From an optimization exercise on the open Yosys and OpenROAD flow, aimed at small area, a short achievable clock period and few clock cycles; shortcuts taken in it are not production practice. Where RTL was checked, it was by simulation tests only, not by an equivalence proof against the original. Some runs may be left out. An edit can pass the tests and still lose a function that they never use. Only the layout flow was run in runs 3 to 8; the RTL was not checked for function there. Power and IR drop assume default switching activity.

===== flow/config.mk =====
export PLATFORM = sky130hd
export DESIGN_NAME = top
export DESIGN_NICKNAME = top
export VERILOG_FILES = /design/flow/design.v
export SDC_FILE = /design/flow/constraint.sdc
export NUM_CORES = 4
export LEC_CHECK = 0
export CAP_MARGIN = 20
export CORE_MARGIN = 2
export CORE_UTILIZATION = 40
export SLEW_MARGIN = 20

===== flow/constraint.sdc =====
create_clock -name core_clock -period 16.0 [get_ports {clk}]
set_input_delay 3.2000 -clock core_clock [delete_from_list [all_inputs] [get_ports {clk}]]
set_output_delay 3.2000 -clock core_clock [all_outputs]
set_load 0.01 [all_outputs]

===== flow/design.v =====
module maxpooling(
    input clk,
    input rst,
    input i_valid,
    output reg [15:0] address,
    output reg o_valid
);
reg [12:0] need_address_count_r;
reg [12:0] need_address_count_c;
reg [2:0] row_cnt;
reg [2:0] column_cnt;
reg [2:0] S_row_cnt;
reg [2:0] S_column_cnt;
reg [15:0] n_c;
reg [15:0] r_c;
reg [15:0] next_cnt;
always@(posedge clk)begin
    if(rst==1)begin
        address<=0;
        row_cnt<=0;
        column_cnt<=0;
        next_cnt<=0;
        need_address_count_r<=0;
        need_address_count_c<=0;
        S_row_cnt<=1;
        S_column_cnt<=2;
        n_c<=0;
        r_c<=0;
        o_valid<=0;
    end
    else if (i_valid) begin
            if(row_cnt<S_row_cnt) begin
               address<=column_cnt*5+n_c/4+row_cnt+r_c*5+next_cnt*100;
               row_cnt<=row_cnt+1; 
               o_valid<=1;
            end else if(column_cnt<S_column_cnt) begin
                column_cnt<=column_cnt+1;
                row_cnt<=0;
                o_valid<=0;
            end else if(need_address_count_r<1) begin
                column_cnt<=0;
                row_cnt<=0;
                need_address_count_r<=need_address_count_r+1;
                o_valid<=0;
            end else if(need_address_count_r<17) begin
                column_cnt<=0;
                row_cnt<=0;
                S_row_cnt<=2;
                need_address_count_r<=need_address_count_r+1;
                o_valid<=0;
                if(need_address_count_r==2) begin
                    n_c<=n_c;
                end else begin
                    n_c<=n_c+1;
                end
            end else if(need_address_count_r<19) begin
                S_row_cnt<=1;
                row_cnt<=0;
                column_cnt<=0;
                o_valid<=0;
                n_c<=n_c+1;
                need_address_count_r<=need_address_count_r+1;
            end else if(need_address_count_c<1) begin
                S_column_cnt<=3;
                o_valid<=0;
                row_cnt<=0;
                column_cnt<=0;
                need_address_count_r<=0;
                need_address_count_c<=need_address_count_c+1;
                n_c<=0;
            end else if(need_address_count_c<2) begin
                S_column_cnt<=4;
                o_valid<=0;
                row_cnt<=0;
                column_cnt<=0;
                need_address_count_r<=0;
                n_c<=0;
                need_address_count_c<=need_address_count_c+1;
            end else if(need_address_count_c<17) begin
                r_c<=r_c+1;
                S_column_cnt<=4;
                o_valid<=0;
                row_cnt<=0;
                column_cnt<=0;
                need_address_count_r<=0;
                n_c<=0;
                need_address_count_c<=need_address_count_c+1;
            end else if(need_address_count_c<18) begin
                r_c<=r_c+1;
                S_column_cnt<=3;
                o_valid<=0;
                row_cnt<=0;
                column_cnt<=0;
                need_address_count_r<=0;
                n_c<=0;
                need_address_count_c<=need_address_count_c+1;
            end else if(need_address_count_c<19) begin
                r_c<=r_c+1;
                S_column_cnt<=2;
                n_c<=0;
                row_cnt<=0;
                column_cnt<=0;
                o_valid<=0;
                need_address_count_r<=0;
                need_address_count_c<=need_address_count_c+1;
            end 
            else begin
            need_address_count_c<=0;
            need_address_count_r<=0;
            o_valid<=0;
            n_c<=0;
                row_cnt<=0;
                column_cnt<=0;
                o_valid<=0;
                next_cnt<=1+next_cnt;
            end
        end else begin
            o_valid<=0;
            row_cnt<=0;
        end
    end
endmodule
module maxpooling_i(
    input clk,
    input rst,
    input i_valid,
    input [63:0] i_data,
    output reg o_valid,
    output reg [15:0] o_data
);
reg [15:0] desire_data [0:39];
reg [15:0] max_temp;
reg [15:0] max_value;
reg [15:0] row_cnt;
reg [15:0] column_cnt;
reg [15:0] cnt;
reg [15:0] cnt_counter;
reg [15:0] next_matrix;
reg [15:0] matrix_cnt;
reg [15:0] row_size;
reg [2:0] step;
reg [15:0] timing_cnt;
reg [1:0]check;
reg [10:0] max_temp_cnt;
reg i_valid_u;
integer k;
reg [15:0] m1 [0:19];
reg [15:0] m2 [0:9];
reg [15:0] m3 [0:4];
reg [15:0] m4a, m4b, m5, dmax;
always @(*) begin
    for (k = 0; k < 20; k = k + 1)
        m1[k] = (desire_data[2*k+1] > desire_data[2*k]) ? desire_data[2*k+1] : desire_data[2*k];
    for (k = 0; k < 10; k = k + 1)
        m2[k] = (m1[2*k+1] > m1[2*k]) ? m1[2*k+1] : m1[2*k];
    for (k = 0; k < 5; k = k + 1)
        m3[k] = (m2[2*k+1] > m2[2*k]) ? m2[2*k+1] : m2[2*k];
    m4a = (m3[1] > m3[0]) ? m3[1] : m3[0];
    m4b = (m3[3] > m3[2]) ? m3[3] : m3[2];
    m5 = (m4b > m4a) ? m4b : m4a;
    dmax = (m3[4] > m5) ? m3[4] : m5;
end
reg [10:0] padding_cnt;
reg [10:0] padding_signal;
always@(posedge clk) begin
    if(i_valid||i_valid_u==1) begin
    if(cnt<cnt_counter+padding_signal*2) begin
    max_temp <= dmax;
         cnt<=cnt+1;
          o_valid<=0;
          check<=1;
    i_valid_u<=1;
    end 
   else begin
    max_temp_cnt<=0;
    o_valid<=1;
    cnt<=0;
    o_data <= max_temp;
    check<=2;
    i_valid_u<=0;
     matrix_cnt<=matrix_cnt+1;
     timing_cnt<=timing_cnt+1;
    end
end else begin
   o_data <= 0;
      o_valid<=0;
          desire_data[0]<=0;desire_data[1]<=0;desire_data[2]<=0;desire_data[3]<=0;desire_data[4]<=0;
    desire_data[5]<=0;desire_data[6]<=0;desire_data[7]<=0;desire_data[8]<=0;desire_data[9]<=0;
    desire_data[10]<=0;desire_data[11]<=0;desire_data[12]<=0;desire_data[13]<=0;desire_data[14]<=0;
    desire_data[15]<=0;desire_data[16]<=0;desire_data[17]<=0;desire_data[18]<=0;desire_data[19]<=0;
    desire_data[21]<=0;desire_data[22]<=0;desire_data[23]<=0;desire_data[24]<=0;desire_data[25]<=0;desire_data[20]<=0;
    desire_data[26]<=0;desire_data[27]<=0;desire_data[28]<=0;desire_data[29]<=0;desire_data[30]<=0;
    desire_data[31]<=0;desire_data[32]<=0;desire_data[33]<=0;desire_data[34]<=0;desire_data[35]<=0;
    desire_data[36]<=0;desire_data[37]<=0;desire_data[38]<=0;desire_data[39]<=0;
    max_temp <= 0;
    next_matrix<=0; 
    step<=0;
end
    if(rst==1)begin
    i_valid_u<=0;
    desire_data[0]<=0;desire_data[1]<=0;desire_data[2]<=0;desire_data[3]<=0;desire_data[4]<=0;
    desire_data[5]<=0;desire_data[6]<=0;desire_data[7]<=0;desire_data[8]<=0;desire_data[9]<=0;
    desire_data[10]<=0;desire_data[11]<=0;desire_data[12]<=0;desire_data[13]<=0;desire_data[14]<=0;
    desire_data[15]<=0;desire_data[16]<=0;desire_data[17]<=0;desire_data[18]<=0;desire_data[19]<=0;
    desire_data[21]<=0;desire_data[22]<=0;desire_data[23]<=0;desire_data[24]<=0;desire_data[25]<=0;desire_data[20]<=0;
    desire_data[26]<=0;desire_data[27]<=0;desire_data[28]<=0;desire_data[29]<=0;desire_data[30]<=0;
    desire_data[31]<=0;desire_data[32]<=0;desire_data[33]<=0;desire_data[34]<=0;desire_data[35]<=0;
    desire_data[36]<=0;desire_data[37]<=0;desire_data[38]<=0;desire_data[39]<=0;
        max_temp_cnt<=0;
        max_value <= 0;
        row_cnt<=0;
        next_matrix<=0;
        cnt_counter<=6;
        cnt<=0;
        column_cnt<=0;
        row_size<=3;
        matrix_cnt<=0;
        step<=0;
        timing_cnt<=0;
        o_valid<=0;
        o_data<=0;
        check<=0;
        padding_cnt<=0;
        padding_signal<=0;
    end
    else if (i_valid)begin 
    if(next_matrix<row_size+padding_cnt*2) begin
            if(step==1) begin
                step<=0;
            end else begin
                step<=step+1;
            end
            if(matrix_cnt>1&&matrix_cnt<18&&step==0)begin
                if(timing_cnt%4==2)begin
                    desire_data[next_matrix*4]  <= i_data[15:0];
                    desire_data[next_matrix*4+1]<= i_data[31:16];
                    desire_data[next_matrix*4+2]<= i_data[47:32];
                    desire_data[next_matrix*4+3]<= i_data[63:48];
                end
                else if(timing_cnt%4==3)begin
                    desire_data[next_matrix*4]  <= 0;
                    desire_data[next_matrix*4+1]<= i_data[31:16];
                    desire_data[next_matrix*4+2]<= i_data[47:32];
                    desire_data[next_matrix*4+3]<= i_data[63:48];
                end
                else if(timing_cnt%4==0)begin
                    desire_data[next_matrix*4]  <= 0;
                    desire_data[next_matrix*4+1]<= 0;
                    desire_data[next_matrix*4+2]<= i_data[47:32];
                    desire_data[next_matrix*4+3]<= i_data[63:48];
                end
                else if(timing_cnt%4==1)begin
                    desire_data[next_matrix*4]  <= 0;
                    desire_data[next_matrix*4+1]<= 0;
                    desire_data[next_matrix*4+2]<= 0;
                    desire_data[next_matrix*4+3]<= i_data[63:48];
                end
            end 
            else if(matrix_cnt>1&&matrix_cnt<18&&step==1)begin
                if(timing_cnt%4==2)begin
                    desire_data[next_matrix*4]  <= i_data[15:0];
                    desire_data[next_matrix*4+1]<= 0;
                    desire_data[next_matrix*4+2]<= 0;
                    desire_data[next_matrix*4+3]<= 0;
                end
                else if(timing_cnt%4==3)begin
                    desire_data[next_matrix*4]  <= i_data[15:0];
                    desire_data[next_matrix*4+1]<= i_data[31:16];
                    desire_data[next_matrix*4+2]<= 0;
                    desire_data[next_matrix*4+3]<= 0;
                end
                else if(timing_cnt%4==0)begin
                    desire_data[next_matrix*4]  <= i_data[15:0];
                    desire_data[next_matrix*4+1]<= i_data[31:16];
                    desire_data[next_matrix*4+2]<= i_data[47:32];
                    desire_data[next_matrix*4+3]<= 0;
                end
                else if(timing_cnt%4==1)begin
                    desire_data[next_matrix*4]  <= i_data[15:0];
                    desire_data[next_matrix*4+1]<= i_data[31:16];
                    desire_data[next_matrix*4+2]<= i_data[47:32];
                    desire_data[next_matrix*4+3]<= i_data[63:48];
                end           
                o_valid<=0;
                o_data<=0;
            end else begin
                    if (matrix_cnt==19) begin
                        desire_data[next_matrix*4]  <= 0;
                    end else begin
                        desire_data[next_matrix*4]  <= i_data[15:0];
                    end
                    desire_data[next_matrix*4+1]<= i_data[31:16];
                    desire_data[next_matrix*4+2]<= i_data[47:32];
                    if (row_size==3)begin
                        desire_data[next_matrix*4+3]<= 0;
                    end else begin
                        desire_data[next_matrix*4+3]<= i_data[63:48];
                    end
                end
            next_matrix<=next_matrix+1;
            o_valid<=0;
            o_data<=0;
    end 
end else if (matrix_cnt==0) begin
    check<=3;
end 
else if (matrix_cnt==1)begin
        row_size<=4;
    end else if (matrix_cnt>1&&matrix_cnt<18)begin;
        row_size<=6;
        cnt_counter<=9+padding_signal;
    end else if (matrix_cnt>16&&matrix_cnt<19)begin
        row_size<=4;
        cnt_counter<=6;
    end else if (matrix_cnt>19&&matrix_cnt<20)begin
        row_size<=3;
        cnt_counter<=6;
    end else if (matrix_cnt==20)begin
    if (padding_cnt==0||padding_cnt==17) begin
    padding_signal<=1;
    end else if (padding_cnt==18)begin
    padding_signal<=0;
    end else begin
    padding_signal<=2;
    end
    padding_cnt<=padding_cnt+1;
        matrix_cnt<=0;
        row_size<=3;
        cnt_counter<=6;
    end 
end
endmodule
module top(
    input wire clk,
    input wire rst,
    input wire [63:0]i_data,                     
    input wire start,
    output wire [15:0]address,                   
    output wire o_valid,                    
    output reg [63:0]out_data,
    output reg out_valid,
    output reg done,
    output reg [15:0] o_address,
    output reg [9:0] done_cnt
    );
    reg i_valid;
    reg [5:0] cnt;
    reg first;
    reg en;
    reg [2:0]check;
    reg [9:0] padding_cnt;
    reg [9:0] padding_count;
    reg [9:0] total_cnt;
    reg [9:0] max_cnt;
    reg [3:0] o_address_cnt;
    reg [15:0]  o_data_1, o_data_2, o_data_3, o_data_4;
    reg [5:0] cnt_output;
    wire [15:0] o_data;
    reg trigger;
    wire valid;
always@(posedge clk) begin
        done<=0;
        out_valid<=0;
    if (valid==1||trigger==1) begin
        if (max_cnt<=400||trigger==1) begin
        o_address_cnt<=o_address_cnt+1;
        if(max_cnt==403) begin
        done_cnt<=done_cnt+1;
            done<=1;
            max_cnt<=0;
            trigger<=0;
            o_address<=done_cnt*100;
        end
         if(o_address_cnt==0) begin
            if(cnt_output==0) begin
                o_data_1<=o_data;
            end else if (cnt_output==1||cnt_output==2) begin
                o_data_1<=o_data;
                out_data[15:0]<=o_data_1;
                out_data[31:16]<=o_data_2;
                out_data[47:32]<=o_data_3;
                out_data[63:48]<=o_data_4;
                out_valid<=1;
                if (cnt_output==1) begin
                cnt_output<=2;
                end else if (cnt_output==2) begin
                o_address<=o_address+1+done_cnt*100;
                end
            end
            end
         else if(o_address_cnt==1) begin
         o_data_2<=o_data;
         end 
         else if(o_address_cnt==2) begin
         o_data_3<=o_data;
         end
        else if(o_address_cnt==3) begin
        o_data_4<=o_data;
        o_address_cnt<=0;
        if (cnt_output==0) begin
                cnt_output<=1;
                end else if (cnt_output==2) begin
                cnt_output<=2;
                end
        end
        if(max_cnt==403) begin
        max_cnt<=0;
        end else begin
            max_cnt<=max_cnt+1;
            end
        end
    end
     else if(max_cnt==400) begin
        trigger<=1;
        end 
    if(rst==1) begin
    out_data<=0;
    trigger<=0;
    out_valid<=0;
    o_address<=0;
    max_cnt<=0;
    done<=0;
    cnt<=0;
    first<=0;
    i_valid<=0;
    en<=0;
    check<=0;
    padding_cnt<=0;
    padding_count<=0;
    total_cnt<=0;
    done_cnt<=0;
    o_address_cnt<=0;
    o_data_1<=0;
    o_data_2<=0;
    o_data_3<=0;
    o_data_4<=0;
    cnt_output<=0;
    end
    else if( start==1) begin
        if(padding_cnt>3)begin
            padding_cnt<=0;
            padding_count<=0;
            total_cnt<=total_cnt+1;
            first<=0;
        end
        if(total_cnt==0||total_cnt==19)begin
        if(padding_cnt<2||padding_count>209)begin
            if( first==0||valid==1)begin
                i_valid<=1;
                cnt<=cnt+1;
                first<=1;
                check<=1;
            end 
            else if (cnt==4||cnt==6||cnt==2) begin
                en<=1;
                check<=2;
                cnt<=cnt+1;
            end  
            else if(cnt==7)begin
                cnt<=cnt+1;       
                check<=3;
                i_valid<=0;
                en<=0;
            end
            else if(cnt==9)begin            
                cnt<=0;
                en<=0;
                padding_cnt<=padding_cnt+1;
            end
            else begin
                cnt<=cnt+1;
                en<=0;
            end
        end  else begin
        padding_count<=padding_count+1;
            if( first==0||valid==1)begin
                i_valid<=1;
                cnt<=cnt+1;
                first<=1;
                check<=1;
            end 
            else if (cnt==3||cnt==2||cnt==5||cnt==6||cnt==8||cnt==9) begin
                en<=1;
                check<=2;
                cnt<=cnt+1;
            end  
            else if(cnt==10)begin
                cnt<=cnt+1;       
                check<=3;
                i_valid<=0;
                en<=0;
            end
            else if(cnt==12)begin            
                cnt<=0;
                en<=0;
            end
            else begin
                cnt<=cnt+1;
                en<=0;
            end            
        end  
    end
        else if(total_cnt==1||total_cnt==18)begin
        if(padding_cnt<2||padding_count>257)begin
            if( first==0||valid==1)begin
                i_valid<=1;
                cnt<=cnt+1;
                first<=1;
                check<=1;
            end 
            else if (cnt==4||cnt==6||cnt==2||cnt==8) begin
                en<=1;
                check<=2;
                cnt<=cnt+1;
            end  
            else if(cnt==9)begin
                cnt<=cnt+1;       
                check<=3;
                i_valid<=0;
                en<=0;
            end
            else if(cnt==11)begin            
                cnt<=0;
                en<=0;
                padding_cnt<=padding_cnt+1;
            end
            else begin
                cnt<=cnt+1;
                en<=0;
            end
        end  else begin
        padding_count<=padding_count+1;
            if( first==0||valid==1)begin
                i_valid<=1;
                cnt<=cnt+1;
                first<=1;
                check<=1;
            end 
            else if (cnt==3||cnt==2||cnt==5||cnt==6||cnt==8||cnt==9||cnt==11||cnt==12) begin
                en<=1;
                check<=2;
                cnt<=cnt+1;
            end  
            else if(cnt==13)begin
                cnt<=cnt+1;       
                check<=3;
                i_valid<=0;
                en<=0;
            end
            else if(cnt==15)begin            
                cnt<=0;
                en<=0;
            end
            else begin
                cnt<=cnt+1;
                en<=0;
            end            
        end  
    end
        else if(total_cnt>1&&total_cnt<19)begin
        if(padding_cnt<2||padding_count>305)begin
            if( first==0||valid==1)begin
                i_valid<=1;
                cnt<=cnt+1;
                first<=1;
                check<=1;
            end 
            else if (cnt==4||cnt==6||cnt==2||cnt==8||cnt==10) begin
                en<=1;
                check<=2;
                cnt<=cnt+1;
            end  
            else if(cnt==11)begin
                cnt<=cnt+1;       
                check<=3;
                i_valid<=0;
                en<=0;
            end
            else if(cnt==13)begin            
                cnt<=0;
                en<=0;
                padding_cnt<=padding_cnt+1;
            end
            else begin
                cnt<=cnt+1;
                en<=0;
            end
        end  else begin
        padding_count<=padding_count+1;
            if( first==0||valid==1)begin
                i_valid<=1;
                cnt<=cnt+1;
                first<=1;
                check<=1;
            end 
            else if (cnt==3||cnt==2||cnt==5||cnt==6||cnt==8||cnt==9||cnt==11||cnt==12||cnt==14||cnt==15) begin
                en<=1;
                check<=2;
                cnt<=cnt+1;
            end  
            else if(cnt==16)begin
                cnt<=cnt+1;       
                check<=3;
                i_valid<=0;
                en<=0;
            end
            else if(cnt==18)begin            
                cnt<=0;
                en<=0;
            end
            else begin
                cnt<=cnt+1;
                en<=0;
            end            
        end  
    end
end
end
maxpooling dut (
        .clk(clk),
        .rst(rst),
        .i_valid(i_valid),
        .address(address),
        .o_valid(o_valid)
    );
maxpooling_i u_value (
        .clk     (clk),
        .rst     (rst),
        .i_valid (en),
        .i_data    (i_data),
        .o_valid (valid),
        .o_data  (o_data)
    );
endmodule

===== flow/run.sh =====
#!/bin/bash
# synth_recipe.tcl (not shown) runs the flow's synth.tcl, then flattens the netlist and writes it again
# the make line also repeats each setting of config.mk as NAME=value (left out here)
make -C /OpenROAD-flow-scripts/flow DESIGN_CONFIG=/design/flow/config.mk WORK_HOME=/design/flow/orfs CLKGATE_MAP_FILE= SYNTH_SCRIPT=/design/flow/synth_recipe.tcl finish

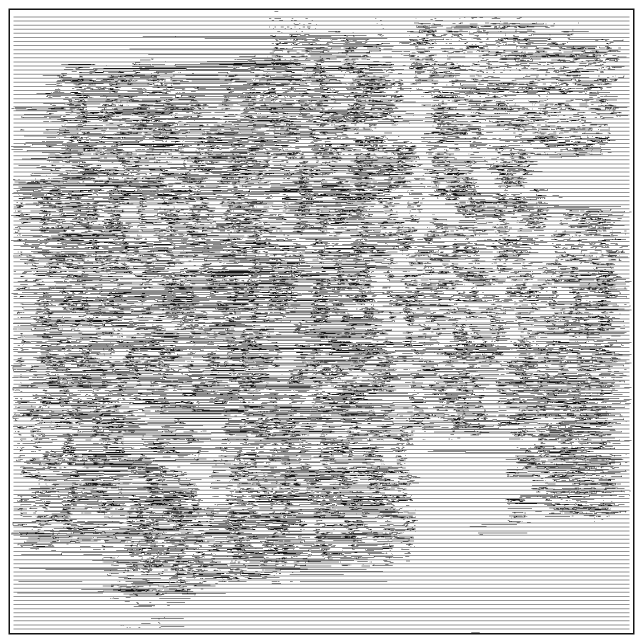
(run_1/m1.png)
Drawn at 1.5 px/µm. Supply wires on this layer in gray.
main direction	horizontal
longest straight run	109 µm
wire length on this layer	92.9 mm
share of all routed wire	42%

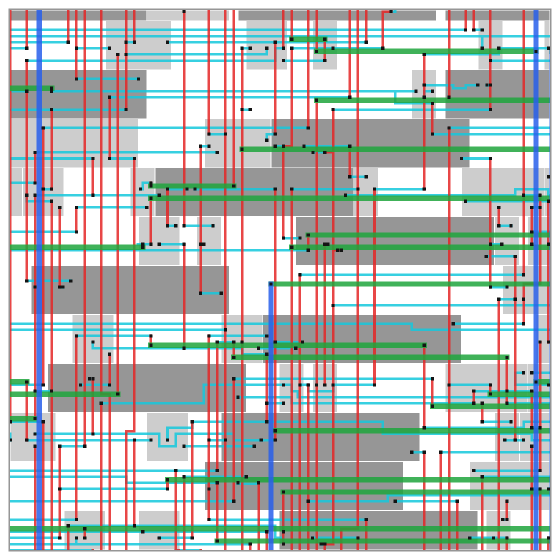
(run_1/closeup.png)
Window x 89 to 119, y 297 to 327 µm. Cells in gray, sequential cells in the stronger gray; small squares are vias.
color	layer
blue	M4
red	M2
cyan	M1
green	M3
cells with their middle in the window	39
most frequent	edfxtp_1 (11), and2_1 (7)
sequential cells in the window	11
netlist names of flops here include	u_value.desire_data (11)

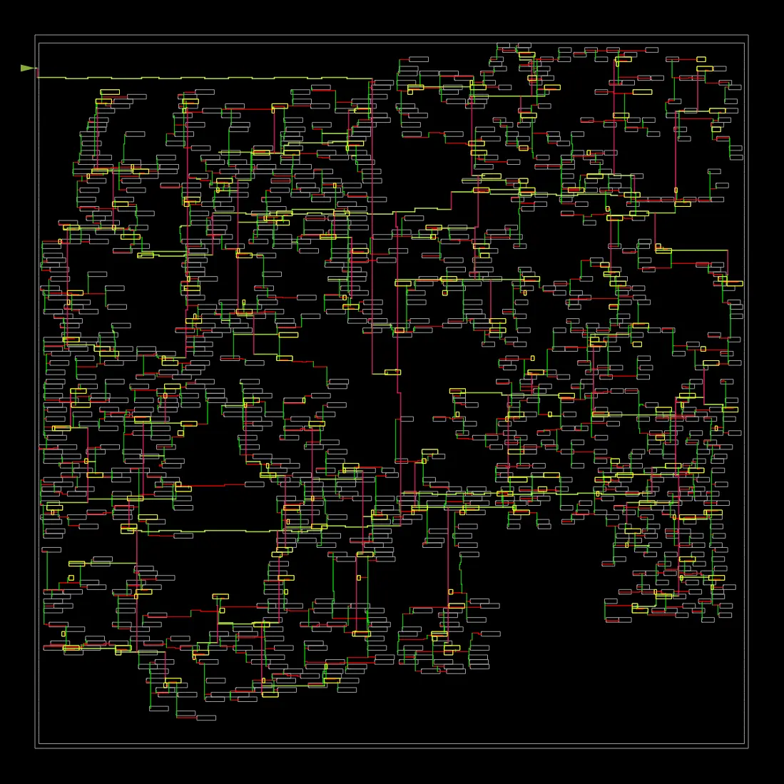
(run_1/clock_nets.png)
total CTS buffers: 121
Clk power: 2.82 mW
CTS sink cnt: 1059

==> results.json, run 1 <==
{
  "drtIter0Drc": 4540,
  "clock_skew_ps": 53.71,
  "drc": 0,
  "clock_latency_ps": 800,
  "outcome": "complete, no violations",
  "synthesis.area_um2": 67700,
  "synth_top_area_frac": 0.2839,
  "internal_power_mw": 6.740,
  "synth-edff-count": 640,
  "place.gp.congestion": 0.9457,
  "largestClassByArea": "multi-input combinational cells",
  "ys_warn_count": 6,
  "worst_path_largest_cell_delay_ps": 550,
  "gr-usage-all-layers": 0.2487,
  "dr.pass1.iters": 6,
  "min_period_ps": 14870,
  "relSlewSlack": 0.1743,
  "p_per_area_nw_per_um2": 154.4,
  "layout_common_cells": "795 x ha_1, 774 x nor2_1, 678 x inv_1",
  "buffers": 299,
  "ys_seq_elements": 1059,
  "multiInputGateArea_um2": 36860,
  "fp.dieH_um": 415.4,
  "boundaryPins": 176,
  "grt_max_degree": 174,
  "drv_slew": 0,
  "min_path_type": "reg2reg",
  "regToRegEndpoint": "u_value.max_temp[8]$_SDFFE_PP0P_",
  "min_delay_path_depth": 2,
  "worstMarginPinSlew_ps": 1235,
  "synth.yosys.seq_area_share": 0.4078,
  "powerComb_mw": 6.08,
  "final_common_cell": "ha_1",
  "grt_pass1_vias": 51020,
  "tns_ps": 0,
  "top_power_group": "combinational cells",
  "hold_ws_ps": 450.3,
  "critPathLaunchType": "register",
  "layout-drive-gt1-share": 0.06975,
  "layout.nonclk_buf_frac": 0.03420,
  "multi_input_cells": 5159,
  "grt_pass1_wl_um": 323700,
  "r2r_start": "u_value.desire_data[17][5]$_SDFFCE_PN0P_",
  "leakagePower_nw": 33.65,
  "path_clk_slew_ps": 60,
  "seqPwrFrac": 0.247,
  "start_util": 0.4040,
  "die_w_um": 415.4,
  "multi_input_area_share": 0.4815,
  "p_clk_frac": 0.238,
  "syn_avg_cell_area_um2": 9.470,
  "cts_tree": "done",
  "rsz0062_at_grt": "false",
  "routed_via_density": 5.524,
  "inverters": 683,
  "syn2layout_area_growth_pct": 13.06,
  "power_switching_share": 0.4296,
  "critPathMaxFanout": 25,
  "cp-endpoint": "u_value.max_temp[8]$_SDFFE_PP0P_",
  "final-instance-count-excl-fill": 9679,
  "antenna_found_initial": 36,
  "regArea_um2": 27610,
  "cp.arrival_ps": 15540,
  "ir_drop_v": 0.0003976,
  "core-area_um2": 167600,
  "hold_viol": 0,
  "slowest_stage": "or3_1",
  "wl_per_cell_um": 22.67,
  "vias": 53464,
  "seq_cells": 1059,
  "reg2reg_slack_ps": 1130,
  "reg2reg_depth": 76,
  "powerSeq_mw": 2.92,
  "synth_area_leader_cell": "edfxtp_1",
  "place_hpwl_um": 153300,
  "die_area_um2": 172600,
  "ctsLongestPathBuffers": 3,
  "synth_cell_types": 96,
  "holdPathEnd": "out_data[8]$_SDFFE_PP0P_",
  "clk_share": 0.05247,
  "setup.worst_path.end_class": "register",
  "place_inst": 9398,
  "port_buffers": 175,
  "n_fill_cell": 15973,
  "grt_overflow": 0,
  "postSynthCellCount": 7149,
  "crit_top_cell": "a21oi_1",
  "root_buffer": "clkbuf_16",
  "nets": 8234,
  "ys_top_cells_by_area": "edfxtp_1 28%, ha_1 15%, dfxtp_1 12%",
  "max_freq_ghz": 0.06725,
  "postRouteAntennaNets": 0,
  "nWellTaps": 2204,
  "pwr-share-comb": 0.514,
  "htree_levels": 3,
  "setup_violations": 0,
  "async_flop_share": 0,
  "hold_start": "o_data_1[8]$_SDFFE_PP0P_",
  "fin_crit_sh": 0.9294,
  "diodes": 49,
  "switchingPower_mw": 5.077,
  "n_clock_buffer": 177,
  "sh_seq_area": 0.3607,
  "rows": 150,
  "required_ps": 16670,
  "routed_wl_um": 219400,
  "drv_cap": 0,
  "synth_ff_type": "edfxtp_1",
  "crit_start": "u_value.desire_data[17][5]$_SDFFCE_PN0P_",
  "crit_type": "reg2reg"
}
Testbench counts for the RTL of run 1, summed over its fixed seeds: cycles 164,880.
==> run 1: layer usage <==
metal	vias to the layer above	track usage	wire length (µm)
met3	394	0.03554	14640
met1	25763	0.3228	92860
met2	1805	0.4104	101200
li1	25496	-	-
met4	6	0.1109	10700
met5	-	0	41
==> run 1: synthesized netlist by cell type (62+ instances only) <==
library cell	n
a21oi_1	522
inv_1	678
dfxtp_1	419
o21ai_0	223
nand2b_1	69
mux2i_1	364
a21o_1	135
nand2_1	608
o21a_1	62
nor3_1	62
clkbuf_1	225
nand4_1	140
edfxtp_1	640
nand3_1	99
nor2b_1	72
mux2_2	82
nor2_1	777
xor2_1	91
and2_1	343
xnor2_1	103
ha_1	795
==> run 1: through the flow <==
step	cell area [µm²]	total power, mW	util	worst slack (ps)
CTS	76280	11.69	0.4552	527.0
global route	76450	12.45	0.4561	1.307
finish	76540	11.82	0.4567	1130
floorplan	67700	7.027	-	1538
detailed placement	72270	8.852	0.4312	644.8
global placement	72270	8.857	0.4312	915.6
==> run 1: worst max-delay path: cells and delay by family, from the launching register on <==
kind	cells	cell delay (ps)
AO/OA/AOI/OAI	43	8800
AND/OR/NAND/NOR	21	2610
adder cells (fa/ha/maj)	6	1870
multiplexers	2	690
flip-flops	1	400
buffers and inverters	4	350
==> run 1: repair_timing <==
action,4_1_cts,5_1_grt
buffers inserted,0,6
hold buffers,0,0
resized for setup,0,26
setup endpoints to repair,0,16
==> run 1: state kept, by name, indices dropped and copies added, names as in the netlist, 11 cells and up <==
signal / flops
dut.address: 16
dut.n_c: 16
dut.need_address_count_c: 13
dut.need_address_count_r: 13
dut.next_cnt: 14
dut.r_c: 16
o_address: 16
o_data_1: 16
o_data_2: 16
o_data_3: 16
o_data_4: 16
out_data: 64
u_value.cnt: 16
u_value.desire_data: 640
u_value.matrix_cnt: 16
u_value.max_temp: 16
u_value.next_matrix: 16
u_value.o_data: 16
u_value.padding_cnt: 11
==> run 1: logic make-up (layout without fill, tap and decap cells) <==
group,after synthesis,after routing,share of synthesized area
AOI/OAI and AO/OA,1295,1295,0.1182
and+or+nand+nor,2376,2376,0.1675
buffers and inverters,931,1208,0.05189
muxes,447,447,0.06768
DFF,1059,1059,0.4078
adders and majority gates,847,847,0.1619
other,0,49,0
xor gates and xnor gates,194,194,0.02510
--- run 2 (diff from run 1) ---
==> flow/design.v (replaced) <==
module top(
    input  wire        clk,
    input  wire        rst,
    input  wire [63:0] i_data,
    input  wire        start,
    output wire [15:0] address,
    output reg         o_valid,
    output reg  [63:0] out_data,
    output reg         out_valid,
    output reg         done,
    output reg  [15:0] o_address,
    output wire [9:0]  done_cnt
);
    reg  [6:0] n;
    reg  [2:0] m;           
    reg        done_r;
    wire [6:0] n1 = n + 7'd1;
    assign address  = {9'd0, n};
    assign done_cnt = {9'd0, done_r};
    reg row0, flush;        
    reg left, right;        
    always @(posedge clk) begin
        if (rst || !start) begin
            n       <= 7'd0;
            m       <= 3'd0;
            o_valid <= 1'b1;
            row0    <= 1'b0;
            flush   <= 1'b0;
            left    <= 1'b0;
            right   <= 1'b0;
        end else if (n != 7'd114) begin
            n       <= n1;
            m       <= (m == 3'd4) ? 3'd0 : m + 3'd1;
            o_valid <= (n1 < 7'd100);
            row0    <= (n1 >= 7'd2) && (n1 < 7'd7);
            flush   <= (n1 >= 7'd102);
            left    <= (m == 3'd3);            
            right   <= (m == 3'd2);            
        end
    end
    always @(posedge clk) begin
        if (rst) begin
            out_valid <= 1'b0;
            done      <= 1'b0;
            done_r    <= 1'b0;
        end else begin
            out_valid <= start && (n >= 7'd14) && (n <= 7'd113);
            done      <= start && (n == 7'd113);
            if (start && n == 7'd113) done_r <= 1'b1;
        end
    end
    reg  [63:0]  X;
    reg  [255:0] ring [0:4];    
    wire [255:0] head = ring[4];
    wire [63:0]  hA = head[255:192], hB = head[191:128], hC = head[127:64], hD = head[63:0];
    reg  [63:0]  vA, vB, vC, vout;
    function [15:0] vmax(input [15:0] s, input [15:0] x, input r0, input fl);
        vmax = (!r0 && (fl || s > x)) ? s : x;
    endfunction
    integer j;
    always @(*) begin
        for (j = 0; j < 4; j = j + 1) begin
            vout[16*j +: 16] = vmax(hA[16*j +: 16], X[16*j +: 16], row0, flush);
            vA[16*j +: 16]   = vmax(hB[16*j +: 16], X[16*j +: 16], row0, flush);
            vB[16*j +: 16]   = vmax(hC[16*j +: 16], X[16*j +: 16], row0, flush);
            vC[16*j +: 16]   = vmax(hD[16*j +: 16], X[16*j +: 16], row0, flush);
        end
    end
    always @(posedge clk) begin
        X       <= i_data;
        ring[0] <= {vA, vB, vC, X};
        ring[1] <= ring[0];
        ring[2] <= ring[1];
        ring[3] <= ring[2];
        ring[4] <= ring[3];
    end
    reg [63:0] Vr, W1;
    reg [15:0] hprev, p1;
    function [15:0] max2(input [15:0] a, input [15:0] b);
        max2 = (a > b) ? a : b;
    endfunction
    wire [15:0] p2 = W1[15:0], p3 = W1[31:16], p4 = W1[47:32], p5 = W1[63:48];
    wire [15:0] p6 = Vr[15:0], p7 = Vr[31:16];
    wire [15:0] a = max2(p3, p4);
    wire [15:0] g = max2(p2, p3);
    wire [15:0] h = max2(p4, p5);
    wire [15:0] c = max2(p6, p7);
    wire [15:0] d = max2(p2, a);       
    wire [15:0] e = max2(a, p5);       
    wire [15:0] f = max2(g, h);        
    wire [15:0] o0 = (!left  && hprev > d) ? hprev : d;
    wire [15:0] o1 = (!left  && p1 > f)    ? p1    : f;
    wire [15:0] o2 = (!right && p6 > f)    ? p6    : f;
    wire [15:0] o3 = (!right && c > e)     ? c     : e;
    always @(posedge clk) begin
        Vr        <= vout;
        W1        <= Vr;
        hprev     <= h;
        p1        <= p5;
        out_data  <= {o3, o2, o1, o0};
        o_address <= {9'd0, n - 7'd14};
    end
endmodule
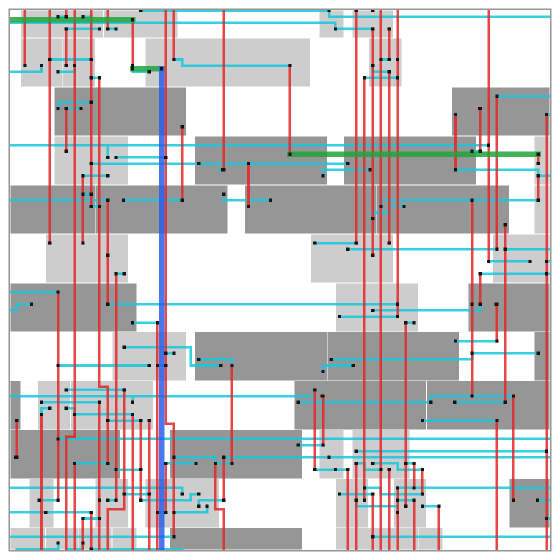
(run_2/closeup.png)
Window x 73 to 103, y 249 to 279 µm. Cells in gray, sequential cells in the stronger gray; small squares are vias.
color	layer
cyan	M1
red	M2
blue	M4
green	M3
cells with their middle in the window	39
sequential cells in the window	16
netlist names of flops here include	ring (16)
most frequent	dfxtp_1 (16), mux2_2 (5), ha_1 (5)

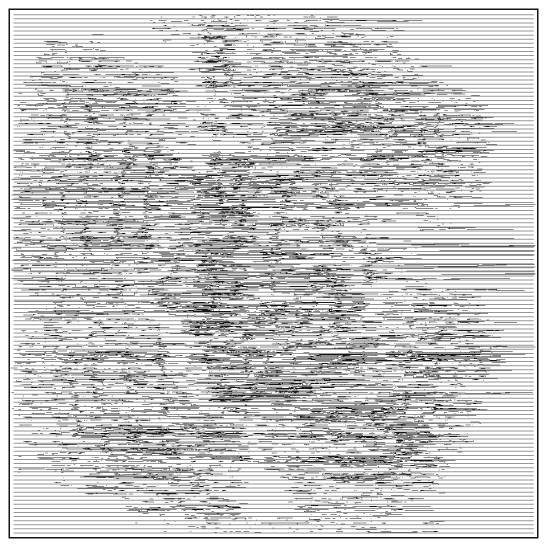
(run_2/m1.png)
Drawn at 1.5 px/µm. Supply wires on this layer in gray.
main direction	horizontal
longest straight run	89.2 µm
wire length on this layer	49.1 mm
share of all routed wire	48%

==> results.json, run 2 <==
{
  "outcome": "complete, no violations",
  "drc": 0,
  "path_clk_slew_ps": 60,
  "largest_register_ffs": 1280,
  "crit_type": "reg2reg",
  "root_buffer": "clkbuf_16",
  "ctsLongestPathBuffers": 3,
  "routed_wl_um": 102700,
  "grt_pass1_vias": 26032,
  "synth_cell_types": 66,
  "drv_slew": 0,
  "crit_top_cell": "a21oi_1",
  "layout_common_cells": "1593 x dfxtp_1, 437 x ha_1, 272 x mux2_2",
  "async_flop_share": 0,
  "die_w_um": 351.3,
  "holdPathEnd": "ring[4][44]$_DFF_P_",
  "post_cts.repair.setup_buffers": 0,
  "finalInstanceArea_um2": 57120,
  "wl_per_cell_um": 18.21,
  "synth-edff-count": 0,
  "routed_via_density": 4.566,
  "ys_top_cells_by_area": "dfxtp_1 66%, ha_1 11%, mux2_2 6.3%",
  "total_power_mw": 12.89,
  "synth_area_leader_cell": "dfxtp_1",
  "nets": 4401,
  "pwr-share-comb": 0.311,
  "synth.most_common_cell": "dfxtp_1",
  "cp_num_buf_inv": 2,
  "cts_buffers": 156,
  "min_delay_path_depth": 0,
  "cts.sinks": 1593,
  "postRouteAntennaNets": 0,
  "max_freq_ghz": 0.1115,
  "reg2reg_depth": 28,
  "setup_violations": 0,
  "rows": 127,
  "critPathMaxFanout": 30,
  "tns_ps": 0,
  "drtIter0Drc": 949,
  "worst_path_largest_cell_delay_ps": 830,
  "ys_seq_elements": 1593,
  "clock_skew_ps": 25.70,
  "hold_viol": 0,
  "htree_levels": 4,
  "grt_overflow": 0,
  "hold_start": "ring[3][44]$_DFF_P_",
  "synth_ff_type": "dfxtp_1",
  "seqPwrFrac": 0.396,
  "power_switching_share": 0.3166,
  "ir_drop_v": 0.0001650,
  "slowest_stage": "a221o_1",
  "place_hpwl_um": 75380,
  "die_area_um2": 123400,
  "relSlewSlack": 0.3269,
  "syn2layout_area_growth_pct": 18.37,
  "wl_met3_um": 4266,
  "grt_pass1_wl_um": 155900,
  "ys_top_cells_by_count": "1593 x dfxtp_1, 437 x ha_1, 272 x mux2_2",
  "required_ps": 16640,
  "synth_top_area_frac": 0.6608,
  "p_per_area_nw_per_um2": 225.6,
  "crit_start": "W1[57]$_DFF_P_",
  "top_layer": "met5",
  "setup.worst_path.end_class": "register",
  "cp.arrival_ps": 9620,
  "boundaryPins": 176,
  "clock_latency_ps": 770,
  "place_area_um2": 51640,
  "fp.dieH_um": 351.3,
  "postSynthCellCount": 3627,
  "final_common_cell": "dfxtp_1",
  "reg2reg_slack_ps": 7030,
  "regToRegEndpoint": "out_data[20]$_DFF_P_",
  "worstMarginPinSlew_ps": 1009,
  "wl_met2_um": 45710,
  "core-area_um2": 119800,
  "hold_buffers": 0,
  "place.gp.congestion": 0.8881,
  "critical_path.top_delay_family": "compound AO/OA/AOI/OAI gates",
  "synthesis.area_um2": 48260,
  "p_clk_frac": 0.293,
  "critPathLaunchType": "register",
  "cts_resized": 0,
  "r2r_start": "W1[57]$_DFF_P_",
  "gr-usage-all-layers": 0.1683,
  "start_util": 0.4028,
  "ys_warn_count": 2,
  "leakagePower_nw": 25.26,
  "syn_avg_cell_area_um2": 13.31,
  "min_period_ps": 8972,
  "synth.yosys.seq_area_share": 0.6608,
  "drv_cap": 0,
  "cts_tree": "done",
  "m1WireLength_um": 49050,
  "grt_max_degree": 31,
  "antenna_found_initial": 6,
  "vias": 25746,
  "min_path_type": "reg2reg",
  "switchingPower_mw": 4.080,
  "internal_power_mw": 8.807,
  "port_buffers": 148,
  "fin_crit_sh": 0.5608,
  "rsz0062_at_grt": "false",
  "largest-register": "ring",
  "layout-drive-gt1-share": 0.1505,
  "dr.pass1.iters": 5
}
Testbench counts for the RTL of run 2, summed over its fixed seeds: cycles 2,736.
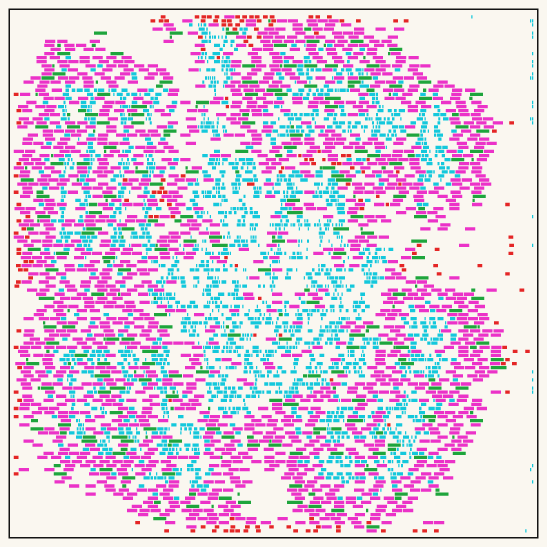
(run_2/class_map.png)
Drawn at 1.5 px/µm.
color	class	cells
magenta	sequential cells	1593
cyan	remaining logic cells	1974
red	remaining buffers and delay cells	172
green	clock drivers and dummy loads	287

[run 2: changes by cell type in the layout (fill, tap and decap cells not counted), sizes merged, moves of 394 or more]
cell	delta
dfxtp	+1174
edfxtp	-640
nand2	-552
a21oi	-394
inv	-422
nor2	-679
[run 2: how the worst max path moves through the flow]
stage,slack (ps),end,cells after the start
5_1_grt,6220,out_data[31]$_DFF_P_,29
3_5_place_dp,7190,out_data[20]$_DFF_P_,29
3_3_place_gp,6990,out_data[31]$_DFF_P_,28
4_1_cts,7160,out_data[20]$_DFF_P_,29
6_report,7030,out_data[20]$_DFF_P_,28
2_1_floorplan,7760,out_data[10]$_DFF_P_,39
[run 2: per-layer routing]
metal	vias up	track usage
met5	-	0
met3	187	0.03474
met2	425	0.2649
li1	12949	-
met1	12183	0.2248
met4	2	0.07012
[run 2: kinds of logic after synthesis]
| kind of cell | count (synthesis) | synth area share |
|---|---|---|
| DFF | 1593 | 0.6608 |
| AOI/OAI and AO/OA | 452 | 0.06134 |
| adders and majority gates | 437 | 0.1133 |
| and+or+nand+nor | 397 | 0.04299 |
| muxes | 389 | 0.08960 |
| buffers and inverters | 347 | 0.02987 |
| xor gates and xnor gates | 11 | 0.001997 |
| other | 1 | 0.00007771 |
[run 2: power by group through the flow]
stage / sequential, mW / combinational, mW / clock, mW
floorplan: 5.04 / 2.82 / 0
global placement: 5.19 / 3.94 / 0
detailed placement: 5.20 / 3.99 / 0
CTS: 5.12 / 4.03 / 3.88
global route: 5.18 / 4.44 / 4.04
finish: 5.11 / 4.01 / 3.77
[run 2: final cells by class]
class	instances	area [µm²]
Clock buffer	209	4394
Clock inverter	78	1077
Tap cell	1612	2017
Multi-Input combinational cell	1713	15090
Fill cell	10679	62690
Sequential cell	1593	31890
Inverter	261	979.7
Antenna cell	1	2.502
Timing Repair Buffer	172	1669
[run 2: per-stage QoR]
stage / hold WS, ps / std cells / utilization / setup WS, ps
global placement: 309.5 / 5350 / 0.4309 / 6992
floorplan: 309.6 / 3653 / - / 7763
global route: 311.0 / 5638 / 0.4768 / 6220
CTS: 301.0 / 5638 / 0.4767 / 7160
finish: 300.6 / 5639 / 0.4768 / 7028
detailed placement: 312.1 / 5351 / 0.4310 / 7194
--- run 3 (diff from run 2) ---
==> flow/design.v (replaced) <==
module top(
    input  wire        clk,
    input  wire        rst,
    input  wire [63:0] i_data,
    input  wire        start,
    output wire [15:0] address,
    output reg         o_valid,
    output reg  [63:0] out_data,
    output reg         out_valid,
    output reg         done,
    output reg  [15:0] o_address,
    output wire [9:0]  done_cnt
);
    reg  [6:0] n;
    reg  [2:0] m;           
    reg        done_r;
    wire [6:0] n1 = n + 7'd1;
    assign address  = {9'd0, n};
    assign done_cnt = {9'd0, done_r};
    reg row0;               
    reg hopf;               
    reg flush;              
    reg left, right;        
    always @(posedge clk) begin
        if (rst || !start) begin
            n       <= 7'd0;
            m       <= 3'd0;
            o_valid <= 1'b1;
            row0    <= 1'b0;
            hopf    <= 1'b0;
            flush   <= 1'b0;
            left    <= 1'b0;
            right   <= 1'b0;
        end else if (n != 7'd113) begin
            n       <= n1;
            m       <= (m == 3'd4) ? 3'd0 : m + 3'd1;
            o_valid <= (n1 < 7'd100);
            row0    <= (n1 >= 7'd1)  && (n1 < 7'd6);
            hopf    <= (n1 >= 7'd2)  && (n1 < 7'd12);
            flush   <= (n1 >= 7'd101);
            left    <= (m == 3'd2);            
            right   <= (m == 3'd1);            
        end
    end
    always @(posedge clk) begin
        if (rst) begin
            out_valid <= 1'b0;
            done      <= 1'b0;
            done_r    <= 1'b0;
        end else begin
            out_valid <= start && (n >= 7'd13) && (n <= 7'd112);
            done      <= start && (n == 7'd112);
            if (start && n == 7'd112) done_r <= 1'b1;
        end
    end
    function gt16(input [15:0] a, input [15:0] b);
        reg [15:0] g, l;
        reg [7:0] g1, l1;
        reg [3:0] g2, l2;
        reg [1:0] g3, l3;
        integer i;
        begin
            g = a & ~b;
            l = ~a & b;
            for (i = 0; i < 8; i = i + 1) begin
                g1[i] = g[2*i+1] | (~l[2*i+1] & g[2*i]);
                l1[i] = l[2*i+1] | (~g[2*i+1] & l[2*i]);
            end
            for (i = 0; i < 4; i = i + 1) begin
                g2[i] = g1[2*i+1] | (~l1[2*i+1] & g1[2*i]);
                l2[i] = l1[2*i+1] | (~g1[2*i+1] & l1[2*i]);
            end
            for (i = 0; i < 2; i = i + 1) begin
                g3[i] = g2[2*i+1] | (~l2[2*i+1] & g2[2*i]);
                l3[i] = l2[2*i+1] | (~g2[2*i+1] & l2[2*i]);
            end
            gt16 = g3[1] | (~l3[1] & g3[0]);
        end
    endfunction
    function [15:0] max2(input [15:0] a, input [15:0] b);
        max2 = gt16(a, b) ? a : b;
    endfunction
    reg  [255:0] ring [0:4];    
    wire [255:0] head = ring[4];
    wire [63:0]  hQ = head[255:192], hR = head[191:128], hS = head[127:64], hY = head[63:0];
    wire [255:0] r0 = ring[0];
    wire [63:0]  r0R = r0[255:192], r0S = r0[191:128], r0P = r0[127:64], r0X = r0[63:0];
    wire [63:0]  x = i_data;
    reg  [63:0]  vout, pn, q1;
    integer j;
    always @(*) begin
        for (j = 0; j < 4; j = j + 1) begin
            vout[16*j +: 16] = (flush || gt16(hQ[16*j +: 16], x[16*j +: 16])) ? hQ[16*j +: 16] : x[16*j +: 16];
            pn[16*j +: 16]   = (!row0 && (flush || gt16(hY[16*j +: 16], x[16*j +: 16])))
                               ? hY[16*j +: 16] : x[16*j +: 16];
            q1[16*j +: 16]   = (!hopf && gt16(r0R[16*j +: 16], r0P[16*j +: 16])) ? r0R[16*j +: 16] : r0P[16*j +: 16];
        end
    end
    always @(posedge clk) begin
        ring[0] <= {hR, hS, pn, x};
        ring[1] <= {q1, r0S, r0P, r0X};
        ring[2] <= ring[1];
        ring[3] <= ring[2];
        ring[4] <= ring[3];
    end
    reg [63:0] Vr;
    reg [15:0] sd, se, sf, sh, sq3;     
    reg [15:0] ph, pq3;                 
    wire [15:0] q0 = Vr[15:0], q1v = Vr[31:16], q2 = Vr[47:32], q3 = Vr[63:48];
    wire [15:0] g  = max2(q0, q1v);
    wire [15:0] h  = max2(q2, q3);
    wire [15:0] a  = max2(q1v, q2);
    wire [15:0] d  = max2(q0, a);
    wire [15:0] e  = max2(a, q3);
    wire [15:0] f  = max2(g, h);
    wire [15:0] o0 = (!left  && gt16(ph, sd))  ? ph  : sd;
    wire [15:0] o1 = (!left  && gt16(pq3, sf)) ? pq3 : sf;
    wire [15:0] o2 = (!right && gt16(q0, sf))  ? q0  : sf;
    wire [15:0] o3 = (!right && gt16(g, se))   ? g   : se;
    always @(posedge clk) begin
        Vr        <= vout;
        sd        <= d;
        se        <= e;
        sf        <= f;
        sh        <= h;
        sq3       <= q3;
        ph        <= sh;
        pq3       <= sq3;
        out_data  <= {o3, o2, o1, o0};
        o_address <= {9'd0, n - 7'd13};
    end
endmodule
--- a/flow/config.mk
+++ b/flow/config.mk
@@ -7,2 +7,3 @@
 export LEC_CHECK = 0
+export ABC_CLOCK_PERIOD_IN_PS = 3000
 export CAP_MARGIN = 20
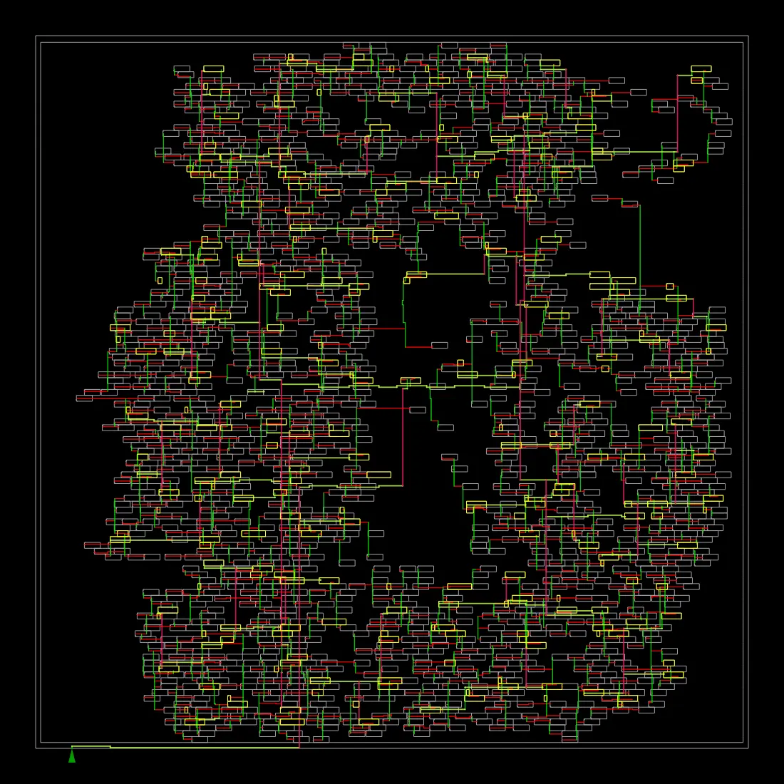
(run_3/clock_nets.png)
num sequential: 1546
total CTS buffers: 143
clock buffers: 196
CTS sink cnt: 1546
Skew-Pair Late Insertion Delay: 750 ps

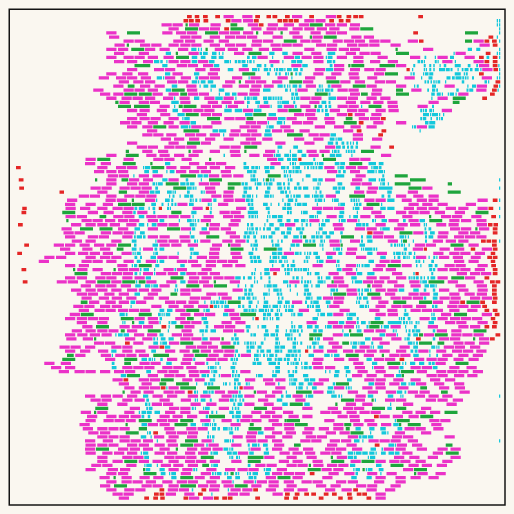
(run_3/class_map.png)
Drawn at 1.5 px/µm.
color	class	cells
red	remaining buffers and delay cells	160
green	clock drivers and dummy loads	261
cyan	remaining logic cells	1612
magenta	sequential cells	1546

==> results.json, run 3 <==
{
  "hold_buffers": 0,
  "fp.dieH_um": 329.5,
  "synth-compound-area-share": 0.06186,
  "cts_tree": "done",
  "place.gp.congestion": 0.8701,
  "post_cts.repair.setup_buffers": 0,
  "critPathLaunchType": "input pin",
  "power_switching_share": 0.2995,
  "path_clk_slew_ps": 60,
  "cts_resized": 0,
  "drv_slew": 0,
  "grt_max_degree": 33,
  "largest_register_ffs": 1280,
  "grt_overflow": 0,
  "synth_area_leader_cell": "dfxtp_1",
  "gr-usage-all-layers": 0.1497,
  "fin_crit_sh": 0.4570,
  "min_path_type": "reg2reg",
  "grt_pass1_vias": 21807,
  "vias": 22279,
  "rsz0062_at_grt": "false",
  "min_period_ps": 7312,
  "synthAdderAreaFrac": 0.04777,
  "synth.yosys.seq_area_share": 0.7304,
  "synth_ff_type": "dfxtp_1",
  "drtIter0Drc": 1333,
  "synth_top_area_frac": 0.7304,
  "htree_levels": 4,
  "async_flop_share": 0,
  "largest-register": "ring",
  "core-area_um2": 105100,
  "min_delay_path_depth": 0,
  "reg2reg_depth": 15,
  "post-route-util": 0.4782,
  "top_regs": "ring x1280, Vr x64, out_data x64",
  "ctsLongestPathBuffers": 3,
  "setup.worst_path.end_class": "register",
  "dr.pass1.iters": 8,
  "die_area_um2": 108600,
  "ys_top_cells_by_count": "1546 x dfxtp_1, 250 x inv_1, 154 x maj3_1",
  "place_hpwl_um": 56680,
  "synth-simple-area-share": 0.05022,
  "syn_avg_cell_area_um2": 13.14,
  "place_ws_ps": 7874,
  "finalInstanceArea_um2": 50270,
  "outcome": "complete, no violations",
  "rows": 119,
  "max_freq_ghz": 0.1368,
  "grt_pass1_wl_um": 124300,
  "pwr-share-comb": 0.238,
  "p_clk_frac": 0.309,
  "holdPathEnd": "ring[4][174]$_DFF_P_",
  "required_ps": 16620,
  "routed_via_density": 4.480,
  "hold_viol": 0,
  "nets": 3538,
  "place_inst": 4709,
  "r2r_start": "Vr[34]$_DFF_P_",
  "total_power_mw": 11.23,
  "root_buffer": "clkbuf_16",
  "final_common_cell": "dfxtp_1",
  "cp.arrival_ps": 7930,
  "crit_start": "i_data[0]",
  "synthesis.area_um2": 42380,
  "drv_cap": 0,
  "synth.most_common_cell": "dfxtp_1",
  "postSynthCellCount": 3226,
  "reg2reg_slack_ps": 10160,
  "start_util": 0.4031,
  "boundaryPins": 176,
  "hold_start": "ring[3][174]$_DFF_P_",
  "ir_drop_v": 0.0001248,
  "crit_type": "in2reg",
  "worstMarginPinSlew_ps": 1046,
  "synth_top_family_by_area": "multiplexers",
  "post_synth_xor_area_fraction": 0.002480,
  "switchingPower_mw": 3.364,
  "seqPwrFrac": 0.453,
  "regToRegEndpoint": "se[6]$_DFF_P_",
  "wl_per_cell_um": 16.25
}
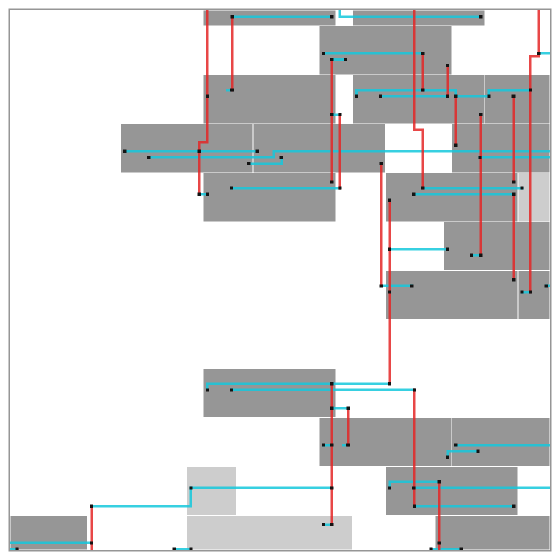
(run_3/closeup.png)
Window x 67 to 97, y 232 to 262 µm. Cells in gray, sequential cells in the stronger gray; small squares are vias.
color	layer
red	M2
cyan	M1
netlist names of flops here include	ring (16)
most frequent	dfxtp_1 (16), clkbuf_16 (1), clkinvlp_4 (1)
sequential cells in the window	16
cells with their middle in the window	18

run 3: cell types whose count changed after synthesis, moves of 34 or more:
| cell | previous run | this run |
|---|---|---|
| a21o_1 | 66 | 10 |
| dfxtp_1 | 1593 | 1546 |
| ha_1 | 437 | 8 |
| maj3_1 | 0 | 154 |
| maj3_2 | 0 | 34 |
| mux2_2 | 272 | 149 |
| nand2_1 | 57 | 147 |
| nand2b_1 | 19 | 59 |
| nand4_1 | 86 | 6 |
| o21a_1 | 117 | 3 |
| o21ai_0 | 77 | 137 |
run 3: worst max-delay path by stage:
stage                     cells after the start  slack, ps        endpoint
after detailed placement                     13       7870   Vr[2]$_DFF_P_
final                                        13       8690   Vr[2]$_DFF_P_
after global placement                       13       7890   Vr[1]$_DFF_P_
after floorplan                              13       8830  Vr[12]$_DFF_P_
after global routing                         13       8530   Vr[1]$_DFF_P_
after CTS                                    13       8680   Vr[2]$_DFF_P_
run 3: kinds of logic after synthesis:
kind of cell	after synthesis
compound gates	412
xor+xnor	12
fa+ha+maj	196
buf+inv	345
flops	1546
mux	273
other cells	1
simple gates	441
run 3: worst max-delay path, stage by stage:
cell             delay, ps
clkdlybuf4s50_1        480
nand2b_1               180
maj3_2                 300
maj3_2                 310
maj3_2                 310
maj3_2                 330
maj3_2                 320
maj3_2                 310
maj3_2                 310
maj3_2                 310
maj3_2                 330
o311ai_4               790
mux2_2                 420
run 3: power by group through the flow:
stage | combinational, mW | clock [mW] | sequential (mW)
2_1_floorplan | 1.89 | 0 | 4.97
3_3_place_gp | 2.63 | 0 | 5.17
3_5_place_dp | 2.67 | 0 | 5.18
4_1_cts | 2.68 | 3.56 | 5.10
5_1_grt | 2.89 | 3.73 | 5.18
6_report | 2.67 | 3.47 | 5.09
run 3: area by class of cell:
cell class / count / area, µm²
fill: 9312 / 54850
sequential: 1546 / 30950
multi-input combinational: 1361 / 10090
clock buffer: 196 / 4089
tap: 1391 / 1740
timing repair buffer: 160 / 1575
inverter: 251 / 942.2
clock inverter: 65 / 874.6
antenna: 3 / 7.507
run 3: metal layers:
metal	vias up	GRT usage	routed length, µm
li1	11170	-	-
met1	10528	0.1984	38370
met2	447	0.2416	37010
met3	134	0.02897	3282
met4	0	0.05761	2130
met5	-	0	0
--- run 4 (diff from run 3) ---
--- a/flow/config.mk
+++ b/flow/config.mk
@@ -7,3 +7,2 @@
 export LEC_CHECK = 0
-export ABC_CLOCK_PERIOD_IN_PS = 3000
 export CAP_MARGIN = 20
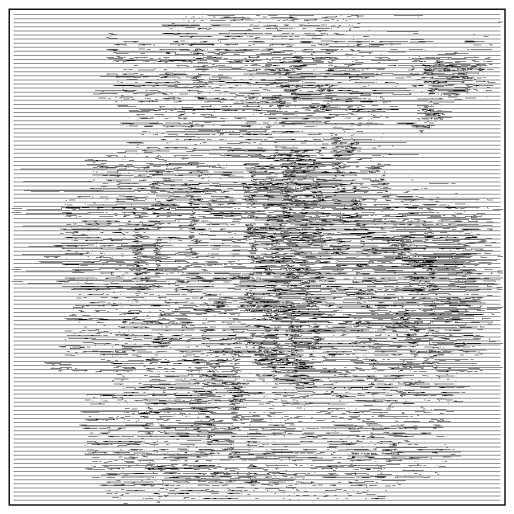
(run_4/m1.png)
Drawn at 1.5 px/µm. Supply wires on this layer in gray.
share of all routed wire	48%
main direction	horizontal
wire length on this layer	38.4 mm

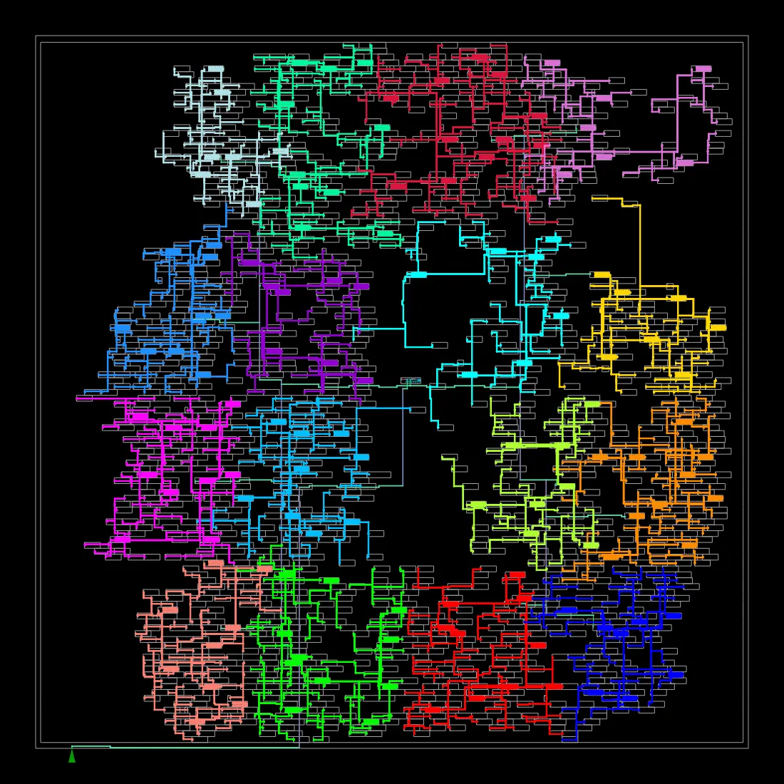
(run_4/cts.png)
htree depth: 4
root buffer cell: clkbuf_16

==> results.json, run 4 <==
{
  "place_hpwl_um": 56680,
  "hold_buffers": 0,
  "synth-edff-count": 0,
  "largest-register": "ring",
  "min_path_type": "reg2reg",
  "rsz0062_at_grt": "false",
  "post-route-util": 0.4782,
  "top_regs": "ring x1280, Vr x64, out_data x64",
  "hold_ws_ps": 307.3,
  "r2r_start": "Vr[34]$_DFF_P_",
  "synth.yosys.seq_area_share": 0.7304,
  "layout_common_cells": "1546 x dfxtp_1, 250 x inv_1, 154 x maj3_1",
  "ys_top_cells_by_area": "dfxtp_1 73%, mux2_2 4.0%, maj3_1 3.6%",
  "leakagePower_nw": 20.95,
  "synthesis.area_um2": 42380,
  "start_util": 0.4031,
  "die_w_um": 329.5,
  "antenna_found_initial": 3,
  "port_buffers": 148,
  "critPathMaxFanout": 18,
  "synth_top_area_frac": 0.7304,
  "ys_seq_elements": 1546,
  "ys_top_cells_by_count": "1546 x dfxtp_1, 250 x inv_1, 154 x maj3_1",
  "drc": 0,
  "synth-simple-area-share": 0.05022,
  "cp.arrival_ps": 7930,
  "drv_slew": 0,
  "setup.worst_path.end_class": "register",
  "synth-compound-area-share": 0.06186,
  "clock_latency_ps": 750,
  "gr-usage-all-layers": 0.1497,
  "outcome": "complete, no violations",
  "clock_skew_ps": 29.34,
  "critical_path.top_delay_family": "adder cells",
  "postRouteAntennaNets": 0,
  "crit_top_cell": "maj3_2",
  "fp.dieH_um": 329.5,
  "drtIter0Drc": 1333,
  "grt_pass1_vias": 21807,
  "crit_type": "in2reg",
  "postSynthCellCount": 3226,
  "dr.pass1.iters": 8,
  "routed_wl_um": 80800,
  "hold_viol": 0,
  "grt_pass1_wl_um": 124300,
  "vias": 22279,
  "required_ps": 16620,
  "crit_start": "i_data[0]",
  "synth.most_common_cell": "dfxtp_1",
  "fin_crit_sh": 0.4570,
  "tns_ps": 0,
  "synthAdderAreaFrac": 0.04777,
  "relSlewSlack": 0.3024,
  "syn_avg_cell_area_um2": 13.14,
  "synth_top_family_by_area": "multiplexers",
  "ys_warn_count": 2,
  "min_period_ps": 7312,
  "grt_overflow": 0,
  "place.gp.congestion": 0.8701,
  "critPathLaunchType": "input pin",
  "setup_violations": 0,
  "yosys-mux-area-fraction": 0.07228,
  "synth_area_leader_cell": "dfxtp_1",
  "drv_cap": 0,
  "wl_per_cell_um": 16.25,
  "crit_chain": "clkdlybuf4s50_1 -> nand2b_1 -> maj3_2 -> maj3_2 -> maj3_2 -> maj3_2 -> maj3_2 -> maj3_2 -> maj3_2 -> maj3_2 -> maj3_2 -> o311ai_4 -> mux2_2",
  "syn2layout_area_growth_pct": 18.62,
  "async_flop_share": 0,
  "boundaryPins": 176,
  "cp_num_buf_inv": 1,
  "rows": 119,
  "p_per_area_nw_per_um2": 223.4,
  "ctsLongestPathBuffers": 3,
  "synth_cell_types": 83,
  "cts_resized": 0,
  "largest_register_ffs": 1280,
  "core-area_um2": 105100,
  "grt_max_degree": 33,
  "layout-drive-gt1-share": 0.1344,
  "ir_drop_v": 0.0001248
}
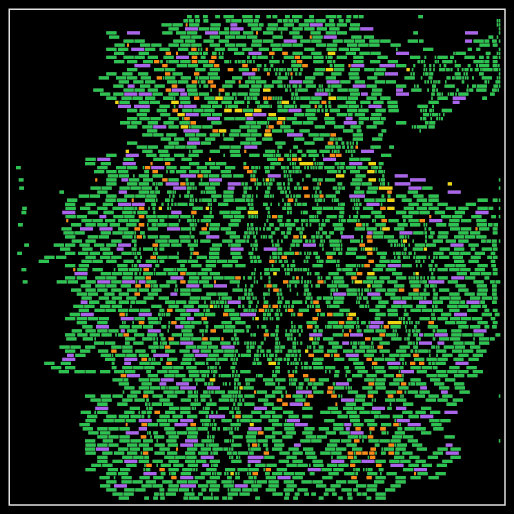
(run_4/sizing.png)
Drawn at 1.5 px/µm.
color	size	cells
green	x1 and smaller	3098
orange	x2	224
purple	x6 and larger	201
yellow	x3 and x4	56

run 4: cell counts after synthesis:
No cell type changed its count.
run 4: logic make-up after synthesis:
group / after synthesis
muxes: 273
DFF: 1546
xor gates and xnor gates: 12
adders and majority gates: 196
buffers and inverters: 345
and+or+nand+nor: 441
other: 1
AOI/OAI and AO/OA: 412
run 4: where the power goes:
group	internal, mW	switching (mW)
Clock	2.03	1.44
Combinational	1.21	1.46
Sequential	4.63	0.462
Total	7.87	3.36
run 4: final timing paths:
check             depth (start not counted)                    to  slack, ps
hold reg to reg                           0  ring[4][174]$_DFF_P_        310
hold / removal                            0  ring[4][174]$_DFF_P_        310
setup reg to reg                         15         se[6]$_DFF_P_      10160
setup / recovery                         13         Vr[2]$_DFF_P_       8690
run 4: final cells by class:
class                      instances  area (µm²)  share of cell area
inverter                         251       942.2             0.01874
clock inverter                    65       874.6             0.01740
sequential                      1546       30950              0.6157
clock buffer                     196        4089             0.08135
multi-input combinational       1361       10090              0.2007
timing repair buffer             160        1575             0.03134
antenna                            3       7.507           0.0001494
tap                             1391        1740             0.03462
run 4: metrics by stage:
step	area, µm²	std cells	worst slack [ps]	power [mW]
2_1_floorplan	42470	3252	8834	6.855
3_3_place_gp	45270	4708	7890	7.802
3_5_place_dp	45290	4709	7874	7.846
4_1_cts	50250	4970	8683	11.34
5_1_grt	50260	4972	8530	11.79
6_report	50270	4973	8688	11.23
run 4: metal layers:
metal	track usage	vias to the layer above	wire (µm)
met5	0	-	0
met4	0.05761	0	2130
met3	0.02897	134	3282
met2	0.2416	447	37010
met1	0.1984	10528	38370
li1	-	11170	-
--- run 5 (diff from run 4) ---
==> flow/flow/run.sh (new file) <==
#!/bin/bash
# Standard layout, with timing repair aimed at a setup slack of 12 ns (a 4 ns path)
# instead of 0, so the resizer shortens the critical paths; the clock and SDC are unchanged.
set -euo pipefail
bash standard.sh SETUP_SLACK_MARGIN=12 finish > standard_flow.log 2>&1
==> flow/standard.sh (new file) <==
#!/bin/bash
# synth_recipe.tcl (not shown) runs the flow's synth.tcl, then flattens the netlist and writes it again
# the make line also repeats each setting of config.mk as NAME=value (left out here)
make -C /OpenROAD-flow-scripts/flow DESIGN_CONFIG=/design/flow/config.mk WORK_HOME=/design/flow/orfs CLKGATE_MAP_FILE= SYNTH_SCRIPT=/design/flow/synth_recipe.tcl "${@:-finish}"
removed: flow/run.sh
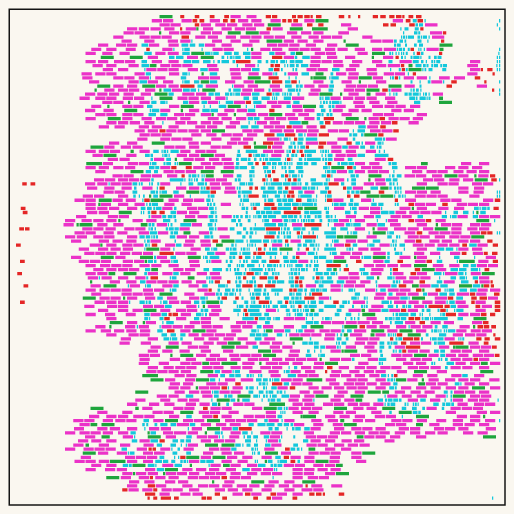
(run_5/class_map.png)
Drawn at 1.5 px/µm.
color	class	cells
magenta	sequential cells	1546
cyan	remaining logic cells	1620
red	remaining buffers and delay cells	322
green	clock drivers and dummy loads	261

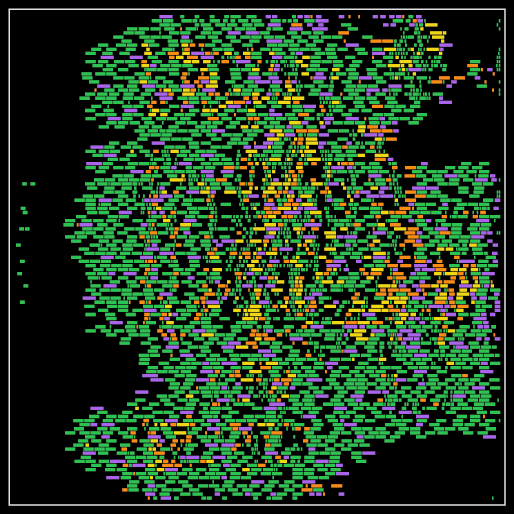
(run_5/sizing.png)
Drawn at 1.5 px/µm.
color	size	cells
orange	x2	414
yellow	x3 and x4	301
green	x1 and smaller	2665
purple	x6 and larger	369

==> results.json, run 5 <==
{
  "outcome": "complete, no violations",
  "critPathMaxFanout": 7,
  "grt_pass1_vias": 22598,
  "drc": 0,
  "layout_common_cells": "1434 x dfxtp_1, 236 x inv_1, 148 x clkbuf_16",
  "leakagePower_nw": 22.72,
  "cts_tree": "done",
  "synth_ff_type": "dfxtp_1",
  "cp.arrival_ps": 6960,
  "vias": 23471,
  "critPathLaunchType": "input pin",
  "largest_register_ffs": 1280,
  "clock_skew_ps": 31.17,
  "place_area_um2": 45690,
  "holdPathEnd": "ring[3][127]$_DFF_P_",
  "wl_met3_um": 4236,
  "drtIter0Drc": 1453,
  "grt_overflow": 0,
  "n_fill_cell": 8861,
  "routed_via_density": 4.566,
  "largest-register": "ring",
  "reg2reg_slack_ps": 11560,
  "top_regs": "ring x1280, Vr x64, out_data x64",
  "ir_drop_v": 0.0001399,
  "synth_cell_types": 83,
  "p_per_area_nw_per_um2": 232.5,
  "ys_warn_count": 2,
  "worst_path_largest_cell_delay_ps": 320,
  "grt_max_degree": 26,
  "setup.worst_path.end_class": "register",
  "required_ps": 16610,
  "root_buffer": "clkbuf_16",
  "async_flop_share": 0,
  "place_hpwl_um": 58150,
  "m1WireLength_um": 41100,
  "max_freq_ghz": 0.1574,
  "pwr-share-comb": 0.315,
  "regArea_um2": 31190,
  "ys_top_cells_by_count": "1546 x dfxtp_1, 250 x inv_1, 154 x maj3_1",
  "port_buffers": 148,
  "post_synth_xor_area_fraction": 0.002480,
  "synth_area_leader_cell": "dfxtp_1",
  "synthesis.area_um2": 42380,
  "ctsLongestPathBuffers": 3,
  "synth-simple-area-share": 0.05022,
  "min_delay_path_depth": 0,
  "layout-drive-gt1-share": 0.2891,
  "drv_cap": 0,
  "synth-compound-area-share": 0.06186,
  "postRouteAntennaNets": 0,
  "htree_levels": 4,
  "cp.depth": 15,
  "drv_slew": 0,
  "routed_wl_um": 88790,
  "hold_viol": 0,
  "die_area_um2": 108600,
  "crit_type": "in2reg",
  "core-area_um2": 105100,
  "path_clk_slew_ps": 60,
  "ys_seq_elements": 1546,
  "power_switching_share": 0.3043,
  "multiInputGateArea_um2": 11570,
  "min_period_ps": 6352,
  "total_power_mw": 12.53,
  "gr-usage-all-layers": 0.1612,
  "place.gp.congestion": 0.8787,
  "diodes": 0,
  "min_path_type": "reg2reg",
  "r2r_start": "ring[0][96]$_DFF_P_",
  "rows": 119,
  "reg2reg_depth": 15,
  "die_w_um": 329.5,
  "place_inst": 4711,
  "critical_path.top_delay_family": "adder cells",
  "fp.dieH_um": 329.5,
  "tns_ps": 0,
  "seqPwrFrac": 0.415,
  "fin_crit_sh": 0.3970
}
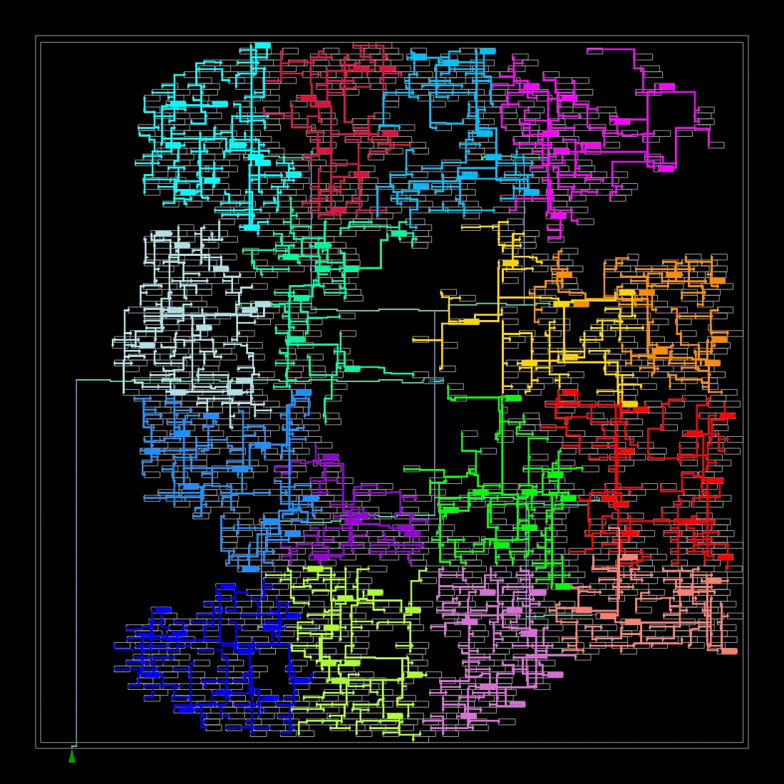
(run_5/cts.png)
total CTS buffers: 145

run 5: cell types whose count changed in the layout (fill, tap and decap cells not counted), moves of 61 or more:
cell,previous run,this run
buf_4,11,79
buf_6,1,128
clkdlybuf4s50_1,148,43
dfxtp_1,1546,1434
dfxtp_2,0,70
mux2_2,149,88
mux2_4,28,92
o21ai_0,137,72
run 5: final cells by class:
cell class / count / area share
multi-input combinational: 1369 / 0.2148
clock buffer: 193 / 0.07554
timing repair buffer: 322 / 0.06695
sequential: 1546 / 0.5790
inverter: 251 / 0.01797
tap: 1391 / 0.03230
clock inverter: 68 / 0.01347
run 5: power groups by stage:
stage	clock [mW]	sequential, mW	combinational (mW)
2_1_floorplan	0	4.97	1.97
3_3_place_gp	0	5.21	2.62
3_5_place_dp	0	5.22	2.65
4_1_cts	3.46	5.20	3.56
5_1_grt	3.62	5.29	4.16
6_report	3.37	5.20	3.95
run 5: how the worst max path moves through the flow:
| stage | start | to | slack (ps) |
|---|---|---|---|
| final | i_data[0] | Vr[3]$_DFF_P_ | 9650 |
| after global routing | i_data[0] | Vr[12]$_DFF_P_ | 9600 |
| after global placement | i_data[0] | Vr[7]$_DFF_P_ | 8100 |
| after CTS | i_data[0] | Vr[3]$_DFF_P_ | 9660 |
| after floorplan | i_data[0] | Vr[12]$_DFF_P_ | 8960 |
| after detailed placement | i_data[0] | Vr[4]$_DFF_P_ | 8110 |
run 5: stage by stage:
stage	utilization	hold slack (ps)	setup WS, ps
2_1_floorplan	-	309.6	8959
3_3_place_gp	0.4346	309.6	8103
3_5_place_dp	0.4347	312.1	8106
4_1_cts	0.5038	302.5	9661
5_1_grt	0.5126	315.4	9601
6_report	0.5126	309.0	9648
run 5: logic make-up after synthesis:
| kind of cell | after synthesis |
|---|---|
| DFF | 1546 |
| xor gates and xnor gates | 12 |
| muxes | 273 |
| and+or+nand+nor | 441 |
| buffers and inverters | 345 |
| AOI/OAI and AO/OA | 412 |
| adders and majority gates | 196 |
| other | 1 |
run 5: what timing repair did:
item	in CTS	in global routing
buffers inserted	111	35
pin swaps	102	64
endpoints found under the setup margin	315	332
gates resized for setup	855	165
gates cloned	20	2
hold buffers	0	0
run 5: metal layers:
metal,vias up,track usage
li1,11543,-
met1,11114,0.2157
met2,620,0.2550
met3,194,0.03137
met4,0,0.06818
met5,-,0
--- run 6 (diff from run 5) ---
==> flow/flow/run.sh (replaced) <==
#!/bin/bash
# Standard layout, with timing repair aimed at a setup slack of 11 ns (a 5 ns path)
# instead of 0, so the resizer shortens the critical paths; the clock and SDC are unchanged.
set -euo pipefail
bash standard.sh SETUP_SLACK_MARGIN=11 finish > standard_flow.log 2>&1
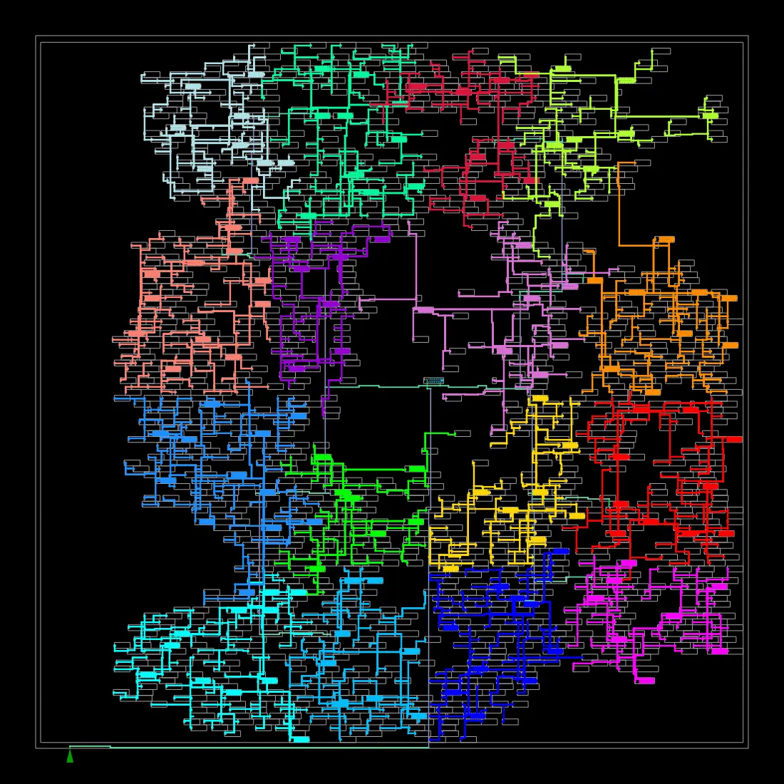
(run_6/cts.png)
total CTS buffers: 144

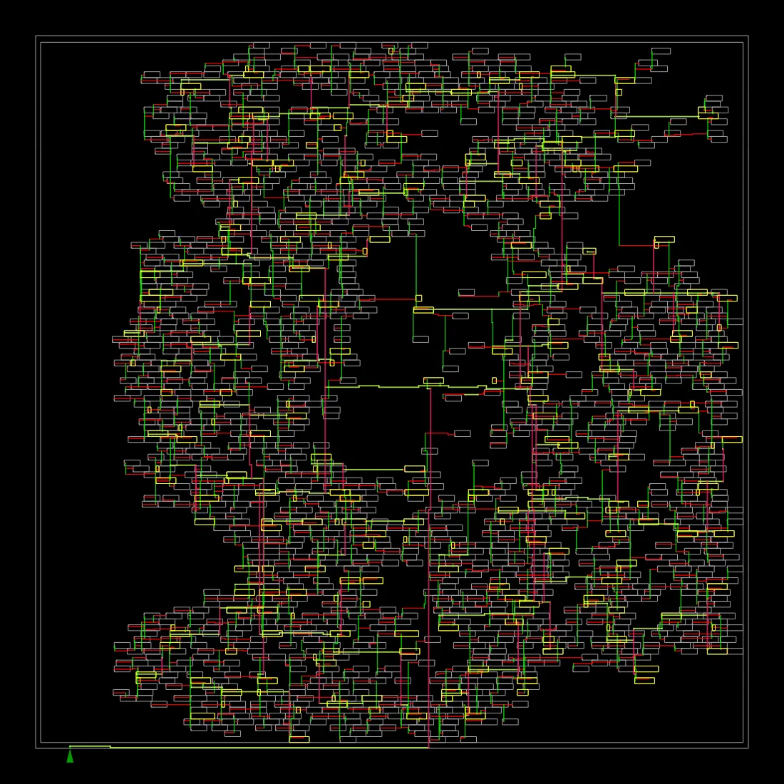
(run_6/clock_nets.png)
clock buffers: 199
Setup Skew: 22.18 ps
Clk power: 3.48 mW
Skew-Pair Late Insertion Delay: 740 ps

==> results.json, run 6 <==
{
  "outcome": "complete, no violations",
  "rsz0062_at_grt": "true",
  "synth_ff_type": "dfxtp_1",
  "ys_top_cells_by_area": "dfxtp_1 73%, mux2_2 4.0%, maj3_1 3.6%",
  "layout-drive-gt1-share": 0.1939,
  "hold_ws_ps": 312.6,
  "synth_top_family_by_area": "multiplexers",
  "boundaryPins": 176,
  "n_fill_cell": 9059,
  "setup_violations": 0,
  "grt_pass1_wl_um": 128200,
  "regArea_um2": 30980,
  "syn2layout_area_growth_pct": 22.58,
  "layout_common_cells": "1528 x dfxtp_1, 245 x inv_1, 147 x clkbuf_16",
  "root_buffer": "clkbuf_16",
  "final_common_cell": "dfxtp_1",
  "grt_max_degree": 35,
  "critPathLaunchType": "input pin",
  "p_clk_frac": 0.300,
  "core-area_um2": 105100,
  "grt_overflow": 0,
  "leakagePower_nw": 21.86,
  "ys_top_cells_by_count": "1546 x dfxtp_1, 250 x inv_1, 154 x maj3_1",
  "cp.arrival_ps": 6890,
  "synth-simple-area-share": 0.05022,
  "cts.sinks": 1546,
  "relSlewSlack": 0.3667,
  "hold_buffers": 0,
  "async_flop_share": 0,
  "fin_crit_sh": 0.3920,
  "setup.worst_path.end_class": "register",
  "synthesis.area_um2": 42380,
  "synthAdderAreaFrac": 0.04777,
  "drc": 0,
  "finalInstanceArea_um2": 51940,
  "crit_type": "in2reg",
  "required_ps": 16610,
  "synth-edff-count": 0,
  "antenna_found_initial": 1,
  "gr-usage-all-layers": 0.1554,
  "place_area_um2": 45580,
  "largest_register_ffs": 1280,
  "tns_ps": 0,
  "cts_tree": "done",
  "start_util": 0.4031,
  "top_regs": "ring x1280, Vr x64, out_data x64",
  "syn_avg_cell_area_um2": 13.14,
  "path_clk_slew_ps": 60,
  "port_buffers": 148,
  "ys_warn_count": 2,
  "drv_slew": 0,
  "die_area_um2": 108600,
  "min_path_type": "reg2reg",
  "synth_cell_types": 83,
  "vias": 22975,
  "place.gp.congestion": 0.8927,
  "pwr-share-comb": 0.258,
  "switchingPower_mw": 3.473,
  "place_hpwl_um": 57980,
  "grt_pass1_vias": 22047,
  "yosys-mux-area-fraction": 0.07228,
  "synth_area_leader_cell": "dfxtp_1",
  "synth.most_common_cell": "dfxtp_1",
  "synth.yosys.seq_area_share": 0.7304,
  "ctsLongestPathBuffers": 3,
  "critPathMaxFanout": 4,
  "drv_cap": 0,
  "hold_viol": 0,
  "min_period_ps": 6271,
  "wl_per_cell_um": 16.86,
  "synth-compound-area-share": 0.06186,
  "nets": 3623,
  "ir_drop_v": 0.0001324,
  "routed_via_density": 4.546,
  "postSynthCellCount": 3226,
  "fp.dieH_um": 329.5,
  "place_inst": 4708,
  "worstMarginPinSlew_ps": 950.0,
  "drtIter0Drc": 1357,
  "internal_power_mw": 8.151,
  "multiInputGateArea_um2": 10850,
  "dr.pass1.iters": 6,
  "final-instance-count-excl-fill": 5054,
  "power_switching_share": 0.2988,
  "synth_top_area_frac": 0.7304,
  "routed_wl_um": 85230,
  "largest-register": "ring",
  "rows": 119,
  "die_w_um": 329.5,
  "post-route-util": 0.4941,
  "post_synth_xor_area_fraction": 0.002480,
  "seqPwrFrac": 0.442,
  "postRouteAntennaNets": 0,
  "max_freq_ghz": 0.1595,
  "htree_levels": 4,
  "p_per_area_nw_per_um2": 223.8,
  "ys_seq_elements": 1546
}
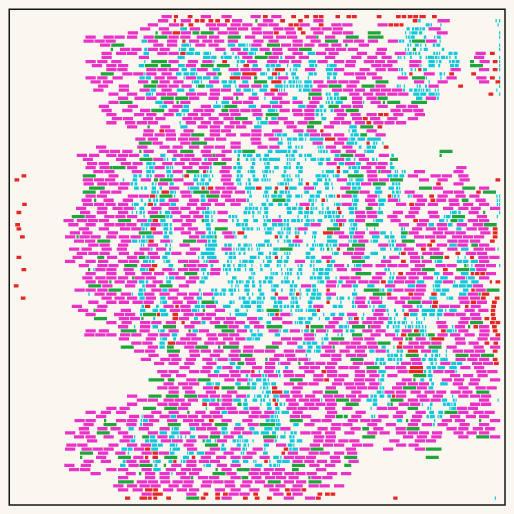
(run_6/class_map.png)
Drawn at 1.5 px/µm.
color	class	cells
cyan	remaining logic cells	1619
green	clock drivers and dummy loads	260
red	remaining buffers and delay cells	237
magenta	sequential cells	1546

run 6: stage by stage:
step | power (mW) | setup WS [ps]
after floorplan | 6.894 | 8959
after global placement | 7.805 | 8116
after detailed placement | 7.839 | 8091
after CTS | 11.50 | 9735
after global routing | 12.19 | 9685
final | 11.62 | 9729
run 6: cell type report:
class	instances	area share
flip-flops and latches	1546	0.5964
multi-input cells	1368	0.2089
clock buffers	199	0.07877
repair buffers	237	0.04729
well taps	1391	0.03351
inverters	251	0.01838
clock inverters	61	0.01664
diodes	1	0.00004818
run 6: what timing repair did:
| item | CTS | global route |
|---|---|---|
| pin swaps | 63 | 28 |
| gates cloned | 11 | 2 |
| setup buffers | 34 | 38 |
| gates resized for setup | 158 | 75 |
| setup endpoints to repair | 190 | 181 |
run 6: per-layer routing:
metal,vias up,wire length (µm),global-route usage
met4,0,2850,0.06749
met3,175,3509,0.02878
li1,11352,-,-
met1,10937,40490,0.2087
met5,-,0,0
met2,511,38390,0.2452
run 6: final timing paths:
kind                     endpoint  cells after the start            startpoint  slack [ps]
max reg2reg         sd[3]$_DFF_P_                     15        Vr[35]$_DFF_P_       11140
min          ring[3][144]$_DFF_P_                      0  ring[2][144]$_DFF_P_         310
max                 Vr[5]$_DFF_P_                     14             i_data[0]        9730
min reg2reg  ring[3][144]$_DFF_P_                      0  ring[2][144]$_DFF_P_         310
run 6: power by group through the flow:
stage | sequential [mW] | clock, mW | combinational, mW
CTS | 5.14 | 3.57 | 2.79
floorplan | 4.97 | 0 | 1.93
detailed placement | 5.22 | 0 | 2.62
finish | 5.14 | 3.48 | 3.00
global placement | 5.20 | 0 | 2.60
global route | 5.22 | 3.73 | 3.23
run 6: cell families (layout without fill, tap and decap cells):
family	count (synthesis)	count (layout)
AOI/OAI and AO/OA	412	419
xor gates and xnor gates	12	12
adders and majority gates	196	196
buffers and inverters	345	748
DFF	1546	1546
muxes	273	273
other	1	28
and+or+nand+nor	441	441
run 6: worst max-delay path, stage by stage:
cell and delay (ps):
buf_8 100, nand2b_4 120, maj3_2 290, maj3_2 300, maj3_2 300, maj3_2 290, maj3_2 300, maj3_2 290
maj3_2 300, maj3_2 300, maj3_2 320, o311ai_4 300, buf_6 180, mux2_4 300
--- run 7 (diff from run 6) ---
--- a/flow/design.v
+++ b/flow/design.v
@@ -33,3 +33,3 @@
             right   <= 1'b0;
-        end else if (n != 7'd113) begin
+        end else if (n != 7'd114) begin
             n       <= n1;
@@ -37,7 +37,7 @@
             o_valid <= (n1 < 7'd100);
-            row0    <= (n1 >= 7'd1)  && (n1 < 7'd6);
-            hopf    <= (n1 >= 7'd2)  && (n1 < 7'd12);
-            flush   <= (n1 >= 7'd101);
-            left    <= (m == 3'd2);            
-            right   <= (m == 3'd1);            
+            row0    <= (n1 >= 7'd2)  && (n1 < 7'd7);
+            hopf    <= (n1 >= 7'd3)  && (n1 < 7'd13);
+            flush   <= (n1 >= 7'd102);
+            left    <= (m == 3'd3);            
+            right   <= (m == 3'd2);            
         end
@@ -50,5 +50,5 @@
         end else begin
-            out_valid <= start && (n >= 7'd13) && (n <= 7'd112);
-            done      <= start && (n == 7'd112);
-            if (start && n == 7'd112) done_r <= 1'b1;
+            out_valid <= start && (n >= 7'd14) && (n <= 7'd113);
+            done      <= start && (n == 7'd113);
+            if (start && n == 7'd113) done_r <= 1'b1;
         end
@@ -87,3 +87,4 @@
     wire [63:0]  r0R = r0[255:192], r0S = r0[191:128], r0P = r0[127:64], r0X = r0[63:0];
-    wire [63:0]  x = i_data;
+    reg  [63:0]  X;
+    wire [63:0]  x = X;
     reg  [63:0]  vout, pn, q1;
@@ -99,2 +100,3 @@
     always @(posedge clk) begin
+        X       <= i_data;
         ring[0] <= {hR, hS, pn, x};
@@ -129,3 +131,3 @@
         out_data  <= {o3, o2, o1, o0};
-        o_address <= {9'd0, n - 7'd13};
+        o_address <= {9'd0, n - 7'd14};
     end
==> flow/flow/run.sh (replaced) <==
#!/bin/bash
# The standard layout (bash standard.sh), with two changes to how it is made; the clock,
# the SDC and the synthesis are unchanged:
#  - timing repair aims at a setup slack of 11.5 ns instead of 0, so the resizer keeps
#    shortening the critical paths well below the 16 ns clock period;
#  - the port buffers are buf_2 cells rather than the resizer's default choice.
set -euo pipefail
bash standard.sh SETUP_SLACK_MARGIN=11.5 "BUFFER_PORTS_ARGS=-buffer_cell sky130_fd_sc_hd__buf_2" finish > standard_flow.log 2>&1
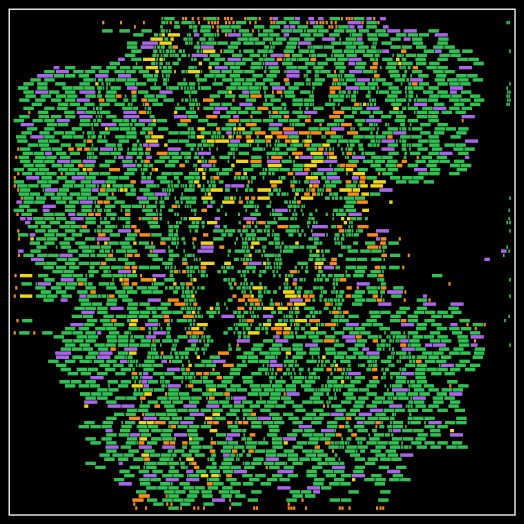
(run_7/sizing.png)
Drawn at 1.5 px/µm.
color	size	cells
green	x1 and smaller	2986
orange	x2	389
yellow	x3 and x4	153
purple	x6 and larger	269

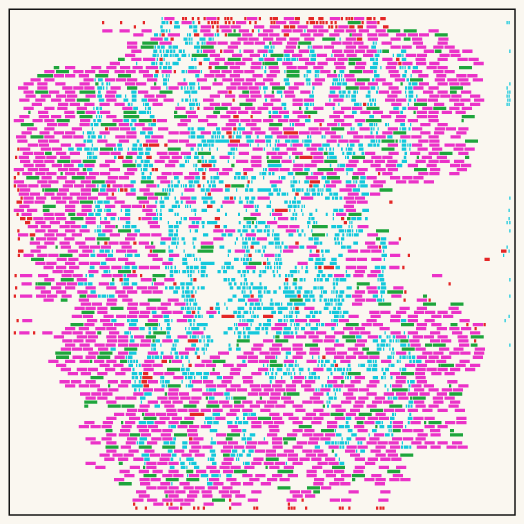
(run_7/class_map.png)
Drawn at 1.5 px/µm.
color	class	cells
red	remaining buffers and delay cells	223
green	clock drivers and dummy loads	284
magenta	sequential cells	1610
cyan	remaining logic cells	1680

==> results.json, run 7 <==
{
  "outcome": "complete, no violations",
  "critPathLaunchType": "register",
  "synth.yosys.seq_area_share": 0.7300,
  "rows": 121,
  "ys_seq_elements": 1610,
  "layout_common_cells": "1533 x dfxtp_1, 237 x inv_1, 182 x maj3_1",
  "crit_type": "reg2reg",
  "ys_top_cells_by_count": "1610 x dfxtp_1, 238 x inv_1, 190 x maj3_1",
  "synth-compound-area-share": 0.07158,
  "grt_max_degree": 36,
  "post-route-util": 0.4876,
  "synth_top_area_frac": 0.7300,
  "grt_overflow": 0,
  "setup.worst_path.end_class": "register",
  "syn2layout_area_growth_pct": 20.56,
  "final_common_cell": "dfxtp_1",
  "p_per_area_nw_per_um2": 236.1,
  "ys_warn_count": 2,
  "hold_buffers": 0,
  "grt_pass1_wl_um": 139500,
  "min_period_ps": 4581,
  "layout-drive-gt1-share": 0.2136,
  "rsz0062_at_grt": "true",
  "setup_slack_ps": 11420,
  "place_hpwl_um": 63990,
  "tns_ps": 0,
  "n_fill_cell": 9468,
  "largest-register": "ring",
  "root_buffer": "clkbuf_16",
  "postSynthCellCount": 3386,
  "nets": 3747,
  "cts.sinks": 1610,
  "hold_viol": 0,
  "die_area_um2": 113100,
  "drv_cap": 0,
  "min_path_type": "reg2reg",
  "synth_cell_types": 86,
  "synth_ff_type": "dfxtp_1",
  "vias": 24197,
  "total_power_mw": 12.57,
  "ys_top_cells_by_area": "dfxtp_1 73%, maj3_1 4.3%, mux2_2 3.2%",
  "path_clk_slew_ps": 60,
  "place_inst": 4935,
  "clock_latency_ps": 760,
  "synth_top_family_by_area": "compound AO/OA/AOI/OAI gates",
  "ir_drop_v": 0.0001147,
  "drtIter0Drc": 1229,
  "max_freq_ghz": 0.2183,
  "htree_levels": 4,
  "final-instance-count-excl-fill": 5275,
  "die_w_um": 336.2,
  "yosys-mux-area-fraction": 0.05880,
  "synthesis.area_um2": 44150,
  "drv_slew": 0,
  "worstMarginPinSlew_ps": 1087,
  "start_util": 0.4045,
  "setup_violations": 0,
  "postRouteAntennaNets": 0,
  "grt_pass1_vias": 23521,
  "gr-usage-all-layers": 0.1636,
  "syn_avg_cell_area_um2": 13.04,
  "worst_path_largest_cell_delay_ps": 340,
  "cts_buffers": 155,
  "routed_via_density": 4.587,
  "cts_tree": "done",
  "async_flop_share": 0,
  "drc": 0,
  "finalInstanceArea_um2": 53230,
  "slowest_stage": "maj3_2",
  "place_ws_ps": 10500,
  "synth-edff-count": 0,
  "cp.arrival_ps": 5220,
  "place_area_um2": 46390,
  "leakagePower_nw": 22.33,
  "ctsLongestPathBuffers": 3,
  "synth.most_common_cell": "dfxtp_1",
  "routed_wl_um": 93010,
  "hold_ws_ps": 312.7,
  "core-area_um2": 109200,
  "synthAdderAreaFrac": 0.05229,
  "port_buffers": 148,
  "place.gp.congestion": 0.8894,
  "largest_register_ffs": 1280,
  "fp.dieH_um": 336.2,
  "fin_crit_sh": 0.2863,
  "relSlewSlack": 0.2724,
  "synth_area_leader_cell": "dfxtp_1",
  "required_ps": 16640,
  "post_synth_xor_area_fraction": 0.002380,
  "wl_per_cell_um": 17.63,
  "antenna_found_initial": 3,
  "synth-simple-area-share": 0.05053,
  "dr.pass1.iters": 5,
  "clock_skew_ps": 33.70,
  "boundaryPins": 176,
  "crit_top_cell": "maj3_2",
  "critPathMaxFanout": 5,
  "crit_chain": "nor2b_4 -> maj3_2 -> maj3_2 -> maj3_2 -> maj3_2 -> maj3_2 -> maj3_2 -> maj3_2 -> maj3_2 -> maj3_2 -> maj3_2 -> o31ai_4 -> buf_6 -> buf_16 -> mux2_4"
}
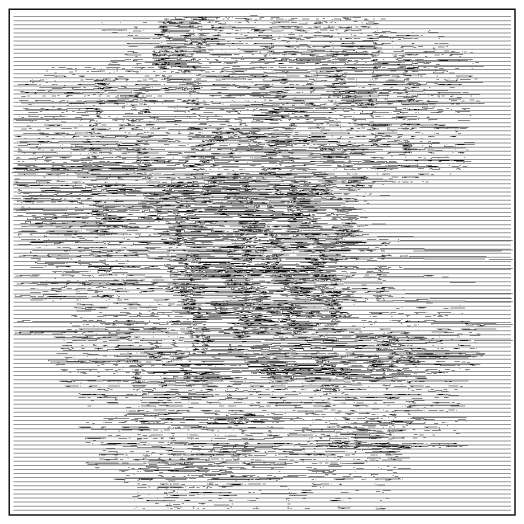
(run_7/m1.png)
Drawn at 1.5 px/µm. Supply wires on this layer in gray.
longest straight run	84.6 µm
main direction	horizontal
nets with wire on the layer	3579
wire length on this layer	43.5 mm
share of all routed wire	47%

-- run 7: critical path, delay by kind of cell, from the launching register on --
family,cells,cell delay [ps]
adder cells (fa/ha/maj),10,3160
flip-flops,1,320
AO/OA/AOI/OAI,1,290
multiplexers,1,290
buffers and inverters,2,280
AND/OR/NAND/NOR,1,120
-- run 7: cell families after synthesis --
kind of cell,after synthesis
xor gates and xnor gates,12
AOI/OAI and AO/OA,474
DFF,1610
muxes,236
adders and majority gates,225
buffers and inverters,360
other,1
and+or+nand+nor,468
-- run 7: routing by layer --
layer  up-vias  part of all wire  GRT usage
li1      11885                 -          -
met1     11525              0.47     0.2154
met2       575              0.45     0.2560
met3       212             0.049    0.03708
met4         0             0.037    0.07480
met5         -                 0          0
-- run 7: cell type report --
cell class | instances | area [µm²] | area share
sequential | 1610 | 32400 | 0.6087
multi-input combinational | 1442 | 11000 | 0.2067
clock buffer | 216 | 4504 | 0.08462
tap | 1476 | 1847 | 0.03470
timing repair buffer | 223 | 1702 | 0.03197
inverter | 238 | 893.4 | 0.01678
clock inverter | 68 | 875.8 | 0.01645
antenna | 2 | 5.005 | 0.00009403
-- run 7: timing repair --
item | CTS | global route
pin swaps | 21 | 34
gates cloned | 3 | 3
resized for setup | 177 | 97
buffers inserted | 33 | 15
endpoints found under the setup margin | 210 | 211
-- run 7: worst paths after layout --
check                                     startpoint                    to  slack (ps)  cells after the start
worst min-delay path            ring[3][147]$_DFF_P_  ring[4][147]$_DFF_P_         310                      0
worst min register to register  ring[3][147]$_DFF_P_  ring[4][147]$_DFF_P_         310                      0
worst max-delay path            ring[0][208]$_DFF_P_  ring[1][212]$_DFF_P_       11420                     15
worst max register to register  ring[0][208]$_DFF_P_  ring[1][212]$_DFF_P_       11420                     15
-- run 7: where the power goes --
group          total (mW)  switching, mW  internal [mW]
Sequential           5.43          0.563           4.87
Clock                3.74           1.52           2.22
Combinational        3.40           1.83           1.57
Total                12.6           3.91           8.66
--- run 8 (diff from run 7) ---
==> flow/flow/run.sh (replaced) <==
#!/bin/bash
# The standard layout (bash standard.sh), with two changes to how it is made; the clock,
# the SDC and the synthesis are unchanged:
#  - timing repair aims at a setup slack of 11.5 ns instead of 0, so the resizer keeps
#    shortening the critical paths well below the 16 ns clock period;
#  - the port buffers are buf_4 cells rather than the resizer's default choice.
set -euo pipefail
bash standard.sh SETUP_SLACK_MARGIN=11.5 "BUFFER_PORTS_ARGS=-buffer_cell sky130_fd_sc_hd__buf_4" finish > standard_flow.log 2>&1
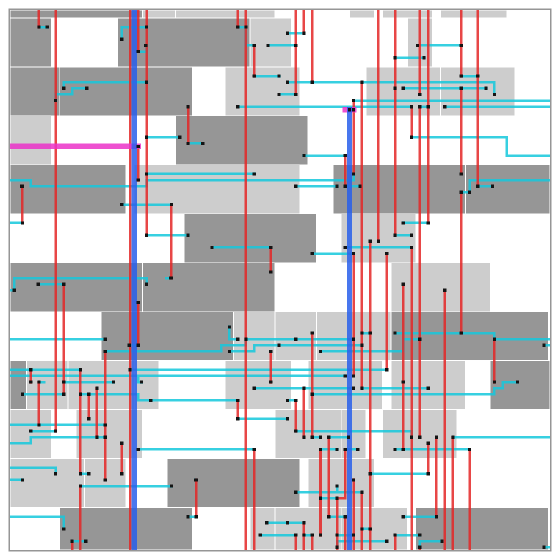
(run_8/closeup.png)
Window x 69 to 99, y 237 to 267 µm. Cells in gray, sequential cells in the stronger gray; small squares are vias.
color	layer
magenta	M3
cyan	M1
red	M2
blue	M4
most frequent	dfxtp_1 (13), maj3_1 (7), inv_1 (4)
cells with their middle in the window	42
netlist names of flops here include	ring (11), Vr (3)
sequential cells in the window	14

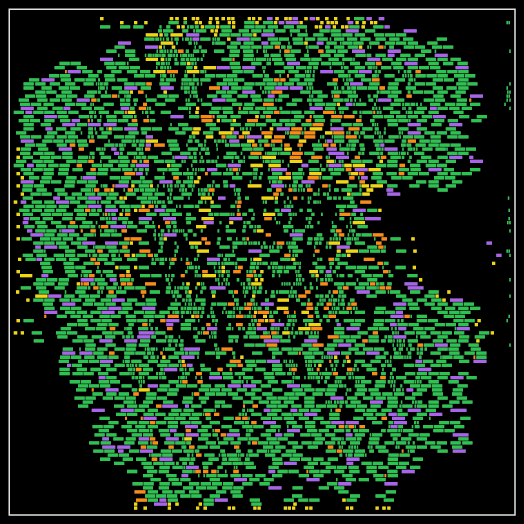
(run_8/sizing.png)
Drawn at 1.5 px/µm.
color	size	cells
purple	x6 and larger	255
yellow	x3 and x4	242
green	x1 and smaller	3001
orange	x2	281

==> results.json, run 8 <==
{
  "reg2reg_depth": 15,
  "path_clk_slew_ps": 60,
  "cts_buffers": 154,
  "hold_start": "ring[4][190]$_DFF_P_",
  "clock_skew_ps": 38.22,
  "m1WireLength_um": 43380,
  "syn_avg_cell_area_um2": 13.04,
  "top_layer": "met4",
  "wl_met2_um": 41430,
  "largest-register": "ring",
  "die_area_um2": 113100,
  "busiest_layer": "met2",
  "place_hpwl_um": 64100,
  "ys_warn_count": 2,
  "post_synth_xor_area_fraction": 0.002380,
  "die_w_um": 336.2,
  "post-route-util": 0.4863,
  "hold_ws_ps": 311.2,
  "crit_type": "reg2reg",
  "synth_ff_type": "dfxtp_1",
  "clock_latency_ps": 770,
  "relSlewSlack": 0.2006,
  "finalInstanceArea_um2": 53080,
  "final_common_cell": "dfxtp_1",
  "synth-compound-area-share": 0.07158,
  "cts_tree": "done",
  "synthesis.area_um2": 44150,
  "async_flop_share": 0,
  "synth-simple-area-share": 0.05053,
  "yosys-mux-area-fraction": 0.05880,
  "fin_crit_sh": 0.2845,
  "use_met3": 0.03581,
  "r2r_start": "pq3[0]$_DFF_P_",
  "layout_common_cells": "1533 x dfxtp_1, 237 x inv_1, 183 x maj3_1",
  "gr-usage-all-layers": 0.1623,
  "critPathMaxFanout": 7,
  "rows": 121,
  "synth_top_area_frac": 0.7300,
  "use_met2": 0.2557,
  "ys_top_cells_by_area": "dfxtp_1 73%, maj3_1 4.3%, mux2_2 3.2%",
  "place_area_um2": 46790,
  "n_fill_cell": 9454,
  "critPathLaunchType": "register",
  "synth.yosys.seq_area_share": 0.7300,
  "diodes": 0,
  "synth_top_family_by_area": "compound AO/OA/AOI/OAI gates",
  "postRouteAntennaNets": 0,
  "tns_ps": 0,
  "min_delay_path_depth": 0,
  "postSynthCellCount": 3386,
  "worstMarginPinSlew_ps": 1195,
  "syn2layout_area_growth_pct": 20.22,
  "wl_met3_um": 4433,
  "ctsLongestPathBuffers": 3,
  "core-area_um2": 109200,
  "grt_overflow": 0,
  "crit_start": "pq3[0]$_DFF_P_",
  "outcome": "complete, no violations",
  "vias": 23994,
  "synth-edff-count": 0,
  "max_freq_ghz": 0.2197,
  "min_path_type": "reg2reg",
  "cts.sinks": 1610,
  "leakagePower_nw": 22.26,
  "setup_violations": 0,
  "largest_register_ffs": 1280,
  "required_ps": 16640,
  "routed_wl_um": 92290,
  "drv_cap": 0,
  "ys_seq_elements": 1610,
  "fp.dieH_um": 336.2,
  "place.gp.congestion": 0.9091,
  "routed_via_density": 4.566,
  "ir_drop_v": 0.0001099,
  "ys_top_cells_by_count": "1610 x dfxtp_1, 238 x inv_1, 190 x maj3_1",
  "reg2reg_slack_ps": 11450,
  "synthAdderAreaFrac": 0.05229,
  "drv_slew": 0,
  "start_util": 0.4045,
  "cp.arrival_ps": 5190,
  "port_buffers": 148,
  "regToRegEndpoint": "out_data[19]$_DFF_P_"
}
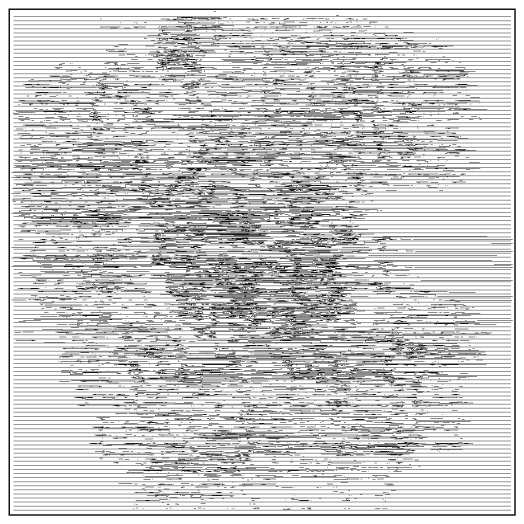
(run_8/m1.png)
Drawn at 1.5 px/µm. Supply wires on this layer in gray.
main direction	horizontal
longest straight run	132 µm
share of all routed wire	47%
nets with wire on the layer	3592
wire length on this layer	43.4 mm

==> run 8: cell count changes in the layout (fill, tap and decap cells not counted), moves of 5 or more <==
cell,change
clkinvlp_4,-10
buf_6,-10
clkbuf_16,-5
buf_4,+121
a21oi_1,+5
buf_2,-120
mux2_1,+7
clkbuf_8,+7
mux2_4,-12
mux2_2,+5
clkinv_2,+5
==> run 8: critical path, cell delays in order (launching register included) <==
cell and delay (ps):
dfxtp_2 320, nor2b_4 120, maj3_2 310, maj3_2 310, maj3_2 310, maj3_2 310
maj3_2 310, maj3_2 300, maj3_2 300, maj3_2 300, maj3_2 300, maj3_2 330
o311ai_4 310, buf_4 170, buf_12 130, mux2_4 300
==> run 8: power breakdown <==
part	internal (mW)	total (mW)	switching (mW)	leakage (nW)
logic	1.52	3.31	1.79	6.07
clock network	2.16	3.65	1.49	2.60
registers	4.87	5.44	0.566	13.6
==> run 8: timing repair <==
| action | CTS | global route |
|---|---|---|
| hold endpoints to repair | 0 | 0 |
| pin swaps | 16 | 15 |
| endpoints found under the setup margin | 205 | 199 |
| buffers inserted | 24 | 11 |
| cloned | 2 | 2 |
| gates resized for setup | 148 | 89 |
==> run 8: how the worst min path moves through the flow <==
stage / endpoint / slack [ps]
3_5_place_dp: ring[0][207]$_DFF_P_ / 310
2_1_floorplan: ph[0]$_DFF_P_ / 310
4_1_cts: ring[3][177]$_DFF_P_ / 300
6_report: ring[0][254]$_DFF_P_ / 310
5_1_grt: ring[1][157]$_DFF_P_ / 310
3_3_place_gp: ring[2][30]$_DFF_P_ / 310
==> run 8: kinds of logic (layout without fill, tap and decap cells) <==
group,Yosys count,after routing
simple gates,468,468
xor+xnor,12,12
mux,236,236
fa+ha+maj,225,226
flops,1610,1610
buf+inv,360,726
other cells,1,27
compound gates,474,474
==> run 8: area by class of cell <==
cell class | count | area (µm²) | share of cell area
sequential | 1610 | 32400 | 0.6104
clock buffer | 220 | 4526 | 0.08526
multi-input combinational | 1443 | 10870 | 0.2049
timing repair buffer | 211 | 1822 | 0.03432
tap | 1476 | 1847 | 0.03479
inverter | 238 | 893.4 | 0.01683
clock inverter | 57 | 715.7 | 0.01348
==> run 8: per-stage QoR <==
stage	worst slack, ps	instances
final	11450	5255
after global routing	11350	5255
after CTS	11400	5242
after detailed placement	10470	4939
after global placement	10490	4939
after floorplan	11530	3412
--- run 9 (diff from run 8) ---
--- a/flow/design.v
+++ b/flow/design.v
@@ -108,23 +108,22 @@
     reg [63:0] Vr;
-    reg [15:0] sd, se, sf, sh, sq3;     
-    reg [15:0] ph, pq3;                 
+    reg [15:0] sp2, sp3, ss1, ss2, sq3;     
+    reg [15:0] ps2, pq3;                    
     wire [15:0] q0 = Vr[15:0], q1v = Vr[31:16], q2 = Vr[47:32], q3 = Vr[63:48];
-    wire [15:0] g  = max2(q0, q1v);
-    wire [15:0] h  = max2(q2, q3);
-    wire [15:0] a  = max2(q1v, q2);
-    wire [15:0] d  = max2(q0, a);
-    wire [15:0] e  = max2(a, q3);
-    wire [15:0] f  = max2(g, h);
-    wire [15:0] o0 = (!left  && gt16(ph, sd))  ? ph  : sd;
-    wire [15:0] o1 = (!left  && gt16(pq3, sf)) ? pq3 : sf;
-    wire [15:0] o2 = (!right && gt16(q0, sf))  ? q0  : sf;
-    wire [15:0] o3 = (!right && gt16(g, se))   ? g   : se;
+    wire [15:0] p1 = max2(q0, q1v);
+    wire [15:0] s2 = max2(q2, q3);
+    wire [15:0] p2 = max2(p1, q2);
+    wire [15:0] p3 = max2(p1, s2);
+    wire [15:0] s1 = max2(q1v, s2);
+    wire [15:0] o0 = (!left  && gt16(ps2, sp2)) ? ps2 : sp2;
+    wire [15:0] o1 = (!left  && gt16(pq3, sp3)) ? pq3 : sp3;
+    wire [15:0] o2 = (!right && gt16(q0, sp3))  ? q0  : sp3;
+    wire [15:0] o3 = (!right && gt16(p1, ss1))  ? p1  : ss1;
     always @(posedge clk) begin
         Vr        <= vout;
-        sd        <= d;
-        se        <= e;
-        sf        <= f;
-        sh        <= h;
+        sp2       <= p2;
+        sp3       <= p3;
+        ss1       <= s1;
+        ss2       <= s2;
         sq3       <= q3;
-        ph        <= sh;
+        ps2       <= ss2;
         pq3       <= sq3;
--- a/flow/flow/run.sh
+++ b/flow/flow/run.sh
@@ -7,2 +7,2 @@
 set -euo pipefail
-bash standard.sh SETUP_SLACK_MARGIN=11.5 "BUFFER_PORTS_ARGS=-buffer_cell sky130_fd_sc_hd__buf_4" finish > standard_flow.log 2>&1
+bash standard.sh SETUP_SLACK_MARGIN=11.5 "BUFFER_PORTS_ARGS=-buffer_cell sky130_fd_sc_hd__buf_4" "CTS_ARGS=-sink_clustering_enable -repair_clock_nets -buf_list sky130_fd_sc_hd__clkbuf_16 -sink_clustering_size 25 -sink_clustering_max_diameter 80 -dont_use_dummy_load" finish > standard_flow.log 2>&1
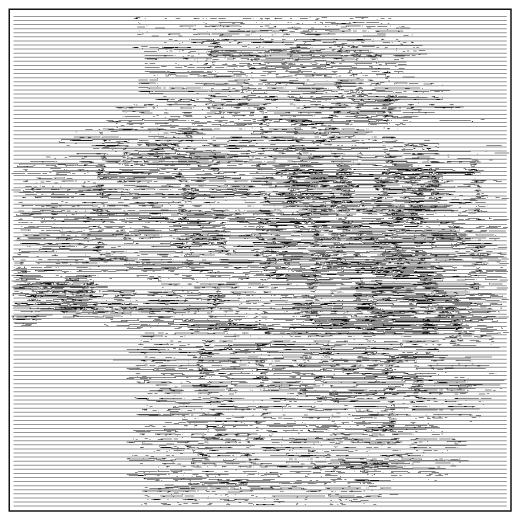
(run_9/m1.png)
Drawn at 1.5 px/µm. Supply wires on this layer in gray.
longest straight run	117 µm
wire length on this layer	42.9 mm
share of all routed wire	50%

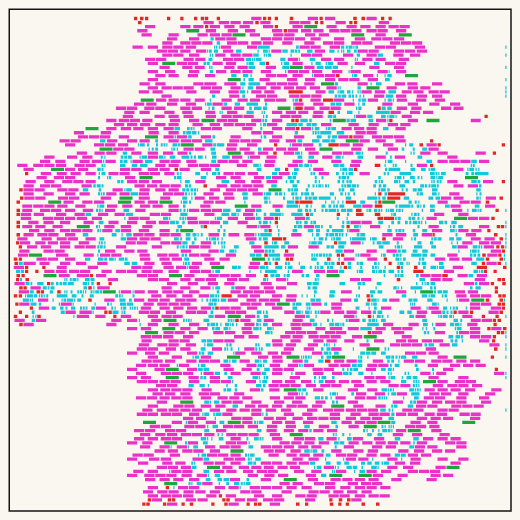
(run_9/class_map.png)
Drawn at 1.5 px/µm.
color	class	cells
magenta	sequential cells	1610
green	clock-net drivers	77
red	remaining buffers and delay cells	234
cyan	remaining logic cells	1611

==> results.json, run 9 <==
{
  "layout-drive-gt1-share": 0.1642,
  "ys_warn_count": 2,
  "root_buffer": "clkbuf_16",
  "cts.sinks": 1610,
  "leakagePower_nw": 20.45,
  "boundaryPins": 176,
  "top_layer": "met5",
  "path_clk_slew_ps": 90,
  "required_ps": 16570,
  "synth.yosys.seq_area_share": 0.7425,
  "drc": 0,
  "hold_start": "ring[2][21]$_DFF_P_",
  "reg2reg_depth": 17,
  "setup_slack_ps": 11550,
  "cp.arrival_ps": 5020,
  "postSynthCellCount": 3286,
  "grt_max_degree": 29,
  "tns_ps": 0,
  "hold_buffers": 0,
  "crit_type": "reg2reg",
  "critPathLaunchType": "register",
  "outcome": "complete, no violations",
  "wl_met2_um": 36560,
  "n_fill_cell": 9567,
  "postRouteAntennaNets": 0,
  "final-instance-count-excl-fill": 4936,
  "synthesis.area_um2": 43410,
  "grt_pass1_vias": 21475,
  "holdPathEnd": "ring[3][21]$_DFF_P_",
  "min_path_type": "reg2reg",
  "crit_chain": "nand2b_1 -> a211oi_1 -> nor4_1 -> nor4_1 -> a211oi_4 -> buf_6 -> buf_12 -> buf_12 -> mux2i_4 -> a22oi_1 -> a222oi_1 -> o211ai_1 -> maj3_2 -> maj3_2 -> o21ai_4 -> buf_6 -> mux2i_2",
  "vias": 22493,
  "ys_seq_elements": 1610,
  "drv_cap": 0,
  "min_period_ps": 4448,
  "start_util": 0.4044,
  "grt_util_met1": 0.2167,
  "worst_path_largest_cell_delay_ps": 570,
  "reg2reg_slack_ps": 11550,
  "critPathMaxFanout": 8,
  "drtIter0Drc": 1250,
  "async_flop_share": 0,
  "p_per_area_nw_per_um2": 212.9,
  "place_hpwl_um": 60910,
  "use_met2": 0.2316,
  "synth.most_common_cell": "dfxtp_1",
  "wl_per_cell_um": 17.46,
  "place_ws_ps": 10400,
  "ys_top_cells_by_count": "1610 x dfxtp_1, 216 x inv_1, 188 x maj3_1",
  "slowest_stage": "dfxtp_1",
  "cp_num_buf_inv": 4,
  "clock_skew_ps": 53.12,
  "ys_top_cells_by_area": "dfxtp_1 74%, maj3_1 4.3%, mux2_2 2.8%",
  "grt_pass1_wl_um": 128300,
  "gr-usage-all-layers": 0.1522,
  "largest_register_ffs": 1280,
  "routed_wl_um": 86200,
  "rsz0062_at_grt": "true",
  "relSlewSlack": 0.3031,
  "antenna_found_initial": 8,
  "regToRegEndpoint": "sp3[0]$_DFF_P_",
  "grt_overflow": 0,
  "place_inst": 4789,
  "hold_viol": 0,
  "critical_path.top_delay_family": "compound AO/OA/AOI/OAI gates",
  "synth_ff_type": "dfxtp_1",
  "wl_met3_um": 4060,
  "synth-edff-count": 0,
  "min_delay_path_depth": 0,
  "routed_via_density": 4.557,
  "regArea_um2": 32290,
  "cts_tree": "done",
  "worstMarginPinSlew_ps": 1045,
  "setup.worst_path.end_class": "register",
  "port_buffers": 148,
  "fp.dieH_um": 333.4,
  "m1WireLength_um": 42870,
  "nets": 3611,
  "syn2layout_area_growth_pct": 13.63,
  "total_power_mw": 10.50,
  "use_met3": 0.02675,
  "clock_latency_ps": 640,
  "multiInputGateArea_um2": 10550,
  "ctsLongestPathBuffers": 3,
  "layout_common_cells": "1579 x dfxtp_1, 213 x inv_1, 210 x buf_4",
  "die_area_um2": 111200,
  "synth_area_leader_cell": "dfxtp_1",
  "htree_levels": 3,
  "rows": 120,
  "synth_top_area_frac": 0.7425,
  "synth_cell_types": 78,
  "final_common_cell": "dfxtp_1",
  "fin_crit_sh": 0.2780,
  "drv_slew": 0,
  "syn_avg_cell_area_um2": 13.21,
  "max_freq_ghz": 0.2248,
  "r2r_start": "Vr[40]$_DFF_P_",
  "core-area_um2": 107400,
  "ir_drop_v": 0.0001516,
  "dr.pass1.iters": 5,
  "setup_violations": 0,
  "largest-register": "ring",
  "busiest_layer": "met2"
}
Testbench counts for the RTL of run 9, summed over its fixed seeds: cycles 2,736.
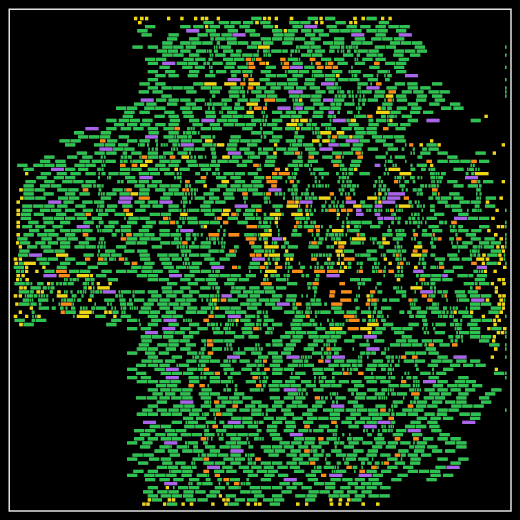
(run_9/sizing.png)
Drawn at 1.5 px/µm.
color	size	cells
purple	x6 and larger	99
orange	x2	208
yellow	x3 and x4	273
green	x1 and smaller	2952

-- run 9: changes by cell type in the layout (fill, tap and decap cells not counted), moves of 31 or more --
cell       delta
clkbuf_8     -36
clkbuf_16    -79
dfxtp_1      +46
buf_4        +36
nor2_1       -39
nand2_1      +31
-- run 9: power breakdown --
| part | leakage, nW | switching (mW) | total, mW | internal [mW] |
|---|---|---|---|---|
| Sequential | 13.6 | 0.437 | 5.26 | 4.83 |
| Clock | 0.949 | 1.14 | 2.00 | 0.862 |
| Combinational | 5.93 | 1.76 | 3.24 | 1.47 |
-- run 9: repair_timing --
| action | CTS | global route |
|---|---|---|
| resized for setup | 115 | 94 |
| endpoints found under the setup margin | 172 | 134 |
| pin swaps | 18 | 25 |
| setup buffers | 25 | 37 |
| endpoints found under the hold margin | 0 | 0 |
| cloned | 3 | 4 |
-- run 9: kinds of logic (layout without fill, tap and decap cells) --
logic type,Yosys count,after routing,share of synthesized area
DFF,1610,1610,0.7425
adders and majority gates,219,219,0.05168
buffers and inverters,308,527,0.03055
other,1,28,0.00008639
and+or+nand+nor,481,481,0.05376
AOI/OAI and AO/OA,439,440,0.06431
muxes,216,216,0.05471
xor gates and xnor gates,12,12,0.002421
-- run 9: metrics by stage --
stage | util | cell area (µm²) | hold slack, ps
detailed placement | 0.4289 | 46040 | 312.1
CTS | 0.4536 | 48700 | 266.7
global route | 0.4594 | 49320 | 257.5
floorplan | - | 43510 | 309.6
finish | 0.4595 | 49320 | 264.0
global placement | 0.4287 | 46020 | 309.6
-- run 9: how the worst max path moves through the flow --
stage                        start         endpoint  cells after the start
CTS                 Vr[34]$_DFF_P_  sp3[10]$_DFF_P_                     15
finish              Vr[40]$_DFF_P_   sp3[0]$_DFF_P_                     17
floorplan            X[32]$_DFF_P_   Vr[46]$_DFF_P_                     14
global placement    Vr[60]$_DFF_P_   sp3[9]$_DFF_P_                     15
global route        Vr[40]$_DFF_P_   sp3[8]$_DFF_P_                     17
detailed placement  Vr[60]$_DFF_P_  sp3[10]$_DFF_P_                     15
-- run 9: area by class of cell --
cell class / instances / share of cell area
flip-flops and latches: 1610 / 0.6547
multi-input cells: 1395 / 0.2140
repair buffers: 234 / 0.04021
clock buffers: 77 / 0.03906
well taps: 1403 / 0.03559
inverters: 216 / 0.01644
diodes: 1 / 0.00005073
--- run 10 (diff from run 9) ---
==> flow/flow/run.sh (replaced) <==
#!/bin/bash
# The standard layout (bash standard.sh), with two changes to how it is made; the clock,
# the SDC and the synthesis are unchanged:
#  - timing repair aims at a setup slack of 11.6 ns instead of 0, so the resizer keeps
#    shortening the critical paths well below the 16 ns clock period;
#  - the port buffers are buf_4 cells rather than the resizer's default choice.
set -euo pipefail
bash standard.sh SETUP_SLACK_MARGIN=11.6 "BUFFER_PORTS_ARGS=-buffer_cell sky130_fd_sc_hd__buf_4" "CTS_ARGS=-sink_clustering_enable -repair_clock_nets -root_buf sky130_fd_sc_hd__clkbuf_16 -tree_buf sky130_fd_sc_hd__clkbuf_16 -buf_list sky130_fd_sc_hd__clkbuf_8 -sink_clustering_size 16 -sink_clustering_max_diameter 50 -dont_use_dummy_load" finish > standard_flow.log 2>&1
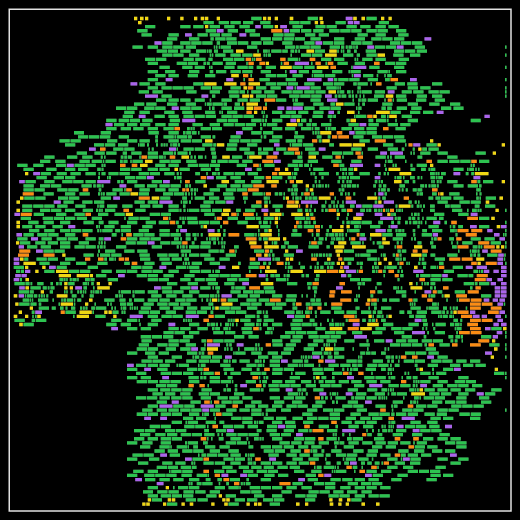
(run_10/sizing.png)
Drawn at 1.5 px/µm.
color	size	cells
orange	x2	255
purple	x6 and larger	226
green	x1 and smaller	2872
yellow	x3 and x4	252

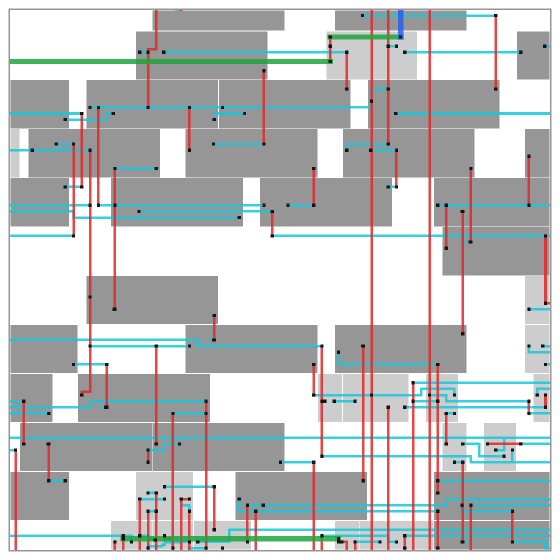
(run_10/closeup.png)
Window x 68 to 98, y 235 to 265 µm. Cells in gray, sequential cells in the stronger gray; small squares are vias.
color	layer
red	M2
cyan	M1
blue	M4
green	M3
cells with their middle in the window	36
netlist names of flops here include	ring (21)
sequential cells in the window	21
most frequent	dfxtp_1 (21), o21ai_0 (3)

==> results.json, run 10 <==
{
  "postSynthCellCount": 3286,
  "core-area_um2": 107400,
  "cts.sinks": 1610,
  "ys_warn_count": 2,
  "routed_wl_um": 88040,
  "largest-register": "ring",
  "rsz0062_at_grt": "true",
  "synth-compound-area-share": 0.06431,
  "wl_met3_um": 4635,
  "crit_chain": "nand2b_1 -> a211oi_1 -> nor4_1 -> nor4_1 -> a211oi_4 -> buf_6 -> buf_12 -> buf_12 -> buf_4 -> a21oi_2 -> inv_1 -> maj3_1 -> a21oi_2 -> o211ai_1 -> o21ai_4 -> buf_6 -> mux2i_2",
  "critPathMaxFanout": 8,
  "p_clk_frac": 0.191,
  "place_ws_ps": 10400,
  "r2r_start": "Vr[56]$_DFF_P_",
  "gr-usage-all-layers": 0.1571,
  "layout_common_cells": "1526 x dfxtp_1, 212 x inv_1, 177 x nand2_1",
  "setup_slack_ps": 11570,
  "synthAdderAreaFrac": 0.05168,
  "hold_ws_ps": 259.4,
  "synth_ff_type": "dfxtp_1",
  "grt_overflow": 0,
  "routed_via_density": 4.596,
  "required_ps": 16620,
  "power_switching_share": 0.3201,
  "wl_met2_um": 37980,
  "top_power_group": "registers",
  "setup_violations": 0,
  "pg_clk_mw": 2.05,
  "regToRegEndpoint": "sp3[0]$_DFF_P_",
  "ys_seq_elements": 1610,
  "drv_cap": 0,
  "outcome": "complete, no violations",
  "seqPwrFrac": 0.495,
  "htree_levels": 4,
  "layout-drive-gt1-share": 0.2033,
  "clock_skew_ps": 81.96,
  "m1WireLength_um": 42950,
  "drtIter0Drc": 1185,
  "cp.arrival_ps": 5040,
  "boundaryPins": 176,
  "syn2layout_area_growth_pct": 15.55,
  "internal_power_mw": 7.282,
  "pwr-share-comb": 0.314,
  "use_met2": 0.2398,
  "drc": 0,
  "final_common_cell": "dfxtp_1",
  "critPathLaunchType": "register",
  "clock_latency_ps": 710,
  "fin_crit_sh": 0.2766,
  "root_buffer": "clkbuf_16",
  "antenna_found_initial": 9,
  "synth_area_leader_cell": "dfxtp_1",
  "post_synth_xor_area_fraction": 0.002421,
  "synth_top_area_frac": 0.7425
}
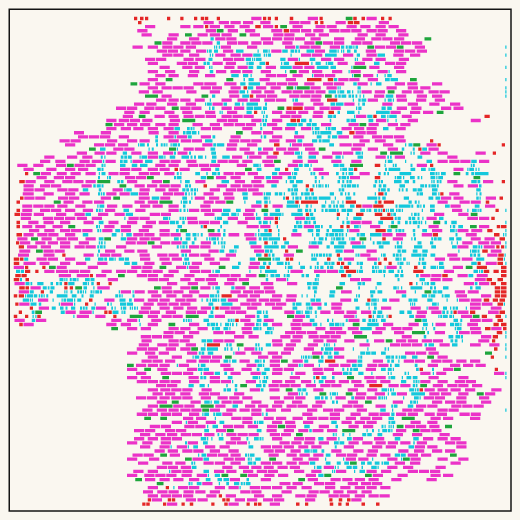
(run_10/class_map.png)
Drawn at 1.5 px/µm.
color	class	cells
red	remaining buffers and delay cells	245
magenta	sequential cells	1610
green	clock-net drivers	138
cyan	remaining logic cells	1612

run 10: cell count changes in the layout (fill, tap and decap cells not counted), moves of 9 or more:
cell / change
clkbuf_8: +121
buf_6: +62
clkbuf_16: -59
buf_4: -54
dfxtp_1: -53
dfxtp_2: +41
dfxtp_4: +12
mux2_1: -9
mux2_4: +9
run 10: worst register-to-register path, cell delays in order (launching register included):
cell and delay [ps]:
dfxtp_1 430, nand2b_1 210, a211oi_1 340, nor4_1 90, nor4_1 510, a211oi_4 80
buf_6 150, buf_12 130, buf_12 130, buf_4 140, a21oi_2 350, inv_1 240
maj3_1 430, a21oi_2 260, o211ai_1 240, o21ai_4 230, buf_6 180, mux2i_2 230
run 10: cell type report:
| cell class | count | area (µm²) |
|---|---|---|
| fillers | 9494 | 57190 |
| flip-flops and latches | 1610 | 32390 |
| multi-input cells | 1396 | 10740 |
| repair buffers | 245 | 2366 |
| clock buffers | 138 | 2091 |
| well taps | 1403 | 1755 |
| inverters | 216 | 810.8 |
| diodes | 3 | 7.507 |
run 10: metrics by stage:
| step | instance area [µm²] | utilization | power (mW) | std cells |
|---|---|---|---|---|
| finish | 50160 | 0.4672 | 10.71 | 5011 |
| global route | 50150 | 0.4672 | 11.26 | 5008 |
| CTS | 49440 | 0.4605 | 10.51 | 4974 |
| detailed placement | 46040 | 0.4289 | 7.982 | 4789 |
| global placement | 46020 | 0.4287 | 7.968 | 4788 |
| floorplan | 43510 | - | 6.917 | 3312 |
run 10: worst min path at each step:
stage / startpoint / endpoint / slack, ps / cells past startpoint
after floorplan: sq3[0]$_DFF_P_ / pq3[0]$_DFF_P_ / 310 / 0
after global placement: ring[0][33]$_DFF_P_ / ring[1][33]$_DFF_P_ / 310 / 0
after detailed placement: ring[1][87]$_DFF_P_ / ring[2][87]$_DFF_P_ / 310 / 0
after CTS: ring[1][120]$_DFF_P_ / ring[2][120]$_DFF_P_ / 250 / 0
after global routing: ring[1][121]$_DFF_P_ / ring[2][121]$_DFF_P_ / 250 / 0
final: ring[1][120]$_DFF_P_ / ring[2][120]$_DFF_P_ / 260 / 0
run 10: kinds of logic (layout without fill, tap and decap cells):
logic type	Yosys count	after routing
buf+inv	308	599
flops	1610	1610
xor+xnor	12	12
fa+ha+maj	219	219
mux	216	216
compound gates	439	441
simple gates	481	481
other cells	1	30

==> layout pictures side by side <==
Signal wires on met1.
Drawn at 1.5 px/µm. Supply wires on this layer in gray.
image #1
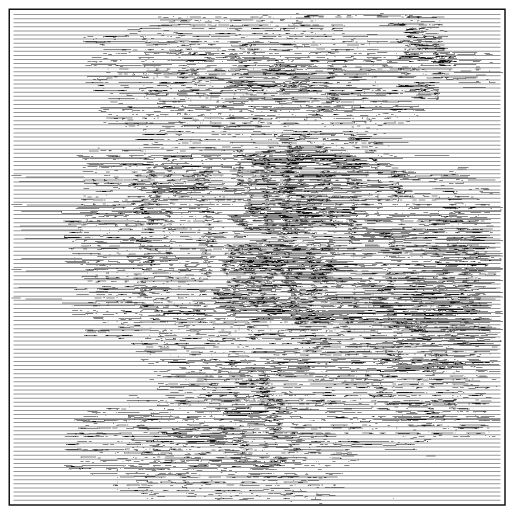
image #2
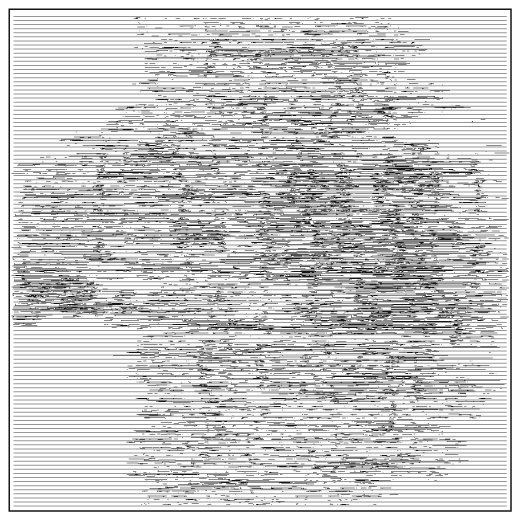
run 6 -> image #1
run 10 -> image #2

Key to image #2:
share of all routed wire	49%
longest straight run	124 µm
main direction	horizontal

-- static timing again, ports no longer ideal --
Ports are ideal in the flow. The routed layouts listed here were re-timed in OpenROAD. Step 1 sets driving cells, clkbuf_16 on the clock port and buf_2 on the other inputs (assumed; they add their load-dependent delay and slew). Step 2 adds t to the input delays and takes it off the output delays; t is the mean of the earliest and latest rising clock arrival at the registers after step 1. Input paths then give back, and output paths get back, about the clock's delay inside the block. Three values: ideal ports, drivers, drivers and shift; two values: the first two.
run | t, ns | slack for setup (ns) | hold slack, ns | worst setup path at the end | worst slew at a driven data input, ns
run 1 | 0.859 | 1.130 / 1.130 / 1.130 | 0.450 / 0.450 / 0.450 | register to register | 0.05
run 2 | 0.821 | 7.028 / 7.028 / 7.028 | 0.301 / 0.301 / 0.301 | register to register | 0.05
run 3 | 0.802 | 8.688 / 8.738 / 7.935 | 0.307 / 0.307 / 0.307 | input to register | 0.11
run 4 | 0.802 | 8.688 / 8.738 / 7.935 | 0.307 / 0.307 / 0.307 | input to register | 0.11
run 5 | 0.790 | 9.648 / 9.677 / 8.887 | 0.309 / 0.309 / 0.309 | input to register | 0.12
run 6 | 0.793 | 9.729 / 9.752 / 8.959 | 0.313 / 0.313 / 0.313 | input to register | 0.11
run 7 | 0.811 | 11.419 / 11.419 / 11.366 | 0.313 / 0.313 / 0.313 | input to register | 0.04
run 8 | 0.817 | 11.448 / 11.446 / 11.448 | 0.311 / 0.311 / 0.311 | register to register | 0.04
run 9 | 0.689 | 11.552 / 11.517 / 11.552 | 0.264 / 0.264 / 0.264 | register to register | 0.09
run 10 | 0.735 | 11.575 / 11.541 / 11.574 | 0.259 / 0.259 / 0.259 | input to register | 0.09
After both steps setup and hold are still met in every run listed. For run 6, which loses most, drivers alone change the setup slack by +0.023 ns; drivers and shift together by -0.770 ns.
